This is an optimization exercise on Yosys and OpenROAD, whose aim is small area, not a production implementation.
In this exercise RTL edits were held to simulation tests only and were not proved equivalent to the original.
No activity file was given, so power comes from the tool's default toggle rates.

==> images/floorplan.png <==
Scale: 1.5 px per um. Pins as bars on the die edge.
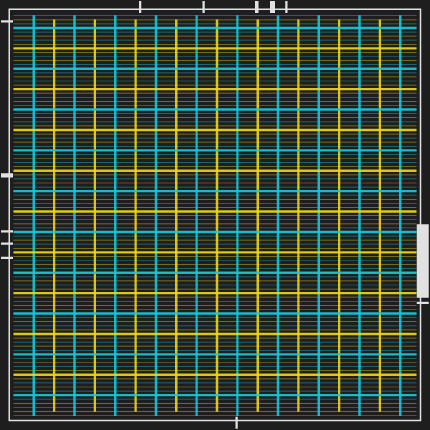
==> images/class_map.png <==
Scale: 1.5 px per um. Fill, decap, tap and diode cells in gray.
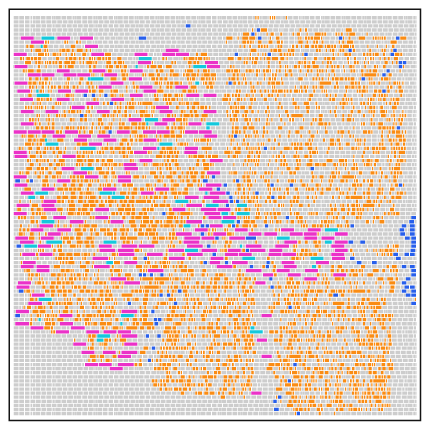
==> images/clock_wires.png <==
Scale: 1.5 px per um.
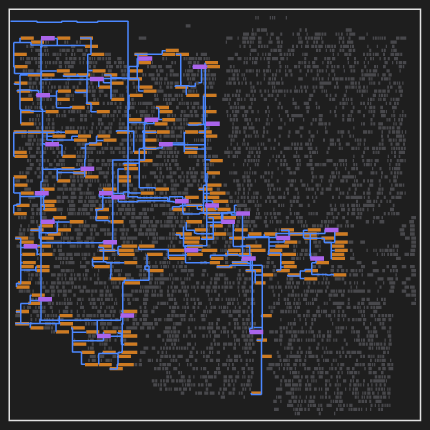
==> images/layers.png <==
Scale: 2 px per um.
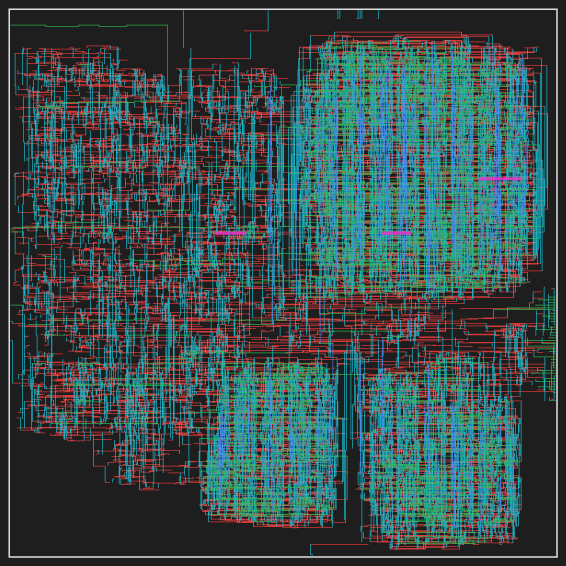
==> images/critical_path.png <==
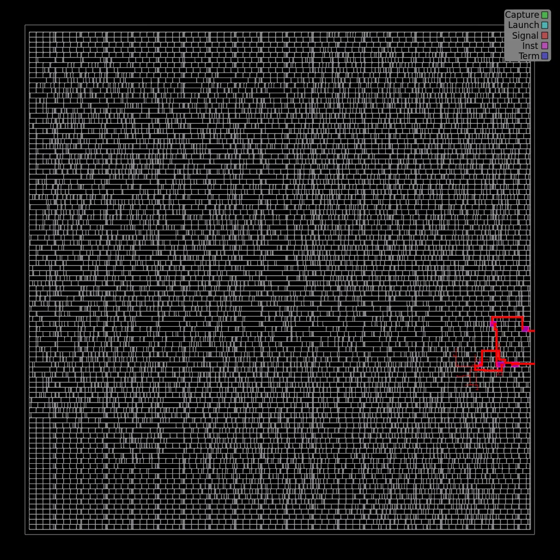
==> flow/design.v <==
module SEG7	
 ( input	   logic[3:0]  iDIG, 
    output  logic [6:0]	oSEG	
  ) ;
always_comb
begin
		case(iDIG)
		4'h1: oSEG = 7'b1111001;	 
		4'h2: oSEG = 7'b0100100; 	 
		4'h3: oSEG = 7'b0110000; 	 
		4'h4: oSEG = 7'b0011001; 	 
		4'h5: oSEG = 7'b0010010; 	 
		4'h6: oSEG = 7'b0000010; 	 
		4'h7: oSEG = 7'b1111000; 	 
		4'h8: oSEG = 7'b0000000; 	 
		4'h9: oSEG = 7'b0011000; 	 
		4'ha: oSEG = 7'b0001000;
		4'hb: oSEG = 7'b0000011;
		4'hc: oSEG = 7'b1000110;
		4'hd: oSEG = 7'b0100001;
		4'he: oSEG = 7'b0000110;
		4'hf: oSEG = 7'b0001110;
		4'h0: oSEG = 7'b1000000;
		endcase
end
endmodule
module	VGA_Controller	(	 
					input		logic	[7:0]		RGBIn,
					output	logic	[10:0]	PixelX,
					output	logic	[10:0]	PixelY,
					output	logic			startOfFrame,
						output logic [27:0] oVGA,  
					input		logic	clk,
					input		logic	resetN	);
logic			[10:0]	H_Cont;
logic			[10:0]	V_Cont;
logic      oVGA_HS;
logic      oVGA_HS_d;
logic      oVGA_VS;
localparam int	H_FRONT	=	16;
localparam int	H_SYNC	=	96;
localparam int	H_BACK	=	48;
localparam int	H_ACT	=	640;
localparam int	H_BLANK	=	H_FRONT+H_SYNC+H_BACK;
localparam int	H_TOTAL	=	H_FRONT+H_SYNC+H_BACK+H_ACT;
localparam int	V_FRONT	=	11;
localparam int	V_SYNC	=	2;
localparam int	V_BACK	=	31;
localparam int	V_ACT	=	480;
localparam int	V_BLANK	=	V_FRONT+V_SYNC+V_BACK;
localparam int	V_TOTAL	=	V_FRONT+V_SYNC+V_BACK+V_ACT;
logic VGA_VS_pulse;
logic VGA_VS_d;
assign	oVGA		=	{{~((H_Cont<H_BLANK)||(V_Cont<V_BLANK))},{1'b1},{oVGA_VS},{oVGA_HS},
                      {RGBIn[1:0], {6{RGBIn[0]}}},{RGBIn[4:2], {5{RGBIn[2]}}},{RGBIn[7:5], {5{RGBIn[5]}}}};
assign	PixelX	=	(H_Cont>=H_BLANK)	?	H_Cont-H_BLANK	:	11'h0	;
assign	PixelY	=	(V_Cont>=V_BLANK)	?	V_Cont-V_BLANK	:	11'h0	;
always_ff@(posedge clk or negedge resetN)
begin
	if(!resetN)
	begin
		H_Cont		<=	11'b0;
		 oVGA_HS		<=	1'b1;
		oVGA_HS_d		<=	1'b1;
	end
	else
	begin
		if(H_Cont<H_TOTAL) 			
					H_Cont	<=	H_Cont+1'b1;
		else
		H_Cont	<=	11'b0;
		if(H_Cont==H_FRONT-1'b1)			 
			oVGA_HS	<=	1'b0;
		if(H_Cont==H_FRONT+H_SYNC-1'b1)	 
			oVGA_HS	<=	1'b1;
		oVGA_HS_d <= oVGA_HS;
	end
end
always_ff@(posedge clk or negedge resetN)
begin
	if(!resetN)
	begin
		  V_Cont		<=	11'b0;
		  oVGA_VS	<=	1'b1;
		   VGA_VS_d	<= 1'b0;
	end
	else begin
		if (!oVGA_HS_d && oVGA_HS)     
	   begin
			if(V_Cont<V_TOTAL)
				V_Cont	<=	V_Cont+1'b1;
			else
				V_Cont	<=	11'b0;
			if(V_Cont==V_FRONT-1'b1)			 
				oVGA_VS	<=	1'b0;
			if(V_Cont==V_FRONT+V_SYNC-1'b1)	 
				oVGA_VS	<=	1'b1;
	   end
		VGA_VS_d	<= oVGA_VS;
	end
end
assign startOfFrame	= !oVGA_VS && VGA_VS_d; 
endmodule
module NumbersBitMap	(	
					input		logic	clk,
					input		logic	resetN,
					input 	logic	[10:0] offsetX, 
					input 	logic	[10:0] offsetY,
					input		logic	InsideRectangle,  
					input 	logic	[3:0] digit,  
					output	logic				drawingRequest,  
					output	logic	[7:0]		RGBout
);
parameter  logic	[7:0] digit_color = 8'hff ;  
logic number_bitmap [0:8191];
initial $readmemh("number_bitmap.hex", number_bitmap);
always_ff@(posedge clk or negedge resetN)
begin
	if(!resetN) begin
		drawingRequest <=	1'b0;
	end
	else begin
		drawingRequest <=	1'b0;
		if (InsideRectangle == 1'b1 )
			drawingRequest <= number_bitmap[{digit, offsetY[4:0], offsetX[3:0]}];	 
	end 
end
assign RGBout = digit_color ;  
endmodule
module	back_ground_draw	(	
					input	logic	clk,
					input	logic	resetN,
					input 	logic	[10:0]	pixelX,
					input 	logic	[10:0]	pixelY,
					output	logic	[7:0]	BG_RGB,
					output	logic		boardersDrawReq 
);
localparam int	xFrameSize	=	640;
localparam int	yFrameSize	=	480;
localparam int	bracketOffset =	30;
localparam int   COLOR_MARTIX_SIZE  = 16*8 ;  
logic [2:0] redBits;
logic [2:0] greenBits;
logic [1:0] blueBits;
localparam logic [2:0] DARK_COLOR = 3'b111 ; 
localparam logic [2:0] LIGHT_COLOR = 3'b000 ; 
localparam  int RED_TOP_Y  = 156 ;
localparam  int RED_LEFT_X  = 256 ;
localparam  int GREEN_RIGHT_X  = 32 ;
localparam  int BLUE_BOTTOM_Y  = 300 ;
localparam  int BLUE_RIGHT_X  = 200 ;
parameter  int COLOR_MATRIX_TOP_Y  = 100 ; 
parameter  int COLOR_MATRIX_LEFT_X = 100 ;
always_ff@(posedge clk or negedge resetN)
begin
	if(!resetN) begin
				redBits <= DARK_COLOR ;	
				greenBits <= DARK_COLOR  ;	
				blueBits <= DARK_COLOR ;	 
				boardersDrawReq <= 1'b0 ;
				BG_RGB = 8'hFF ;
	end 
	else begin
		greenBits <= 3'b110 ; 
		redBits <= 3'b010 ;
		blueBits <= LIGHT_COLOR;
		boardersDrawReq <= 	1'b0 ; 
		if (pixelX == 0 || pixelY == 0  || pixelX == xFrameSize || pixelY == yFrameSize)
			begin 
				redBits <= DARK_COLOR ;	
				greenBits <= DARK_COLOR ;	
				blueBits <= LIGHT_COLOR ;	 
				boardersDrawReq <= 	1'b1 ;
			end
		if (pixelX > 0 && pixelY > 0 )  
				redBits <= DARK_COLOR ;	
				greenBits <= DARK_COLOR ;	
				blueBits <= DARK_COLOR ;
	BG_RGB =  {redBits , greenBits , blueBits} ;  
	end; 	
end 
endmodule
module random 	
 ( 
	input	logic  clk,
	input	logic  resetN, 
	input	logic	 rise,
	output logic unsigned [SIZE_BITS-1:0] dout	
  ) ;
parameter SIZE_BITS = 8;
parameter unsigned  MIN_VAL = 0;   
parameter unsigned MAX_VAL = 255;
	logic unsigned  [SIZE_BITS-1:0] counter ;
	logic rise_d  ;
always_ff @(posedge clk or negedge resetN) begin
		if (!resetN) begin
			dout <= (MAX_VAL-MIN_VAL)/2;
			counter <= MIN_VAL;
			rise_d <= 1'b0;
		end
		else begin
			counter <= counter+1;
			if ( counter >= MAX_VAL )  
				counter <=  MIN_VAL ;  
			rise_d <= rise;
			if (rise && !rise_d)  
				dout <= counter;
		end
	end
endmodule
module	square_object	(	
					input		logic	clk,
					input		logic	resetN,
					input 	logic signed	[10:0] pixelX, 
					input 	logic signed	[10:0] pixelY,
					input 	logic signed	[10:0] topLeftX,  
					input 	logic	signed [10:0] topLeftY,    
					output 	logic	[10:0] offsetX, 
					output 	logic	[10:0] offsetY,
					output	logic	drawingRequest,  
					output	logic	[7:0]	 RGBout  
);
parameter  int OBJECT_WIDTH_X = 100;
parameter  int OBJECT_HEIGHT_Y = 100;
parameter  logic [7:0] OBJECT_COLOR = 8'h5b ; 
localparam logic [7:0] TRANSPARENT_ENCODING = 8'hFF ; 
int rightX ;  
int bottomY ;
logic insideBracket ; 
assign rightX	= (topLeftX + OBJECT_WIDTH_X);
assign bottomY	= (topLeftY + OBJECT_HEIGHT_Y);
assign	insideBracket  = 	 ( (pixelX  >= topLeftX) &&  (pixelX < rightX)  
						   && (pixelY  >= topLeftY) &&  (pixelY < bottomY) )  ;  
always_ff@(posedge clk or negedge resetN)
begin
	if(!resetN) begin
		RGBout			<=	8'b0;
		drawingRequest	<=	1'b0;
	end
	else begin 
	      RGBout <= TRANSPARENT_ENCODING ;  
			drawingRequest <= 1'b0 ; 
			offsetX	<= 0;  
			offsetY	<= 0;  
		if (insideBracket)  
		begin 
			RGBout  <= OBJECT_COLOR ;	 
			drawingRequest <= 1'b1 ;
			offsetX	<= (pixelX - topLeftX);  
			offsetY	<= (pixelY - topLeftY);
		end 
	end
end 
endmodule 
module	objects_mux	(	
					input		logic	clk,
					input		logic	resetN,
					input		logic	smileyDrawingRequest,  
					input		logic	[7:0] smileyRGB, 
					input    logic boxDrawingRequest,
					input 	logic [7:0] boxRGB,
					input    logic HartDrawingRequest,  
					input		logic	[7:0] hartRGB,   
					input		logic	[7:0] backGroundRGB, 
				   output	logic	[7:0] RGBOut
);
always_ff@(posedge clk or negedge resetN)
begin
	if(!resetN) begin
			RGBOut	<= 8'b0;
	end
	else begin
		if (smileyDrawingRequest == 1'b1 )   
			RGBOut <= smileyRGB;   
		 else if (boxDrawingRequest == 1'b1  )
			RGBOut <= boxRGB;
				else if (HartDrawingRequest == 1'b1)
						RGBOut <= hartRGB;
						else 
							RGBOut <= backGroundRGB ;  
		end ; 
	end
endmodule
module	game_controller	(	
			input	logic	clk,
			input	logic	resetN,
			input	logic	startOfFrame,   
			input	logic	drawing_request_Ball,
			input	logic	drawing_request_1,
			input logic drawing_request_2,
			output logic collision,  
			output logic SingleHitPulse  
);
logic colision_smiley_number;
assign colision_smiley_number = (drawing_request_Ball &&  drawing_request_2);
assign collision = ( (drawing_request_Ball &&  drawing_request_1)|| colision_smiley_number); 
logic flag ;  
always_ff@(posedge clk or negedge resetN)
begin
	if(!resetN)
	begin 
		flag	<= 1'b0;
		SingleHitPulse <= 1'b0 ; 
	end 
	else begin 
			SingleHitPulse <= 1'b0 ;  
			if ( collision  && (startOfFrame || flag == 1'b0)) begin 
				flag	<= 1'b1;  
				if (colision_smiley_number) SingleHitPulse <= 1'b1 ; 
			end
			else if (startOfFrame)
				flag	<= 1'b0;  
	end 
end
endmodule
module	smileyBitMap	(	
					input	logic	clk,
					input	logic	resetN,
					input logic	[10:0] offsetX, 
					input logic	[10:0] offsetY,
					input	logic	InsideRectangle,  
					output	logic	drawingRequest,  
					output	logic	[7:0] RGBout,   
					output	logic	[3:0] HitEdgeCode  
 ) ;
localparam  int OBJECT_NUMBER_OF_Y_BITS = 5;   
localparam  int OBJECT_NUMBER_OF_X_BITS = 6;   
localparam  int OBJECT_HEIGHT_Y = 1 <<  OBJECT_NUMBER_OF_Y_BITS ;
localparam  int OBJECT_WIDTH_X = 1 <<  OBJECT_NUMBER_OF_X_BITS;
localparam  int OBJECT_HEIGHT_Y_DIVIDER = OBJECT_NUMBER_OF_Y_BITS - 2;  
localparam  int OBJECT_WIDTH_X_DIVIDER =  OBJECT_NUMBER_OF_X_BITS - 2;
localparam logic [7:0] TRANSPARENT_ENCODING = 8'hFF ; 
logic [7:0] object_colors [0:OBJECT_HEIGHT_Y*OBJECT_WIDTH_X-1];
initial $readmemh("smiley_colors.hex", object_colors);
localparam logic [0:63] hit_colors = 
		  {16'hC446,     
			16'h8C62,    
			16'h8932,
			16'h9113};
always_ff@(posedge clk or negedge resetN)
begin
	if(!resetN) begin
		RGBout <=	8'h00;
		HitEdgeCode <= 4'h0;
	end
	else begin
		RGBout <= TRANSPARENT_ENCODING ;  
		HitEdgeCode <= 4'h0;
		if (InsideRectangle == 1'b1 ) 
		begin  
			HitEdgeCode <= hit_colors[{offsetY[4:3], offsetX[5:4], 2'b00} +: 4];	 
			RGBout <= object_colors[{~offsetY[4:0], offsetX[5:0]}];
		end  	
	end
end
assign drawingRequest = (RGBout != TRANSPARENT_ENCODING ) ? 1'b1 : 1'b0 ;  
endmodule
module	monkey_moveCollision	(	
					input	logic	clk,
					input	logic	resetN,
					input	logic	startOfFrame,   
					input logic jumpIsPressed,
					input logic digitIsPressed,
					input logic [3:0] digit,
					input logic collision,   
					input	logic	[3:0] HitEdgeCode,  
					output    logic signed 	[10:0]	topLeftX,  
					output	 logic signed	[10:0]	topLeftY   
);
parameter int INITIAL_X = 0;
parameter int INITIAL_Y = 0;
parameter int INITIAL_X_SPEED = 40;
parameter int INITIAL_JUMP_SPEED = -200;
parameter int MAX_Y_SPEED = 230;
localparam int  Y_ACCEL = 5;
localparam int	FIXED_POINT_MULTIPLIER	=	64;
localparam int	x_FRAME_SIZE	=	639 * FIXED_POINT_MULTIPLIER;  
localparam int	y_FRAME_SIZE	=	479 * FIXED_POINT_MULTIPLIER;
localparam int	bracketOffset =	30;
localparam int   OBJECT_WIDTH_X = 64;
int Xspeed, topLeftX_FixedPoint;  
int Yspeed, topLeftY_FixedPoint;
logic flag;
logic jumpFlag;
always_ff@(posedge clk or negedge resetN)
begin
	if (!resetN) begin
		flag = 1'b0;
		Xspeed <= 0;
	end
	else begin
		if (startOfFrame) flag=1'b0;
		if (collision && (HitEdgeCode[3]||HitEdgeCode[1]) && !(HitEdgeCode[2]||HitEdgeCode[0])) begin
			flag=1'b1;
			if (HitEdgeCode[3]==1) 
					Xspeed <= INITIAL_X_SPEED;
				else if (HitEdgeCode[1]==1)  
					Xspeed <= INITIAL_X_SPEED*-1;
		end
		else if (flag==1'b0) begin
			if (digitIsPressed) begin
				if(digit==4)  
					Xspeed <= INITIAL_X_SPEED*-1;
				if (digit==6) 
					Xspeed <= INITIAL_X_SPEED;
			end
			else Xspeed<=0;
		end
	end
end
always_ff@(posedge clk or negedge resetN)
begin
	if (!resetN) begin
		jumpFlag = 1'b0;
		Yspeed <= 0;
	end
	else begin
		if(collision && HitEdgeCode[2]==1 && (HitEdgeCode[3]==0 && HitEdgeCode[1]==0))
			Yspeed <= 10;  
		else begin
			if(jumpIsPressed && jumpFlag!=1) begin
				jumpFlag=1'b1;
				Yspeed <= INITIAL_JUMP_SPEED;  
			end
			else if (collision && HitEdgeCode[0]==1 && !(HitEdgeCode[3]||HitEdgeCode[1])) begin
				Yspeed <= -30;  
				jumpFlag=1'b0;
			end
		end
		if (startOfFrame == 1'b1) begin
			if (Yspeed < MAX_Y_SPEED )  
				Yspeed <= Yspeed + Y_ACCEL ;  
		end
	end
end
always_ff@(posedge clk or negedge resetN)
begin
	if(!resetN)
	begin
		topLeftX_FixedPoint	<= INITIAL_X * FIXED_POINT_MULTIPLIER;
		topLeftY_FixedPoint <= INITIAL_Y *FIXED_POINT_MULTIPLIER;
	end
	else begin
		if (startOfFrame == 1'b1 ) 
		begin
			topLeftX_FixedPoint <= topLeftX_FixedPoint + Xspeed;
			topLeftY_FixedPoint <= topLeftY_FixedPoint + Yspeed;
		end
	end
end
assign 	topLeftX = topLeftX_FixedPoint / FIXED_POINT_MULTIPLIER ;    
assign 	topLeftY = topLeftY_FixedPoint / FIXED_POINT_MULTIPLIER ;    
endmodule
module	RopesMatrixBitMap	(	
					input	logic	clk,
					input	logic	resetN,
					input logic	[10:0] offsetX, 
					input logic	[10:0] offsetY,
					input	logic	InsideRectangle,  
					output	logic	drawingRequest,  
					output	logic	[7:0] RGBout   
 ) ;
localparam logic [7:0] TRANSPARENT_ENCODING = 8'hFF ; 
 localparam logic [0:255]  MazeBiMapMask= 
{16'b	0000000000000000,
16'b	0000000000000000,
16'b	0000000010000000,
16'b	0000000010000000,
16'b	0000000010000000,
16'b	0000000010000000,
16'b	0000000010000000,
16'b	0000000010000000,
16'b	0000000000000000,
16'b	0000000000000000,
16'b	0000000000000000,
16'b	0000000000000000,
16'b	0000000000000000,
16'b	0000000000000000,
16'b	0000000000000000,
16'b	0000000000000000};
 logic [7:0] object_colors [0:1023];
initial $readmemh("rope_colors.hex", object_colors);
always_ff@(posedge clk or negedge resetN)
begin
	if(!resetN) begin
		RGBout <=	8'h00;
	end
	else begin
		RGBout <= TRANSPARENT_ENCODING ;  
		if ((InsideRectangle == 1'b1 )		& 	 
		   (MazeBiMapMask[{offsetY[8:5], offsetX[8:5]}] == 1'b1 ))  
						RGBout <= object_colors[{offsetY[4:0], offsetX[4:0]}] ; 
		end 
end
assign drawingRequest = (RGBout != TRANSPARENT_ENCODING ) ? 1'b1 : 1'b0 ;  
endmodule
module monkey_game (
	input  logic        clk,
	input  logic        resetN,
	input  logic [3:0]  keyPad,         
	input  logic        keyPadValid,    
	input  logic        keyRisingEdge,  
	output logic [27:0] OVGA,           
	output logic [6:0]  HEX0,
	output logic [7:0]  BG_RGB,
	output logic        boardersDrawReq
);
logic [10:0] pixelX, pixelY;
logic        startOfFrame;
logic [7:0]  RGB;
logic        smileyDR;
logic [7:0]  smileyRGB;
logic        collision, singleHit;
logic [10:0] SQR_topLeftX;
logic [10:0] DOUT_RANDOM;
logic [10:0] Box_offsetX, Box_offsetY;
logic        boxDrawingRequest;
logic [7:0]  box_RGB;
logic        numberDrawingRequest;
logic [7:0]  RGBNum;
logic        HartDrawingRequest;
logic [7:0]  hartRGB;
assign SQR_topLeftX = 11'd130;  
SEG7 inst10 (.iDIG(keyPad), .oSEG(HEX0));
VGA_Controller inst (
	.RGBIn(RGB), .PixelX(pixelX), .PixelY(pixelY), .startOfFrame(startOfFrame),
	.oVGA(OVGA), .clk(clk), .resetN(resetN));
NumbersBitMap #(.digit_color(8'b10100101)) inst15 (
	.clk(clk), .resetN(resetN), .offsetX(Box_offsetX), .offsetY(Box_offsetY),
	.InsideRectangle(boxDrawingRequest), .digit(keyPad),
	.drawingRequest(numberDrawingRequest), .RGBout(RGBNum));
back_ground_draw #(.COLOR_MATRIX_TOP_Y(30), .COLOR_MATRIX_LEFT_X(30)) inst4 (
	.clk(clk), .resetN(resetN), .pixelX(pixelX), .pixelY(pixelY),
	.BG_RGB(BG_RGB), .boardersDrawReq(boardersDrawReq));
random #(.SIZE_BITS(11), .MIN_VAL(32), .MAX_VAL(400)) inst7 (
	.clk(clk), .resetN(resetN), .rise(singleHit), .dout(DOUT_RANDOM));
square_object #(.OBJECT_WIDTH_X(16), .OBJECT_HEIGHT_Y(32), .OBJECT_COLOR(8'b11001011)) inst6 (
	.clk(clk), .resetN(resetN), .pixelX(pixelX), .pixelY(pixelY),
	.topLeftX(SQR_topLeftX), .topLeftY(DOUT_RANDOM),
	.offsetX(Box_offsetX), .offsetY(Box_offsetY),
	.drawingRequest(boxDrawingRequest), .RGBout(box_RGB));
objects_mux inst16 (
	.clk(clk), .resetN(resetN),
	.smileyDrawingRequest(smileyDR), .smileyRGB(smileyRGB),
	.boxDrawingRequest(numberDrawingRequest), .boxRGB(RGBNum),
	.HartDrawingRequest(HartDrawingRequest), .hartRGB(hartRGB),
	.backGroundRGB(BG_RGB), .RGBOut(RGB));
game_controller inst20 (
	.clk(clk), .resetN(resetN), .startOfFrame(startOfFrame),
	.drawing_request_Ball(smileyDR), .drawing_request_1(boardersDrawReq),
	.drawing_request_2(numberDrawingRequest),
	.collision(collision), .SingleHitPulse(singleHit));
logic [10:0] smileyOffsetX, smileyOffsetY;
logic        smileyRecDR;
logic [7:0]  smileyRecRGB;
logic [3:0]  HitEdgeCode;
logic [10:0] SmileyTLX, SmileyTLY;
smileyBitMap smiley_bitmap (
	.clk(clk), .resetN(resetN), .offsetX(smileyOffsetX), .offsetY(smileyOffsetY),
	.InsideRectangle(smileyRecDR), .drawingRequest(smileyDR), .RGBout(smileyRGB),
	.HitEdgeCode(HitEdgeCode));
square_object #(.OBJECT_WIDTH_X(64), .OBJECT_HEIGHT_Y(32), .OBJECT_COLOR(8'h00)) smiley_square (
	.clk(clk), .resetN(resetN), .pixelX(pixelX), .pixelY(pixelY),
	.topLeftX(SmileyTLX), .topLeftY(SmileyTLY),
	.offsetX(smileyOffsetX), .offsetY(smileyOffsetY),
	.drawingRequest(smileyRecDR), .RGBout(smileyRecRGB));
monkey_moveCollision #(.INITIAL_X(150), .INITIAL_Y(185), .INITIAL_X_SPEED(60),
                       .MAX_Y_SPEED(220)) monkey (
	.clk(clk), .resetN(resetN), .startOfFrame(startOfFrame),
	.jumpIsPressed(keyRisingEdge), .digitIsPressed(keyPadValid), .digit(keyPad),
	.collision(collision), .HitEdgeCode(HitEdgeCode),
	.topLeftX(SmileyTLX), .topLeftY(SmileyTLY));
logic [10:0] BoxHartTopLeftX, BoxHartTopLeftY;
logic        boxHartDrawingRequest;
logic [7:0]  ropeSquareRGB;
square_object #(.OBJECT_WIDTH_X(640), .OBJECT_HEIGHT_Y(480), .OBJECT_COLOR(8'b01011011)) rope_square (
	.clk(clk), .resetN(resetN), .pixelX(pixelX), .pixelY(pixelY),
	.topLeftX(11'd32), .topLeftY(11'd32),  
	.offsetX(BoxHartTopLeftX), .offsetY(BoxHartTopLeftY),
	.drawingRequest(boxHartDrawingRequest), .RGBout(ropeSquareRGB));
RopesMatrixBitMap rope_bitmap (
	.clk(clk), .resetN(resetN), .offsetX(BoxHartTopLeftX), .offsetY(BoxHartTopLeftY),
	.InsideRectangle(boxHartDrawingRequest),
	.drawingRequest(HartDrawingRequest), .RGBout(hartRGB));
endmodule
==> flow/number_bitmap.hex <==
0
0
0
0
0
0
1
1
1
1
1
0
0
0
0
0
0
0
0
0
1
1
1
1
1
1
1
1
1
0
0
0
0
0
0
0
1
1
1
1
1
1
1
1
1
0
0
0
0
0
0
1
1
1
1
1
1
1
1
1
1
1
0
0
0
0
1
1
1
1
1
0
0
1
1
1
1
1
0
0
0
0
1
1
1
0
0
0
0
0
1
1
1
1
1
0
0
1
1
1
1
0
0
0
0
0
0
1
1
1
1
0
0
1
1
1
1
0
0
0
0
0
0
1
1
1
1
0
1
1
1
1
1
0
0
0
0
0
0
1
1
1
1
1
1
1
1
1
0
0
0
0
0
0
0
0
1
1
1
1
1
1
1
1
0
0
0
0
0
0
0
0
1
1
1
1
1
1
1
1
0
0
0
0
0
0
0
0
1
1
1
1
1
1
1
1
0
0
0
0
0
0
0
0
1
1
1
1
1
1
1
1
0
0
0
0
0
0
0
0
1
1
1
1
1
1
1
1
0
0
0
0
0
0
0
0
1
1
1
1
1
1
1
1
0
0
0
0
0
0
0
0
1
1
1
1
1
1
1
1
0
0
0
0
0
0
0
0
1
1
1
1
1
1
1
1
0
0
0
0
0
0
0
0
1
1
1
1
1
1
1
1
0
0
0
0
0
0
0
0
1
1
1
1
1
1
1
1
0
0
0
0
0
0
0
0
1
1
1
1
1
1
1
1
0
0
0
0
0
0
0
0
1
1
1
1
1
1
1
1
0
0
0
0
0
0
0
0
1
1
1
1
1
1
1
1
0
0
0
0
0
0
0
0
1
1
1
1
1
1
1
1
0
0
0
0
0
0
0
1
1
1
1
0
1
1
1
1
1
0
0
0
0
0
0
1
1
1
1
0
0
1
1
1
1
1
0
0
0
0
1
1
1
1
1
0
0
1
1
1
1
1
0
0
0
0
1
1
1
1
0
0
0
0
1
1
1
1
1
0
0
1
1
1
1
1
0
0
0
0
1
1
1
1
1
1
1
1
1
1
1
0
0
0
0
0
0
1
1
1
1
1
1
1
1
1
1
0
0
0
0
0
0
0
1
1
1
1
1
1
1
1
0
0
0
0
0
0
0
0
0
1
1
1
1
1
0
0
0
0
0
0
0
0
0
0
0
0
0
0
1
1
1
0
0
0
0
0
0
0
0
0
0
0
0
1
1
1
1
0
0
0
0
0
0
0
0
0
0
1
1
1
1
1
1
0
0
0
0
0
0
0
0
0
1
1
1
1
1
1
1
0
0
0
0
0
0
0
0
1
1
1
1
1
1
1
1
0
0
0
0
0
0
0
1
1
1
1
1
1
1
1
1
0
0
0
0
0
0
1
1
1
1
1
1
0
1
1
1
0
0
0
0
0
0
1
1
1
1
0
0
0
1
1
1
0
0
0
0
0
0
1
1
1
0
0
0
0
1
1
1
0
0
0
0
0
0
0
1
0
0
0
0
0
1
1
1
0
0
0
0
0
0
0
0
0
0
0
0
0
1
1
1
0
0
0
0
0
0
0
0
0
0
0
0
0
1
1
1
0
0
0
0
0
0
0
0
0
0
0
0
0
1
1
1
0
0
0
0
0
0
0
0
0
0
0
0
0
1
1
1
0
0
0
0
0
0
0
0
0
0
0
0
0
1
1
1
0
0
0
0
0
0
0
0
0
0
0
0
0
1
1
1
0
0
0
0
0
0
0
0
0
0
0
0
0
1
1
1
0
0
0
0
0
0
0
0
0
0
0
0
0
1
1
1
0
0
0
0
0
0
0
0
0
0
0
0
0
1
1
1
0
0
0
0
0
0
0
0
0
0
0
0
0
1
1
1
0
0
0
0
0
0
0
0
0
0
0
0
0
1
1
1
0
0
0
0
0
0
0
0
0
0
0
0
0
1
1
1
0
0
0
0
0
0
0
0
0
0
0
0
0
1
1
1
0
0
0
0
0
0
0
0
0
0
0
0
0
1
1
1
0
0
0
0
0
0
0
0
0
0
0
0
0
1
1
1
0
0
0
0
0
0
0
0
0
0
0
0
0
1
1
1
0
0
0
0
0
0
0
0
0
0
0
0
0
1
1
1
0
0
0
0
0
0
0
0
0
0
0
0
0
1
1
1
0
0
0
0
0
0
1
1
1
1
1
1
1
1
1
1
1
1
1
1
1
0
1
1
1
1
1
1
1
1
1
1
1
1
1
1
1
0
1
1
1
1
1
1
1
1
1
1
1
1
1
1
1
0
1
1
1
1
1
1
1
1
1
1
1
1
1
1
1
0
0
0
0
1
1
1
1
1
1
1
0
0
0
0
0
0
0
0
1
1
1
1
1
1
1
1
1
0
0
0
0
0
1
1
1
1
1
1
1
1
1
1
1
1
0
0
0
1
1
1
1
1
1
1
1
1
1
1
1
1
0
0
0
1
1
1
1
1
1
0
0
1
1
1
1
1
1
0
0
1
1
1
1
0
0
0
0
1
1
1
1
1
1
0
0
1
1
1
0
0
0
0
0
0
1
1
1
1
1
1
0
0
0
0
0
0
0
0
0
0
0
1
1
1
1
1
0
0
0
0
0
0
0
0
0
0
0
1
1
1
1
1
0
0
0
0
0
0
0
0
0
0
0
1
1
1
1
1
0
0
0
0
0
0
0
0
0
0
0
1
1
1
1
0
0
0
0
0
0
0
0
0
0
0
1
1
1
1
1
0
0
0
0
0
0
0
0
0
0
0
1
1
1
1
1
0
0
0
0
0
0
0
0
0
0
0
1
1
1
1
0
0
0
0
0
0
0
0
0
0
0
1
1
1
1
1
0
0
0
0
0
0
0
0
0
0
0
1
1
1
1
1
0
0
0
0
0
0
0
0
0
0
0
1
1
1
1
1
0
0
0
0
0
0
0
0
0
0
0
1
1
1
1
0
0
0
0
0
0
0
0
0
0
0
0
1
1
1
0
0
0
0
0
0
0
0
0
0
0
0
1
1
1
0
0
0
0
0
0
0
0
0
0
0
0
1
1
1
1
0
0
0
0
0
0
0
0
0
0
0
1
1
1
1
0
0
0
0
0
0
0
0
0
0
0
1
1
1
1
0
0
0
0
0
0
0
0
0
0
0
1
1
1
1
1
0
0
0
0
0
0
0
0
0
0
0
1
1
1
1
1
0
0
0
0
0
0
0
0
0
0
1
1
1
1
1
0
0
0
0
0
0
0
0
0
0
1
1
1
1
1
0
0
0
0
0
0
0
0
0
1
1
1
1
1
1
0
0
0
0
0
0
0
0
0
1
1
1
1
1
1
1
1
1
1
1
1
1
1
1
1
1
1
1
1
1
1
1
1
1
1
1
1
1
1
1
1
1
1
1
1
1
1
1
1
1
1
1
1
1
1
1
1
1
1
1
1
1
1
1
1
1
1
1
1
1
1
1
1
1
1
0
0
0
0
1
1
1
1
1
1
1
0
0
0
0
0
0
0
0
1
1
1
1
1
1
1
1
1
1
0
0
0
0
1
1
1
1
1
1
1
1
1
1
1
1
0
0
0
1
1
1
1
1
1
1
1
1
1
1
1
1
0
0
0
1
1
1
1
1
1
0
0
1
1
1
1
1
1
0
0
1
1
1
1
0
0
0
0
0
1
1
1
1
1
0
0
1
1
1
0
0
0
0
0
0
1
1
1
1
1
0
0
0
0
0
0
0
0
0
0
0
0
1
1
1
1
1
0
0
0
0
0
0
0
0
0
0
0
1
1
1
1
0
0
0
0
0
0
0
0
0
0
0
0
1
1
1
1
0
0
0
0
0
0
0
0
0
0
0
0
1
1
1
1
0
0
0
0
0
0
0
0
0
0
0
1
1
1
1
1
0
0
0
0
0
0
0
0
0
0
1
1
1
1
1
0
0
0
0
0
0
0
0
0
0
0
1
1
1
1
1
0
0
0
0
0
0
1
1
1
1
1
1
1
1
1
0
0
0
0
0
0
0
1
1
1
1
1
1
1
0
0
0
0
0
0
0
0
0
1
1
1
1
1
1
1
1
1
1
0
0
0
0
0
0
1
1
1
1
1
1
1
1
1
1
0
0
0
0
0
0
0
0
0
0
0
1
1
1
1
1
1
0
0
0
0
0
0
0
0
0
0
0
1
1
1
1
1
1
0
0
0
0
0
0
0
0
0
0
0
1
1
1
1
1
1
0
0
0
0
0
0
0
0
0
0
0
1
1
1
1
1
0
0
0
0
0
0
0
0
0
0
0
1
1
1
1
1
0
0
0
0
0
0
0
0
0
0
0
1
1
1
1
1
0
0
0
0
0
0
0
0
0
0
0
1
1
1
1
1
0
0
0
0
0
0
0
0
0
0
1
1
1
1
1
1
1
1
1
0
0
0
0
0
0
1
1
1
1
1
1
0
1
1
1
1
1
0
0
0
1
1
1
1
1
1
1
0
1
1
1
1
1
1
1
1
1
1
1
1
1
1
0
0
1
1
1
1
1
1
1
1
1
1
1
1
1
0
0
0
0
1
1
1
1
1
1
1
1
1
1
1
1
0
0
0
0
0
0
1
1
1
1
1
1
1
0
0
0
0
0
0
0
0
0
0
0
0
0
0
1
1
1
1
1
0
0
0
0
0
0
0
0
0
0
0
1
1
1
1
1
0
0
0
0
0
0
0
0
0
0
0
1
1
1
1
1
0
0
0
0
0
0
0
0
0
0
0
1
1
1
1
1
0
0
0
0
0
0
0
0
0
0
1
1
1
1
1
1
0
0
0
0
0
0
0
0
0
1
1
1
1
1
1
1
0
0
0
0
0
0
0
0
0
1
1
0
1
1
1
1
0
0
0
0
0
0
0
0
1
1
1
0
1
1
1
1
0
0
0
0
0
0
0
0
1
1
1
0
1
1
1
1
0
0
0
0
0
0
0
1
1
1
1
0
1
1
1
1
0
0
0
0
0
0
1
1
1
1
1
0
1
1
1
1
0
0
0
0
0
0
1
1
1
1
1
0
1
1
1
1
0
0
0
0
0
0
1
1
1
1
0
0
1
1
1
1
0
0
0
0
0
1
1
1
1
1
0
0
1
1
1
1
0
0
0
0
0
1
1
1
1
0
0
0
1
1
1
1
0
0
0
0
1
1
1
1
0
0
0
0
1
1
1
1
0
0
0
0
1
1
1
1
0
0
0
0
1
1
1
1
0
0
0
1
1
1
1
0
0
0
0
0
1
1
1
1
0
0
0
1
1
1
0
0
0
0
0
0
1
1
1
1
0
0
0
1
1
1
0
0
0
0
0
0
1
1
1
1
0
0
0
1
1
1
0
0
0
0
0
0
1
1
1
1
0
0
0
1
1
1
1
1
1
1
1
1
1
1
1
1
1
1
1
1
1
1
1
1
1
1
1
1
1
1
1
1
1
1
1
1
1
1
1
1
1
1
1
1
1
1
1
1
1
1
1
0
0
0
0
0
0
0
0
0
1
1
1
1
0
0
0
0
0
0
0
0
0
0
0
0
1
1
1
1
0
0
0
0
0
0
0
0
0
0
0
0
1
1
1
1
0
0
0
0
0
0
0
0
0
0
0
0
1
1
1
1
0
0
0
0
0
0
0
0
0
0
0
0
1
1
1
1
0
0
0
0
0
0
0
0
0
0
0
0
1
1
1
1
0
0
0
0
0
0
0
0
0
0
0
0
1
1
1
1
0
0
0
0
0
0
0
0
0
0
0
1
1
1
1
1
1
0
0
0
1
1
1
1
1
1
1
1
1
1
1
1
1
1
1
0
1
1
1
1
1
1
1
1
1
1
1
1
1
1
1
0
1
1
1
1
1
1
1
1
1
1
1
1
1
1
0
0
1
1
1
1
1
1
1
1
1
1
1
1
1
0
0
0
1
1
1
1
0
0
0
0
0
0
0
0
0
0
0
0
1
1
1
1
0
0
0
0
0
0
0
0
0
0
0
0
1
1
1
1
0
0
0
0
0
0
0
0
0
0
0
0
1
1
1
1
0
0
0
0
0
0
0
0
0
0
0
0
1
1
1
1
0
0
0
0
0
0
0
0
0
0
0
0
1
1
1
1
0
0
0
0
0
0
0
0
0
0
0
0
1
1
1
1
0
0
0
0
0
0
0
0
0
0
0
0
1
1
1
1
1
1
1
1
1
1
0
0
0
0
0
0
1
1
1
1
1
1
1
1
1
1
1
1
0
0
0
0
1
1
1
1
1
1
1
1
1
1
1
1
0
0
0
0
1
1
1
1
1
1
1
1
1
1
1
1
1
0
0
0
0
1
0
0
0
0
0
1
1
1
1
1
1
1
0
0
0
0
0
0
0
0
0
0
1
1
1
1
1
1
0
0
0
0
0
0
0
0
0
0
0
1
1
1
1
1
1
0
0
0
0
0
0
0
0
0
0
0
1
1
1
1
1
0
0
0
0
0
0
0
0
0
0
0
1
1
1
1
1
0
0
0
0
0
0
0
0
0
0
0
0
1
1
1
1
0
0
0
0
0
0
0
0
0
0
0
0
1
1
1
1
0
0
0
0
0
0
0
0
0
0
0
0
1
1
1
1
0
0
0
0
0
0
0
0
0
0
0
1
1
1
1
1
0
0
0
0
0
0
0
0
0
0
0
1
1
1
1
1
1
0
0
0
0
0
0
0
0
0
1
1
1
1
1
0
1
1
0
0
0
0
0
0
0
1
1
1
1
1
1
0
1
1
1
1
1
0
0
0
1
1
1
1
1
1
0
0
1
1
1
1
1
1
1
1
1
1
1
1
1
0
0
0
1
1
1
1
1
1
1
1
1
1
1
1
1
0
0
0
1
1
1
1
1
1
1
1
1
1
1
1
0
0
0
0
0
0
0
1
1
1
1
1
1
1
0
0
0
0
0
0
0
0
0
0
0
0
0
1
1
1
1
1
1
1
0
0
0
0
0
0
0
1
1
1
1
1
1
1
1
1
1
0
0
0
0
0
1
1
1
1
1
1
1
1
1
1
1
0
0
0
0
1
1
1
1
1
1
1
1
1
1
1
1
1
0
0
0
1
1
1
1
1
0
0
0
0
1
1
1
1
0
0
1
1
1
1
1
1
0
0
0
0
0
0
0
1
0
0
1
1
1
1
1
0
0
0
0
0
0
0
0
0
0
1
1
1
1
1
0
0
0
0
0
0
0
0
0
0
0
1
1
1
1
0
0
0
0
0
0
0
0
0
0
0
1
1
1
1
1
0
0
0
0
0
0
0
0
0
0
0
1
1
1
1
0
0
0
0
0
0
0
0
0
0
0
0
1
1
1
1
0
0
0
0
0
0
0
0
0
0
0
0
1
1
1
1
0
0
0
0
0
0
0
0
0
0
0
0
1
1
1
1
0
0
1
1
1
1
1
1
1
0
0
0
1
1
1
1
1
1
1
1
1
1
1
1
1
1
0
0
1
1
1
1
1
1
1
1
1
1
1
1
1
1
1
0
1
1
1
1
1
1
1
1
1
1
1
1
1
1
1
1
1
1
1
1
1
1
1
1
0
1
1
1
1
1
1
1
1
1
1
1
1
0
0
0
0
0
0
1
1
1
1
1
1
1
1
1
0
0
0
0
0
0
0
0
1
1
1
1
1
1
1
1
0
0
0
0
0
0
0
0
0
1
1
1
1
1
1
1
0
0
0
0
0
0
0
0
0
1
1
1
1
1
1
1
0
0
0
0
0
0
0
0
0
1
1
1
1
1
1
1
0
0
0
0
0
0
0
0
0
1
1
1
1
1
1
1
1
0
0
0
0
0
0
0
1
1
1
1
1
1
1
1
1
0
0
0
0
0
0
0
1
1
1
1
0
1
1
1
1
1
0
0
0
0
0
1
1
1
1
1
0
1
1
1
1
1
1
1
0
1
1
1
1
1
1
0
0
0
1
1
1
1
1
1
1
1
1
1
1
1
1
0
0
0
0
1
1
1
1
1
1
1
1
1
1
1
0
0
0
0
0
1
1
1
1
1
1
1
1
1
1
0
0
0
0
0
0
0
0
1
1
1
1
1
1
0
0
0
0
0
1
1
1
1
1
1
1
1
1
1
1
1
1
1
1
1
1
1
1
1
1
1
1
1
1
1
1
1
1
1
1
1
1
1
1
1
1
1
1
1
1
1
1
1
1
1
1
1
1
1
1
1
1
1
1
1
1
1
1
1
1
1
1
1
1
1
0
0
0
0
0
0
0
0
0
0
1
1
1
1
1
0
0
0
0
0
0
0
0
0
0
1
1
1
1
1
0
0
0
0
0
0
0
0
0
0
0
1
1
1
1
1
0
0
0
0
0
0
0
0
0
0
0
1
1
1
1
0
0
0
0
0
0
0
0
0
0
0
1
1
1
1
1
0
0
0
0
0
0
0
0
0
0
0
1
1
1
1
0
0
0
0
0
0
0
0
0
0
0
1
1
1
1
1
0
0
0
0
0
0
0
0
0
0
0
1
1
1
1
0
0
0
0
0
0
0
0
0
0
0
1
1
1
1
1
0
0
0
0
0
0
0
0
0
0
0
1
1
1
1
1
0
0
0
0
0
0
0
0
0
0
0
1
1
1
1
1
0
0
0
0
0
0
0
0
0
0
0
1
1
1
1
1
0
0
0
0
0
0
0
0
0
0
0
1
1
1
1
0
0
0
0
0
0
0
0
0
0
0
0
1
1
1
1
0
0
0
0
0
0
0
0
0
0
0
0
1
1
1
0
0
0
0
0
0
0
0
0
0
0
0
0
1
1
1
0
0
0
0
0
0
0
0
0
0
0
0
1
1
1
1
0
0
0
0
0
0
0
0
0
0
0
0
1
1
1
1
0
0
0
0
0
0
0
0
0
0
0
1
1
1
1
0
0
0
0
0
0
0
0
0
0
0
0
1
1
1
1
0
0
0
0
0
0
0
0
0
0
0
1
1
1
1
0
0
0
0
0
0
0
0
0
0
0
0
1
1
1
1
0
0
0
0
0
0
0
0
0
0
0
1
1
1
1
1
0
0
0
0
0
0
0
0
0
0
0
1
1
1
1
0
0
0
0
0
0
0
0
0
0
0
0
1
1
1
1
0
0
0
0
0
0
0
0
0
0
0
1
1
1
1
1
0
0
0
0
0
0
0
0
0
0
0
1
1
1
1
1
0
0
0
0
0
0
0
0
0
0
0
1
1
1
1
1
0
0
0
0
0
0
0
0
0
0
0
0
1
1
1
1
1
1
1
1
0
0
0
0
0
0
0
1
1
1
1
1
1
1
1
1
1
0
0
0
0
0
1
1
1
1
1
1
1
1
1
1
1
1
0
0
0
1
1
1
1
1
1
1
1
1
1
1
1
1
1
0
0
1
1
1
1
1
1
0
1
1
1
1
1
1
1
0
1
1
1
1
1
0
0
0
0
0
1
1
1
1
1
1
1
1
1
1
1
0
0
0
0
0
0
1
1
1
1
1
1
1
1
1
0
0
0
0
0
0
0
0
1
1
1
1
1
1
1
1
0
0
0
0
0
0
0
0
1
1
1
1
1
1
1
1
0
0
0
0
0
0
0
0
1
1
1
1
1
1
1
1
1
0
0
0
0
0
0
1
1
1
1
0
0
1
1
1
1
1
0
0
0
0
1
1
1
1
1
0
0
1
1
1
1
1
1
0
0
1
1
1
1
1
0
0
0
0
1
1
1
1
1
1
1
1
1
1
1
0
0
0
0
0
0
1
1
1
1
1
1
1
1
1
1
0
0
0
0
0
0
0
1
1
1
1
1
1
1
0
0
0
0
0
0
0
0
0
1
1
1
1
1
1
1
1
0
0
0
0
0
0
0
1
1
1
1
1
1
1
1
1
1
0
0
0
0
0
1
1
1
1
1
1
1
1
1
1
1
1
0
0
0
1
1
1
1
1
1
0
0
1
1
1
1
1
1
0
1
1
1
1
1
0
0
0
0
0
1
1
1
1
1
1
1
1
1
1
0
0
0
0
0
0
0
0
1
1
1
1
1
1
1
0
0
0
0
0
0
0
0
0
1
1
1
1
1
1
1
0
0
0
0
0
0
0
0
0
0
1
1
1
1
1
1
0
0
0
0
0
0
0
0
0
0
1
1
1
1
1
1
1
0
0
0
0
0
0
0
0
1
1
1
1
1
1
1
1
1
0
0
0
0
0
0
1
1
1
1
1
1
1
1
1
1
1
1
0
0
1
1
1
1
1
1
1
1
1
1
1
1
1
1
1
1
1
1
1
1
1
1
0
0
1
1
1
1
1
1
1
1
1
1
1
1
1
1
0
0
0
1
1
1
1
1
1
1
1
1
1
1
0
0
0
0
0
0
1
1
1
1
1
1
1
1
1
0
0
0
0
0
0
0
0
1
1
1
1
1
1
1
0
0
0
0
0
0
0
0
1
1
1
1
1
1
1
1
1
1
0
0
0
0
0
1
1
1
1
1
1
1
1
1
1
1
0
0
0
0
1
1
1
1
1
1
1
1
1
1
1
1
1
0
0
1
1
1
1
1
1
1
0
1
1
1
1
1
1
0
0
1
1
1
1
1
0
0
0
0
0
1
1
1
1
1
0
1
1
1
1
0
0
0
0
0
0
0
1
1
1
1
0
1
1
1
1
0
0
0
0
0
0
0
1
1
1
1
1
1
1
1
0
0
0
0
0
0
0
0
0
1
1
1
1
1
1
1
0
0
0
0
0
0
0
0
0
1
1
1
1
1
1
1
0
0
0
0
0
0
0
0
0
1
1
1
1
1
1
1
0
0
0
0
0
0
0
0
0
1
1
1
1
1
1
1
1
0
0
0
0
0
0
0
0
1
1
1
1
1
1
1
1
1
0
0
0
0
0
0
1
1
1
1
1
1
1
1
1
1
1
1
0
1
1
1
1
1
1
1
1
1
1
1
1
1
1
1
1
1
1
1
1
1
1
1
1
0
1
1
1
1
1
1
1
1
1
1
1
1
1
1
1
0
0
1
1
1
1
1
1
1
1
1
1
1
1
1
1
0
0
0
1
1
1
1
1
1
1
0
0
1
1
1
1
0
0
0
0
0
0
0
0
0
0
0
0
1
1
1
1
0
0
0
0
0
0
0
0
0
0
0
0
1
1
1
1
0
0
0
0
0
0
0
0
0
0
0
0
1
1
1
1
0
0
0
0
0
0
0
0
0
0
0
1
1
1
1
0
0
0
0
0
0
0
0
0
0
0
0
1
1
1
1
0
0
0
0
0
0
0
0
0
0
0
1
1
1
1
1
0
0
0
0
0
0
0
0
0
0
1
1
1
1
1
0
0
1
0
0
0
0
0
0
0
1
1
1
1
1
1
0
0
1
1
1
1
0
0
0
0
1
1
1
1
1
0
0
0
1
1
1
1
1
1
1
1
1
1
1
1
1
0
0
0
1
1
1
1
1
1
1
1
1
1
1
1
0
0
0
0
1
1
1
1
1
1
1
1
1
1
1
0
0
0
0
0
0
0
1
1
1
1
1
1
0
0
0
0
0
0
0
0
0
0
0
0
0
1
1
1
1
1
1
0
0
0
0
0
0
0
0
0
0
1
1
1
1
1
1
0
0
0
0
0
0
0
0
0
0
1
1
1
1
1
1
0
0
0
0
0
0
0
0
0
0
1
1
1
1
1
1
0
0
0
0
0
0
0
0
0
1
1
1
1
1
1
1
1
0
0
0
0
0
0
0
0
1
1
0
0
0
0
1
1
1
0
0
0
0
0
0
0
1
1
0
0
0
0
1
1
1
0
0
0
0
0
0
0
1
1
0
0
0
0
1
1
1
0
0
0
0
0
0
1
1
1
0
0
0
0
1
1
1
1
0
0
0
0
0
1
1
0
0
0
0
0
0
1
1
1
0
0
0
0
1
1
1
0
0
0
0
0
0
1
1
1
0
0
0
0
1
1
0
0
0
0
0
0
0
0
1
1
0
0
0
1
1
1
0
0
0
0
0
0
0
0
1
1
1
0
0
1
1
1
0
0
0
0
0
0
0
0
1
1
1
0
0
1
1
1
0
0
0
0
0
0
0
0
1
1
1
0
0
1
1
1
0
0
0
0
0
0
0
0
1
1
1
0
0
1
1
1
0
0
0
0
0
0
0
0
1
1
1
0
0
1
1
1
0
0
0
0
0
0
0
0
1
1
1
0
0
1
1
1
0
0
0
0
0
0
0
0
1
1
1
0
1
1
1
1
1
1
1
1
1
1
1
1
1
1
1
1
1
1
1
1
1
1
1
1
1
1
1
1
1
1
1
1
1
1
1
1
1
1
1
1
1
1
1
1
1
1
1
1
1
1
1
0
0
0
0
0
0
0
0
0
0
1
1
1
1
1
1
0
0
0
0
0
0
0
0
0
0
1
1
1
1
1
1
0
0
0
0
0
0
0
0
0
0
1
1
1
1
1
1
0
0
0
0
0
0
0
0
0
0
1
1
1
1
1
1
0
0
0
0
0
0
0
0
0
0
1
1
1
1
1
1
0
0
0
0
0
0
0
0
0
0
1
1
1
1
1
1
0
0
0
0
0
0
0
0
0
0
1
1
1
1
1
1
0
0
0
0
0
0
0
0
0
0
1
1
1
1
1
1
0
0
0
0
0
0
0
0
0
0
1
1
1
1
1
1
1
0
0
0
0
0
0
0
0
1
1
1
1
1
1
1
1
1
1
1
1
1
1
1
1
0
0
0
0
1
1
1
1
1
1
1
1
1
1
1
1
1
0
0
0
1
1
1
1
1
1
1
1
1
1
1
1
1
1
0
0
1
1
1
1
1
1
1
1
1
1
1
1
1
1
1
0
0
1
1
1
0
0
0
0
1
1
1
1
1
1
1
0
0
1
1
1
0
0
0
0
0
0
1
1
1
1
1
1
0
1
1
1
0
0
0
0
0
0
0
1
1
1
1
1
0
1
1
1
0
0
0
0
0
0
0
0
1
1
1
1
0
1
1
1
0
0
0
0
0
0
0
0
1
1
1
1
0
1
1
1
0
0
0
0
0
0
0
0
1
1
1
1
0
1
1
1
0
0
0
0
0
0
0
1
1
1
1
0
0
1
1
1
0
0
0
0
0
0
1
1
1
1
1
0
0
1
1
1
0
0
0
0
0
1
1
1
1
1
0
0
0
1
1
1
1
1
1
1
1
1
1
1
1
0
0
0
0
1
1
1
1
1
1
1
1
1
1
1
1
0
0
0
0
1
1
1
1
1
1
1
1
1
1
0
0
0
0
0
0
1
1
1
1
1
1
1
1
1
1
1
0
0
0
0
0
1
1
1
1
1
1
1
1
1
1
1
1
0
0
0
0
1
1
1
1
1
1
1
1
1
1
1
1
1
0
0
0
1
1
1
0
0
0
0
0
1
1
1
1
1
1
0
0
1
1
1
0
0
0
0
0
0
1
1
1
1
1
1
0
1
1
1
0
0
0
0
0
0
0
0
1
1
1
1
0
1
1
1
0
0
0
0
0
0
0
0
1
1
1
1
0
1
1
1
0
0
0
0
0
0
0
0
0
1
1
1
0
1
1
1
0
0
0
0
0
0
0
0
0
1
1
1
0
1
1
1
0
0
0
0
0
0
0
0
1
1
1
1
0
1
1
1
0
0
0
0
0
0
0
1
1
1
1
1
0
1
1
1
0
0
0
0
0
1
1
1
1
1
1
1
1
1
1
1
1
1
1
1
1
1
1
1
1
1
1
0
1
1
1
1
1
1
1
1
1
1
1
1
1
1
1
0
1
1
1
1
1
1
1
1
1
1
1
1
1
0
0
0
1
1
1
1
1
1
1
1
1
1
1
1
0
0
0
0
0
0
0
0
0
0
1
1
1
1
1
1
1
0
0
0
0
0
0
0
1
1
1
1
1
1
1
1
1
1
0
0
0
0
0
0
1
1
1
1
1
1
1
1
1
1
1
0
0
0
0
1
1
1
1
1
1
1
1
1
1
1
1
1
0
0
1
1
1
1
1
0
0
1
0
0
0
0
1
1
0
0
1
1
1
0
0
0
0
0
0
0
0
0
0
1
0
1
1
1
1
0
0
0
0
0
0
0
0
0
0
0
0
1
1
1
1
0
0
0
0
0
0
0
0
0
0
0
1
1
1
1
1
0
0
0
0
0
0
0
0
0
0
0
1
1
1
1
0
0
0
0
0
0
0
0
0
0
0
0
1
1
1
1
0
0
0
0
0
0
0
0
0
0
0
0
1
1
1
1
0
0
0
0
0
0
0
0
0
0
0
0
1
1
1
1
0
0
0
0
0
0
0
0
0
0
0
0
1
1
1
1
0
0
0
0
0
0
0
0
0
0
0
0
1
1
1
1
0
0
0
0
0
0
0
0
0
0
0
0
1
1
1
1
0
0
0
0
0
0
0
0
0
0
0
0
1
1
1
1
0
0
0
0
0
0
0
0
0
0
0
0
1
1
1
1
0
0
0
0
0
0
0
0
0
0
0
0
1
1
1
1
0
0
0
0
0
0
0
0
0
0
0
0
1
1
1
1
0
0
0
0
0
0
0
0
0
0
0
0
1
1
1
1
0
0
0
0
0
0
0
0
0
0
0
0
1
1
1
1
0
0
0
0
0
0
0
0
0
0
0
0
1
1
1
1
0
0
0
0
0
0
0
0
0
0
0
0
1
1
1
1
0
0
0
0
0
0
0
0
0
0
0
0
1
1
1
1
1
0
0
0
0
0
0
0
0
0
0
0
0
1
1
1
1
1
0
0
0
0
0
0
0
0
0
0
0
1
1
1
1
1
0
0
0
0
0
0
0
0
0
1
0
0
1
1
1
1
1
0
0
1
0
0
0
0
1
1
0
0
1
1
1
1
1
1
1
1
1
1
1
1
1
1
0
0
0
1
1
1
1
1
1
1
1
1
1
1
1
0
0
0
0
0
1
1
1
1
1
1
1
1
1
1
0
0
0
0
0
0
0
1
1
1
1
1
1
1
1
0
0
0
1
1
1
1
1
1
1
1
1
1
1
0
0
0
0
0
1
1
1
1
1
1
1
1
1
1
1
1
1
0
0
0
1
1
1
1
1
1
1
1
1
1
1
1
1
0
0
0
1
1
1
1
1
1
1
1
1
1
1
1
1
1
0
0
0
1
1
1
0
0
0
0
0
1
1
1
1
1
0
0
0
1
1
1
0
0
0
0
0
0
1
1
1
1
1
0
0
1
1
1
0
0
0
0
0
0
0
1
1
1
1
0
0
1
1
1
0
0
0
0
0
0
0
1
1
1
1
0
0
1
1
1
0
0
0
0
0
0
0
1
1
1
1
1
0
1
1
1
0
0
0
0
0
0
0
0
1
1
1
1
0
1
1
1
0
0
0
0
0
0
0
0
1
1
1
1
0
1
1
1
0
0
0
0
0
0
0
0
1
1
1
1
0
1
1
1
0
0
0
0
0
0
0
0
1
1
1
1
0
1
1
1
0
0
0
0
0
0
0
0
1
1
1
1
0
1
1
1
0
0
0
0
0
0
0
0
1
1
1
1
0
1
1
1
0
0
0
0
0
0
0
0
1
1
1
1
0
1
1
1
0
0
0
0
0
0
0
0
1
1
1
1
0
1
1
1
0
0
0
0
0
0
0
0
1
1
1
1
0
1
1
1
0
0
0
0
0
0
0
0
1
1
1
1
0
1
1
1
0
0
0
0
0
0
0
0
1
1
1
1
0
1
1
1
0
0
0
0
0
0
0
0
1
1
1
1
0
1
1
1
0
0
0
0
0
0
0
0
1
1
1
1
0
1
1
1
0
0
0
0
0
0
0
0
1
1
1
1
0
1
1
1
0
0
0
0
0
0
0
1
1
1
1
0
0
1
1
1
0
0
0
0
0
0
0
1
1
1
1
0
0
1
1
1
0
0
0
0
0
0
1
1
1
1
1
0
0
1
1
1
0
0
0
0
0
0
1
1
1
1
0
0
0
1
1
1
0
0
0
0
0
1
1
1
1
1
0
0
1
1
1
1
1
1
1
1
1
1
1
1
1
0
0
0
1
1
1
1
1
1
1
1
1
1
1
1
1
0
0
0
1
1
1
1
1
1
1
1
1
1
1
1
0
0
0
0
1
1
1
1
1
1
1
1
1
1
0
0
0
0
0
0
1
1
1
1
1
1
1
1
1
1
1
1
1
1
1
1
1
1
1
1
1
1
1
1
1
1
1
1
1
1
1
1
1
1
1
1
1
1
1
1
1
1
1
1
1
1
1
1
1
1
1
1
1
1
1
1
1
1
1
1
1
1
1
1
1
1
1
1
0
0
0
0
0
0
0
0
0
0
1
1
1
1
1
1
0
0
0
0
0
0
0
0
0
0
0
0
1
1
1
1
0
0
0
0
0
0
0
0
0
0
0
0
1
1
1
1
0
0
0
0
0
0
0
0
0
0
0
0
1
1
1
1
0
0
0
0
0
0
0
0
0
0
0
0
1
1
1
1
0
0
0
0
0
0
0
0
0
0
0
0
1
1
1
1
0
0
0
0
0
0
0
0
0
0
0
0
1
1
1
1
0
0
0
0
0
0
0
0
0
0
0
0
1
1
1
1
0
0
0
0
0
0
0
0
0
0
0
0
1
1
1
1
0
0
0
0
0
0
0
0
0
0
0
1
1
1
1
1
1
1
1
1
1
1
1
1
1
1
1
1
1
1
1
1
1
1
1
1
1
1
1
1
1
1
1
1
1
1
1
1
1
1
1
1
1
1
1
1
1
1
1
1
1
1
1
1
1
1
1
1
1
1
1
1
1
1
1
1
1
1
1
1
0
0
0
0
0
0
0
0
0
0
0
1
1
1
1
1
0
0
0
0
0
0
0
0
0
0
0
0
1
1
1
1
0
0
0
0
0
0
0
0
0
0
0
0
1
1
1
1
0
0
0
0
0
0
0
0
0
0
0
0
1
1
1
1
0
0
0
0
0
0
0
0
0
0
0
0
1
1
1
1
0
0
0
0
0
0
0
0
0
0
0
0
1
1
1
1
0
0
0
0
0
0
0
0
0
0
0
0
1
1
1
1
0
0
0
0
0
0
0
0
0
0
0
0
1
1
1
1
0
0
0
0
0
0
0
0
0
0
0
0
1
1
1
1
0
0
0
0
0
1
0
0
0
0
1
1
1
1
1
1
1
1
1
1
1
1
1
1
1
1
1
1
1
1
1
1
1
1
1
1
1
1
1
1
1
1
1
1
1
1
1
1
1
1
1
1
1
1
1
1
1
1
1
1
1
1
1
1
1
1
1
1
1
1
1
1
1
1
1
1
1
1
1
1
1
1
1
1
1
1
1
1
1
1
1
1
1
1
1
1
1
1
1
1
1
1
1
1
1
1
1
1
1
1
1
1
1
1
1
1
1
1
1
1
1
1
1
1
1
1
1
1
1
1
1
1
1
1
1
1
1
1
1
1
1
1
1
1
0
0
0
0
0
0
0
0
0
0
1
1
1
1
1
1
0
0
0
0
0
0
0
0
0
0
0
0
1
1
1
1
0
0
0
0
0
0
0
0
0
0
0
0
1
1
1
1
0
0
0
0
0
0
0
0
0
0
0
0
1
1
1
1
0
0
0
0
0
0
0
0
0
0
0
0
1
1
1
1
0
0
0
0
0
0
0
0
0
0
0
0
1
1
1
1
0
0
0
0
0
0
0
0
0
0
0
0
1
1
1
1
0
0
0
0
0
0
0
0
0
0
0
0
1
1
1
1
0
0
0
0
0
0
0
0
0
0
0
0
1
1
1
1
0
0
0
0
0
0
0
0
0
0
0
1
1
1
1
1
1
1
1
1
1
1
1
1
1
1
1
1
1
1
1
1
1
1
1
1
1
1
1
1
1
1
1
1
1
1
1
1
1
1
1
1
1
1
1
1
1
1
1
1
1
1
1
1
1
1
1
1
1
1
1
1
1
1
1
1
1
1
1
1
0
0
0
0
0
0
0
0
0
0
0
1
1
1
1
1
0
0
0
0
0
0
0
0
0
0
0
0
1
1
1
1
0
0
0
0
0
0
0
0
0
0
0
0
1
1
1
1
0
0
0
0
0
0
0
0
0
0
0
0
1
1
1
1
0
0
0
0
0
0
0
0
0
0
0
0
1
1
1
1
0
0
0
0
0
0
0
0
0
0
0
0
1
1
1
1
0
0
0
0
0
0
0
0
0
0
0
0
1
1
1
1
0
0
0
0
0
0
0
0
0
0
0
0
1
1
1
1
0
0
0
0
0
0
0
0
0
0
0
0
1
1
1
1
0
0
0
0
0
0
0
0
0
0
0
0
1
1
1
1
0
0
0
0
0
0
0
0
0
0
0
0
1
1
1
1
0
0
0
0
0
0
0
0
0
0
0
0
1
1
1
1
0
0
0
0
0
0
0
0
0
0
0
0
1
1
1
1
0
0
0
0
0
0
0
0
0
0
0
0
==> flow/rope_colors.hex <==
ff
ff
ff
ff
ff
ff
ff
ff
ff
ff
ff
ff
ff
ff
ff
ff
ff
ff
ff
ff
ff
ff
ff
ff
ff
ff
ff
ff
ff
ff
ff
ff
ff
ff
ff
ff
ff
ff
ff
ff
ff
ff
ff
ff
ff
ff
ff
ff
ff
ff
ff
ff
ff
ff
ff
ff
ff
ff
ff
ff
ff
ff
ff
ff
ff
ff
ff
ff
ff
ff
ff
ff
ff
ff
ff
ff
ff
ff
ff
ff
ff
ff
ff
ff
ff
ff
ff
ff
ff
ff
ff
ff
ff
ff
ff
ff
ff
ff
ff
ff
ff
ff
ff
ff
ff
ff
ff
ff
ff
ff
ff
ff
ff
ff
ff
ff
ff
ff
ff
ff
ff
ff
ff
ff
ff
ff
ff
ff
ff
ff
ff
ff
ff
ff
ff
ff
ff
d6
6d
b2
b6
b6
ff
ff
ff
ff
ff
ff
ff
ff
ff
ff
ff
ff
ff
ff
ff
ff
ff
ff
ff
ff
ff
ff
ff
ff
ff
ff
b6
20
6d
b2
92
92
6d
db
ff
ff
ff
fb
ff
ff
ff
ff
ff
ff
ff
ff
ff
ff
ff
ff
ff
ff
ff
ff
ff
ff
ff
fb
84
60
85
8d
6d
92
69
89
ff
d2
d2
d2
b2
b2
ff
ff
ff
ff
ff
ff
ff
ff
ff
ff
ff
ff
ff
ff
ff
ff
ff
d2
c0
e0
e0
c0
ad
69
49
85
a5
cd
d2
f2
f2
cd
ad
fb
ff
ff
ff
ff
ff
ff
ff
ff
ff
ff
ff
ff
ff
ff
ff
cd
c0
e0
e0
e0
e0
a0
69
cd
a0
a9
ad
cd
cd
f2
cd
ad
ff
ff
ff
ff
ff
ff
ff
ff
ff
ff
ff
ff
ff
ff
ff
a9
c0
e0
e0
e0
e0
e0
cd
c4
c0
a0
a0
a5
a9
84
a4
80
d2
ff
ff
ff
ff
ff
ff
ff
ff
ff
ff
ff
ff
ff
ff
a9
e0
e0
e0
e0
e0
e0
e5
e0
e0
c0
c0
a0
a0
a0
80
a0
a5
ff
ff
ff
ff
ff
ff
ff
ff
ff
ff
ff
ff
ff
ff
cd
e0
e0
e0
e0
e0
c0
c0
e0
e0
e0
e0
e0
c0
c0
c0
a0
a0
fa
ff
ff
ff
ff
ff
ff
ff
ff
ff
ff
ff
ff
ff
d2
e0
e0
e0
e0
e0
e0
e0
e0
e0
e0
e0
e0
e0
c0
e0
e0
c0
b6
ff
ff
ff
ff
ff
ff
ff
ff
ff
ff
ff
ff
ff
fb
a4
e0
e0
e0
e0
e0
e0
e0
e0
e0
e0
e0
e0
c0
e0
e0
80
b6
ff
ff
ff
ff
ff
ff
ff
ff
ff
ff
ff
ff
ff
ff
8d
a0
e0
e0
e0
e0
e0
e0
e0
e0
e0
e0
e0
e0
e0
c0
64
da
ff
ff
ff
ff
ff
ff
ff
ff
ff
ff
ff
ff
ff
ff
d6
64
a0
e0
e0
e0
e0
e0
e0
e0
e0
e0
e0
e0
c0
80
89
ff
ff
ff
ff
ff
ff
ff
ff
ff
ff
ff
ff
ff
ff
ff
ff
cd
60
c0
e0
e0
e0
e0
e0
e0
e0
e0
e0
e0
c0
80
b2
ff
ff
ff
ff
ff
ff
ff
ff
ff
ff
ff
ff
ff
ff
ff
ff
fb
a4
60
c0
e0
e0
e0
e0
e0
e0
e0
e0
e0
c0
a5
db
ff
ff
ff
ff
ff
ff
ff
ff
ff
ff
ff
ff
ff
ff
ff
ff
ff
d6
80
80
e0
e0
e0
e0
e0
e0
e0
e0
e0
c0
d6
ff
ff
ff
ff
ff
ff
ff
ff
ff
ff
ff
ff
ff
ff
ff
ff
ff
ff
ff
ed
80
a0
e0
e0
e0
e0
e0
e0
e0
60
92
ff
ff
ff
ff
ff
ff
ff
ff
ff
ff
ff
ff
ff
ff
ff
ff
ff
ff
fb
fb
f6
a9
60
c0
e0
e0
e0
c0
80
64
92
ff
ff
ff
ff
ff
ff
ff
ff
ff
ff
ff
ff
ff
ff
ff
ff
ff
ff
fb
fb
fa
f6
d2
84
60
a0
c0
80
64
8d
db
ff
ff
ff
ff
ff
ff
ff
ff
ff
ff
ff
ff
ff
ff
ff
ff
ff
ff
ff
fb
fb
f6
f6
d6
8d
40
60
85
ad
f6
fa
fb
fb
fb
ff
ff
ff
ff
ff
ff
ff
ff
ff
ff
ff
ff
ff
ff
ff
ff
ff
fb
fa
f6
d6
d2
b2
89
cd
d2
d2
f2
f6
f6
fa
fb
fb
ff
ff
ff
ff
ff
ff
ff
ff
ff
ff
ff
ff
ff
ff
ff
ff
fb
fb
fa
d6
d6
d2
d2
d2
cd
d2
d2
d2
d6
f6
f6
fb
fb
ff
ff
ff
ff
ff
ff
ff
ff
ff
ff
ff
ff
ff
ff
ff
fb
fb
fa
f6
f6
f6
f2
d2
d2
d2
d2
d2
d2
d6
f6
fa
fb
ff
ff
ff
ff
ff
ff
ff
ff
ff
ff
ff
ff
ff
ff
ff
fb
fb
fb
fa
f6
f6
f6
f6
d2
d2
d2
d2
d6
d6
f6
fa
fb
fb
ff
ff
ff
ff
ff
ff
ff
ff
ff
ff
ff
ff
ff
ff
fb
fb
fb
fa
fa
f6
f6
f6
f6
d6
d6
d6
d6
d6
f6
fa
fb
fb
ff
ff
ff
ff
ff
ff
ff
ff
ff
ff
ff
ff
ff
ff
ff
fb
fb
fb
fa
fa
f6
f6
f6
f6
d6
d6
d6
f6
fa
fb
fb
fb
ff
ff
ff
ff
ff
ff
ff
ff
ff
ff
ff
ff
ff
ff
ff
ff
fb
fb
fb
fb
fa
fa
fa
f6
f6
d6
fa
fa
fb
fb
fb
fb
ff
ff
ff
ff
ff
ff
ff
ff
ff
ff
ff
ff
ff
ff
ff
ff
fb
fb
fb
fb
fb
fb
fb
fa
fa
fa
fb
fb
fb
fb
fb
ff
ff
ff
ff
ff
ff
ff
ff
ff
ff
ff
ff
ff
ff
ff
ff
ff
ff
fb
fb
fb
fb
fb
fb
fb
fb
fb
fb
fb
fb
fb
ff
ff
ff
ff
ff
ff
ff
ff
==> flow/smiley_colors.hex <==
ff
ff
ff
ff
ff
ff
ff
ff
ff
ff
ff
ff
ff
ff
ff
ff
ff
ff
ff
ff
ff
ff
ff
ff
ff
ff
ff
ff
ff
ff
ff
ff
ff
ff
ff
ff
ff
ff
ff
ff
ff
ff
ff
ff
ff
ff
ff
ff
ff
ff
ff
ff
ff
ff
ff
ff
ff
ff
ff
ff
ff
ff
ff
ff
ff
ff
ff
ff
ff
ff
ff
ff
ff
ff
ff
ff
ff
ff
ff
ff
ff
ff
ff
ff
ff
ff
ff
ff
ff
ff
ff
ff
ff
ff
ff
ff
ff
ff
ff
ff
ff
ff
ff
ff
ff
ff
ff
ff
ff
ff
ff
ff
ff
ff
ff
ff
ff
db
ff
db
ff
ff
ff
ff
ff
ff
ff
ff
ff
ff
ff
ff
ff
ff
ff
ff
ff
ff
ff
ff
ff
ff
ff
ff
ff
ff
ff
ff
ff
ff
ff
ff
ff
ff
ff
ff
ff
ff
ff
ff
ff
ff
ff
ff
ff
ff
ff
ff
ff
ff
ff
ff
ff
ff
ff
db
ff
db
ff
ff
db
ff
ff
ff
db
ff
ff
ff
ff
ff
ff
ff
ff
ff
ff
ff
ff
ff
ff
ff
ff
ff
ff
ff
ff
ff
ff
ff
ff
ff
ff
ff
ff
ff
ff
ff
ff
ff
ff
ff
ff
ff
ff
ff
ff
ff
ff
ff
ff
ff
ff
ff
ff
ff
ff
ff
ff
ff
ff
db
ff
ff
ff
db
db
ff
ff
ff
ff
db
ff
ff
ff
db
ff
ff
ff
ff
ff
ff
ff
ff
ff
ff
ff
ff
ff
ff
ff
ff
ff
ff
ff
ff
ff
ff
ff
ff
ff
ff
ff
ff
ff
ff
ff
ff
ff
ff
ff
ff
ff
ff
ff
ff
ff
ff
ff
ff
ff
ff
ff
ff
ff
db
ff
ff
ff
ff
db
db
ff
ff
ff
db
ff
db
ff
df
db
ff
ff
ff
ff
ff
ff
ff
ff
ff
ff
ff
ff
ff
ff
ff
ff
ff
ff
ff
ff
ff
ff
ff
ff
ff
ff
ff
ff
ff
ff
ff
ff
ff
ff
ff
ff
ff
ff
ff
ff
ff
ff
ff
ff
ff
ff
ff
ff
ff
db
ff
ff
ff
db
db
ff
ff
ff
db
db
ff
ff
db
db
ff
ff
ff
ff
ff
ff
ff
ff
ff
ff
ff
ff
ff
ff
ff
ff
ff
ff
ff
ff
ff
fa
fa
fa
fa
fa
fa
fa
fa
fa
fa
fa
fa
fb
ff
ff
ff
ff
ff
ff
ff
ff
ff
ff
ff
ff
ff
ff
ff
ff
db
ff
ff
ff
ff
ff
ff
db
db
db
ff
db
db
ff
ff
ff
ff
ff
ff
ff
ff
ff
ff
ff
ff
ff
ff
ff
ff
ff
ff
fa
fa
f6
fa
fa
fa
fa
ff
ff
ff
ff
ff
ff
fe
fa
fa
fa
fa
f6
fa
fb
ff
ff
ff
ff
ff
db
ff
ff
ff
ff
db
db
ff
ff
ff
ff
ff
df
db
db
db
db
db
db
ff
ff
ff
ff
ff
ff
ff
ff
ff
ff
ff
ff
ff
ff
ff
ff
fb
f6
f5
f5
fa
fa
fe
fe
fe
fe
fe
fe
fe
fe
fe
fe
fe
fe
fe
fe
fa
fa
f5
f5
f5
fa
ff
ff
ff
db
db
ff
ff
ff
ff
ff
ff
db
db
db
db
db
db
db
db
db
db
db
ff
ff
ff
ff
ff
ff
ff
ff
ff
ff
ff
ff
ff
ff
fb
d5
f5
f5
f9
f9
fa
fa
fa
fa
fa
fe
fe
fe
fe
fe
fe
fe
fe
fa
fa
fa
fa
fa
f9
f9
f5
f5
f5
d6
ff
ff
ff
ff
db
db
db
db
db
ff
ff
ff
db
db
db
db
db
db
db
ff
ff
ff
ff
ff
ff
ff
ff
ff
ff
ff
ff
ff
ff
d6
f1
f5
f5
f9
b1
6d
69
8d
d9
f9
fa
fa
fe
fe
fe
fe
fe
fa
fa
fa
f9
f9
b5
6d
68
8d
d5
f5
f5
f0
d1
fa
ff
ff
ff
ff
db
db
db
db
db
db
db
db
db
db
db
db
b6
ff
ff
ff
ff
ff
ff
ff
ff
ff
ff
ff
ff
ff
d1
f4
f5
f5
d5
8c
88
ac
ac
ac
ac
f9
fd
f9
fe
fa
fa
fe
fe
fa
f9
f9
f9
d5
ac
ac
ac
8c
68
b1
f5
f5
f4
f0
d6
ff
ff
ff
ff
db
db
db
db
db
db
db
db
db
db
b6
db
ff
ff
ff
ff
ff
ff
ff
ff
ff
ff
ff
fb
d1
f4
f5
f5
f9
d0
f0
f0
f0
d0
f0
f0
f0
f9
fd
fa
fa
fe
fe
fe
fd
f9
f9
f5
f0
f0
d0
d0
f0
f0
d0
d4
f5
f5
f5
f0
d5
ff
ff
ff
ff
db
db
db
db
da
b6
b6
b6
d6
ff
ff
ff
ff
ff
ff
ff
ff
ff
ff
ff
ff
ff
d1
f0
f5
f4
f4
f4
f0
d0
ad
91
92
91
8d
d0
f4
f9
fe
fe
fe
fe
fe
fd
fd
f9
f0
ac
8d
92
92
91
ac
f0
f0
f4
f5
f5
f5
f0
d6
ff
ff
ff
ff
db
ff
df
db
db
db
b6
db
ff
ff
ff
ff
ff
ff
ff
ff
ff
ff
ff
ff
d5
f0
f4
f4
f4
f4
f4
d0
91
b6
6e
49
6e
92
92
d0
f9
fd
fe
fe
fe
fe
fe
fd
f4
ac
b6
92
49
49
92
b6
ad
f0
f4
f4
f4
f0
f0
f0
fa
ff
ff
ff
d9
d9
da
d6
d6
d6
db
ff
ff
ff
ff
ff
ff
ff
ff
ff
ff
fa
fa
d5
f0
f4
f4
f4
f4
f8
f4
b1
92
29
4e
25
01
05
72
91
f8
fd
fe
fe
fe
fe
fe
fd
d4
b2
4e
25
6e
25
01
49
92
d0
f4
f4
f4
f0
f0
f0
d5
fa
f9
f8
f8
f8
f4
f0
d5
ff
ff
ff
ff
ff
ff
ff
ff
ff
ff
ff
d9
f8
f4
d0
f0
f4
f4
f4
f4
f8
f4
b1
2a
4e
ff
92
00
05
2a
92
d8
fd
fe
ff
ff
fe
fe
fd
d4
92
05
6d
fb
6d
00
05
6e
b1
f4
f4
f4
f4
f0
f0
f0
f4
f8
f8
f4
f4
f0
d6
ff
ff
ff
ff
ff
ff
ff
ff
ff
ff
ff
da
f8
f8
f4
d0
f0
f4
f4
f4
f4
f8
f4
b1
2a
04
24
00
00
00
2a
91
f8
fd
fe
ff
ff
fe
fe
fd
d4
72
09
00
00
00
00
05
4e
d1
f4
f4
f4
f4
f0
f0
f0
f0
f4
f0
f5
d6
fb
ff
ff
ff
ff
ff
ff
ff
ff
ff
ff
ff
ff
d9
f4
f4
f4
f0
f0
f4
f4
f4
f4
f8
f8
d4
52
05
00
00
25
05
4e
d5
fc
fd
fe
fe
fe
fe
fd
fd
f8
b5
2e
00
00
00
49
2a
71
f4
f4
f4
f4
f4
f0
f0
f0
d5
fa
fb
ff
ff
ff
ff
ff
ff
ff
ff
ff
ff
ff
ff
ff
ff
ff
fa
f4
f4
f0
d0
f0
f4
f4
f4
f4
f8
f8
f8
b5
71
6d
6d
b1
92
b5
fc
fc
fd
fd
fe
fe
fe
fd
fd
fc
f8
95
71
6d
6d
b5
91
d4
f8
f4
f4
f4
f4
f0
f0
f0
fa
ff
ff
ff
ff
ff
ff
ff
ff
ff
ff
ff
ff
ff
ff
ff
ff
ff
ff
d5
d5
da
d5
f0
f0
f4
f4
f4
f8
f8
f8
f4
f0
f1
f5
f5
f4
f8
f8
fc
fd
fd
fd
fd
fd
fd
fd
f8
f8
f4
f1
f5
f5
f0
f4
f4
f8
f4
f4
f4
f4
f0
f0
f0
fb
ff
ff
ff
ff
ff
ff
ff
ff
ff
ff
ff
ff
ff
ff
ff
ff
ff
ff
db
ff
ff
d6
d5
f4
f4
f4
f4
f4
f8
f8
f4
f4
f0
f0
f0
f4
f4
f8
fc
fd
fd
fd
fd
fd
fd
fc
f8
f8
f4
f0
f0
f0
f0
f4
f4
f4
f4
f4
f4
f0
f0
f0
d5
ff
ff
ff
ff
ff
ff
ff
ff
ff
ff
ff
ff
ff
ff
ff
ff
ff
ff
ff
ff
db
db
db
d5
f5
f4
f4
f4
f4
f8
f8
f8
f4
f4
f4
f8
f8
f8
f8
fd
fd
fd
fd
fd
fd
fd
fd
fd
f8
f8
f8
f4
f4
f4
f4
f4
f4
f4
f4
f4
f0
f0
f0
da
ff
ff
ff
ff
ff
ff
ff
ff
ff
ff
ff
ff
ff
ff
ff
ff
ff
ff
ff
ff
db
db
ff
da
d5
f9
f4
f4
f4
f4
f4
f8
f8
f8
d0
68
64
64
8c
d5
fa
fa
fa
f9
f9
fa
d9
b1
68
64
64
88
d4
f4
f4
f4
f4
f4
f4
f0
f0
f5
d5
ff
ff
ff
ff
ff
ff
ff
ff
ff
ff
ff
ff
ff
ff
ff
ff
ff
ff
ff
ff
ff
db
ff
ff
ff
d6
d5
f5
f4
f4
f4
f4
f4
f8
f8
f8
d0
64
20
20
20
b6
db
da
da
da
da
69
20
20
40
8c
f4
f8
f4
f4
f4
f4
f4
f0
f0
f5
d6
ff
ff
ff
ff
ff
ff
ff
ff
ff
ff
ff
ff
ff
ff
ff
ff
ff
ff
ff
ff
ff
ff
db
ff
ff
df
db
d6
d1
f5
f0
f4
f4
f4
f4
f4
f8
f8
f8
ac
20
20
44
69
6d
6d
8d
69
20
20
44
d0
f8
f8
f4
f4
f4
f4
f4
f0
f5
f5
d6
ff
ff
ff
ff
ff
ff
ff
ff
ff
ff
ff
ff
ff
ff
ff
ff
ff
ff
ff
ff
ff
ff
db
db
db
ff
ff
db
db
da
d1
f0
f0
f4
f4
f4
f4
f4
f4
f4
f8
ac
89
d2
f6
d2
cd
d6
f6
ce
89
d4
f8
f4
f4
f4
f4
f0
f0
f0
f5
f6
da
ff
ff
ff
ff
ff
ff
ff
ff
ff
ff
ff
ff
ff
ff
ff
ff
ff
ff
ff
ff
ff
ff
ff
db
ff
ff
db
db
db
db
db
db
d6
d1
f0
f0
f0
f4
f4
f4
f4
f4
f4
f5
f6
fb
f6
f2
fb
fa
f6
f4
f4
f4
f4
f4
f0
f0
f0
f0
f5
da
fb
ff
ff
ff
ff
ff
ff
ff
ff
ff
ff
ff
ff
ff
ff
ff
ff
ff
ff
ff
ff
ff
ff
ff
ff
db
db
ff
ff
ff
db
db
db
db
b6
db
fa
f1
f0
f0
f0
f0
f0
f4
f4
f4
f4
f5
f1
f1
f1
f4
f4
f4
f4
f0
f0
f0
f0
f0
f5
d6
fa
ff
ff
ff
ff
ff
ff
ff
ff
ff
ff
ff
ff
ff
ff
ff
ff
ff
ff
ff
ff
ff
ff
ff
ff
ff
ff
ff
ff
db
db
db
db
db
db
db
ff
ff
ff
ff
fb
f6
f5
f0
f0
f0
f0
f0
f0
f0
f0
f0
f0
f0
f0
f0
f0
f0
f0
f1
f5
fa
ff
ff
ff
ff
ff
ff
ff
ff
ff
ff
ff
ff
ff
ff
ff
ff
ff
ff
ff
ff
ff
ff
ff
ff
ff
ff
ff
ff
ff
ff
ff
ff
ff
ff
ff
ff
ff
ff
ff
ff
ff
ff
ff
ff
ff
ff
fa
fa
f6
f5
f5
f1
f1
f1
f1
f5
f5
f5
f6
fa
fb
ff
ff
ff
ff
ff
ff
ff
ff
ff
ff
ff
ff
ff
ff
ff
ff
ff
ff
ff
ff
ff
ff
ff
ff
ff
ff
ff
ff
ff
ff
ff
ff
ff
ff
ff
ff
ff
ff
ff
ff
ff
ff
ff
ff
ff
ff
ff
ff
ff
ff
ff
ff
ff
ff
ff
ff
ff
ff
ff
ff
ff
ff
ff
ff
ff
ff
ff
ff
ff
ff
ff
ff
ff
ff
ff
ff
ff
ff
ff
ff
ff
ff
ff
ff
ff
ff
ff
ff
ff
ff
ff
ff
ff
ff
==> flow/run.sh <==
#!/bin/bash
# synth_recipe.tcl (not shown) runs the flow's synth.tcl, then flattens the netlist and writes it again
# the make line also repeats each setting of config.mk as NAME=value (left out here)
make -C /OpenROAD-flow-scripts/flow DESIGN_CONFIG=/design/flow/config.mk WORK_HOME=/design/flow/orfs CLKGATE_MAP_FILE= SYNTH_SCRIPT=/design/flow/synth_recipe.tcl finish
==> flow/config.mk <==
export PLATFORM = sky130hd
export DESIGN_NAME = monkey_game
export DESIGN_NICKNAME = monkey_game
export VERILOG_FILES = /design/flow/design.v
export SDC_FILE = /design/flow/constraint.sdc
export NUM_CORES = 4
export LEC_CHECK = 0
export CAP_MARGIN = 20
export CORE_MARGIN = 2
export CORE_UTILIZATION = 40
export SLEW_MARGIN = 20
export SYNTH_MEMORY_MAX_BITS = 65536
==> flow/constraint.sdc <==
create_clock -name core_clock -period 20.0 [get_ports {clk}]
set_input_delay 4.0000 -clock core_clock [delete_from_list [all_inputs] [get_ports {clk}]]
set_output_delay 4.0000 -clock core_clock [all_outputs]
set_load 0.01 [all_outputs]
==> results_dict.tcl <==
set metrics [dict create \
    outcome "finished clean" \
    cts.htree.levels 1 \
    synth_compound_area_share_pct 36.3 \
    postCtsHoldBufs 0 \
    layout-drive-gt1-share_pct 5.81 \
    synthTopCellsByArea "dfrtp_1, ha_1, o21ai_0, a21oi_1, nand2_1" \
    diodes 0 \
    rsz0062_at_grt "false" \
    grt_pass1_wl_um 192000 \
    drc 0 \
    finalHoldViolCount 0 \
    ant_nets 0 \
    synth_xor_area_share_pct 3.45 \
    worstHoldStart "inst4.redBits[0]" \
    synthAdderAreaFrac_pct 9.01 \
    area_delta_synth_final_pct 6.42 \
    synth_edf_count 37 \
    start_util_pct 40.4 \
    crit_required_ps 16000 \
    drv_cap 0 \
    io_buffer_count 44 \
    max_freq_ghz 0.0972 \
    slew_headroom_pct 25.7 \
    start_kind "primary input" \
    ctsResizeCount 0 \
    avgSynthCellArea_um2 6.97 \
    ys_types 111 \
    grt-ovfl-total 0 \
    yosysSeqAreaShare_pct 20.3 \
    slew_viol_final 0 \
    gp_congestion 1.07 \
    crit_type "primary input to output pin" \
    r2r_setup_slack_ps 13480 \
    period_share_pct 51.4 \
    worst_ep_arrival_time_ps 6290 \
    grt_pass1_vias 30500 \
    synth_mux_area_share_pct 1.49 \
    worst_pin_slew_ps 1110 \
    cp-end-kind "output pin" \
    fin_worst_hold_slack_ps 357 \
    fillers 7541 \
    clock-sinks 228 \
    cts.path.max_buffers 3 \
    synth_top_family_by_area "compound AO/OA/AOI/OAI gates" \
    numCtsBuffers 29 \
    dp_hpwl_um 86000 \
    crit_path_start "keyPad[0]" \
    finalNetCount 4180 \
    cts_tree "done" \
    cts_root_buf "clkbuf_16" \
    ys_async_sr_fraction_pct 80.7 \
    cts.clk_slew.worst_paths_ps 60 \
    critPathMaxFanout 9 \
    worstHoldPathType "flop to flop" \
    grt_max_degree 144 \
    yosys.area_share.simple_pct 22.5 \
    dieArea_um2 74600 \
    synth_top_area_share_pct 14.3 \
    yosysWarnings 13 \
    drt_iter0_markers 5891 \
    antenna_found_initial 4 \
    r2r_start "inst.H_Cont[5]" \
    synth_area_um2 29000 \
    ios 52 \
    total_leakage_power_uw 0.0119 \
    via_per_inst 6.80 \
    syn_inst 4158 \
    drt_pass1_iterations 7 \
    postCtsSetupBuffers 0 \
    setup_viol 0 \
    ys_ff_latch 228 \
    pwr_density_cell_nw_per_um2 55.1 \
    dominantRegCellSynth "dfrtp_1" \
    yosysTopAreaCell "dfrtp_1" \
]
About floorplan.png:
[VDD] yellow
[VSS] cyan
signal pins: 52
met4 straps: 19
met5 straps: 19
die width: 273 um
Max VDD drop: 0.0618 mV
Chip Height: 273 um
core area: 71600 um^2

About class_map.png:
[clock drivers and dummy loads] cyan | cells: 54
[remaining logic cells] orange | cells: 3580
[remaining buffers and delay cells] blue | cells: 133
[registers] magenta | cells: 228
num rows: 98
design area: 30800 um^2
Final Util: 43.0%
sequential cell area share: 19.1%

About clock_wires.png:
[flip-flops] orange | count: 228
[clock-net drivers] purple | count: 29
[clock wires] blue | length: 3630 um
routed clock nets: 30
Clk Latency, worst-skew pair: 590 ps
clock-net power: 532 uW
Fin Clk Skew: 30.4 ps
Clock power frac: 31.3%

About layers.png:
[M4] blue | wire length: 7700 um
[M5] magenta | wire length: 47.8 um
[M1] red | wire length: 51.5 mm
[M2] cyan | wire length: 51.8 mm
[M3] green | wire length: 15700 um
WL per Instance: 25.6 um
routed vias: 33600
Total GRT Usage: 32.6%
final WL: 127000 um

About critical_path.png:
total negative slack: 0 ps
Final min period: 10290 ps
final worst slack: 9710 ps

## cells by family after synthesis
logic type	after synthesis
muxes	29
and+or+nand+nor	1446
adders and majority gates	207
DFF	228
AOI/OAI and AO/OA	1642
xor gates and xnor gates	114
buffers and inverters	490
other	2
## cells in the mapped netlist, types with 22 or more instances
library cell    n
a311oi_1       31
nor2b_1        44
edfxtp_1       37
nor2_1        416
o211ai_1       67
buf_1          56
o22ai_1        34
o2111ai_1      24
nand4_1        25
nor4_1         26
inv_1         122
a2111oi_0      26
nor3_1        107
buf_2          33
and3_1         28
o311ai_0       36
o21ai_0       458
buf_4          29
nand2_1       508
o221ai_1       22
xnor2_1        57
xor2_1         57
nand3_1       142
a21oi_1       424
ha_1          195
and2_1         29
a21o_1         46
nand2b_1       43
a31oi_1        84
a211o_1        22
clkbuf_1      239
dfrtp_1       165
o31ai_1        38
a211oi_1       86
## critical path: stages
cell             delay (ps)
clkdlybuf4s50_1         700
inv_1                   240
ha_1                    380
o32ai_1                 360
clkdlybuf4s50_1         600
## flip-flops by register name, indices dropped and copies added (netlist names), 9 cells and up, named ones only
signal	count
monkey.Yspeed	32
monkey.topLeftY_FixedPoint	32
monkey.topLeftX_FixedPoint	30
inst.H_Cont	11
inst.V_Cont	11
inst7.counter	11
inst7.dout	11
rope_square.offsetX	9
## routing by layer
metal,up-vias,track usage (%),wire [um]
met2,2416,47.3,51800
met4,6,16.1,7700
met3,577,8.01,15700
met1,15600,44.9,51500
met5,-,0.257,47
li1,15000,-,-
## cell type report
type / count / area, um^2 / share of cell area, %
tap: 950 / 1190 / 3.86
sequential: 228 / 5880 / 19.1
clock buffer: 41 / 831 / 2.70
multi-input combinational: 3449 / 21200 / 68.6
timing repair buffer: 133 / 1130 / 3.65
inverter: 131 / 494 / 1.60
clock inverter: 13 / 144 / 0.467
## final timing paths
check                      depth (start not counted)                             end
setup / recovery                                   5                         HEX0[3]
hold / removal                                     0                 inst4.BG_RGB[5]
setup reg to reg                                  18                            flop
hold reg to reg                                    0                 inst4.BG_RGB[5]
max in group asynchronous                          3                inst16.RGBOut[4]
min in group asynchronous                          1  monkey.topLeftY_FixedPoint[30]
## power breakdown
part           leakage [uW]  internal [uW]  switching [uW]
Combinational       0.00863            206             389
Clock              0.000483            317             215
Sequential          0.00274            514            59.0
## cell usage in the layout, fill, tap and decap left out, types with 22 or more instances in the layout
master and n:
nand2_1 508, o21ai_0 458, a21oi_1 424, nor2_1 412, ha_1 195, dfrtp_1 165, nand3_1 142, inv_1 120
nor3_1 107, buf_4 88, a211oi_1 86, a31oi_1 84, o211ai_1 67, xnor2_1 57, xor2_1 57, a21o_1 46
nor2b_1 44, clkdlybuf4s50_1 43, nand2b_1 42, o31ai_1 37, edfxtp_1 37, o311ai_0 36, o22ai_1 34, a311oi_1 31
and2_1 29, clkbuf_16 29, and3_1 28, a2111oi_0 26, nor4_1 26, nand4_1 25, o2111ai_1 24, a211o_1 22
o221ai_1 22
## metrics by stage
step / area (um^2) / util (%) / instances / worst slack, ps / total power, uW
floorplan: 29000 / - / 4167 / 11160 / 966
global placement: 29800 / 41.7 / 4891 / 9720 / 1150
detailed placement: 29800 / 41.7 / 4891 / 9760 / 1150
CTS: 30800 / 43.0 / 4945 / 9750 / 1690
global route: 30800 / 43.0 / 4945 / 9560 / 1790
finish: 30800 / 43.0 / 4945 / 9710 / 1700

==> port drivers added, routing unchanged <==
Ports are ideal in the flow. The routed layout listed here was re-timed in OpenROAD. Step 1, drivers: a clkbuf_16 drives clk and a buf_2 each remaining input, both assumed. Step 2 adds t to the input delays and takes it off the output delays; t is the mean of the earliest and latest rising clock arrival at the registers after step 1. Input paths then give back, and output paths get back, about the clock's delay inside the block. Slacks: no drivers / after step 1 / after step 2; pairs: no drivers / after step 1.
t, ns: 0.631
setup WS [ns]: 9.712 / 9.683 / 9.683
hold slack, ns: 0.357 / 0.357 / 0.357
clock arrival spread, ns: 0.033 / 0.033
worst data-port slew with drivers (ns): 0.12
After both steps this run still meets setup and hold. The setup slack of this run moves by -0.029 ns with the drivers and by -0.029 ns with both steps.
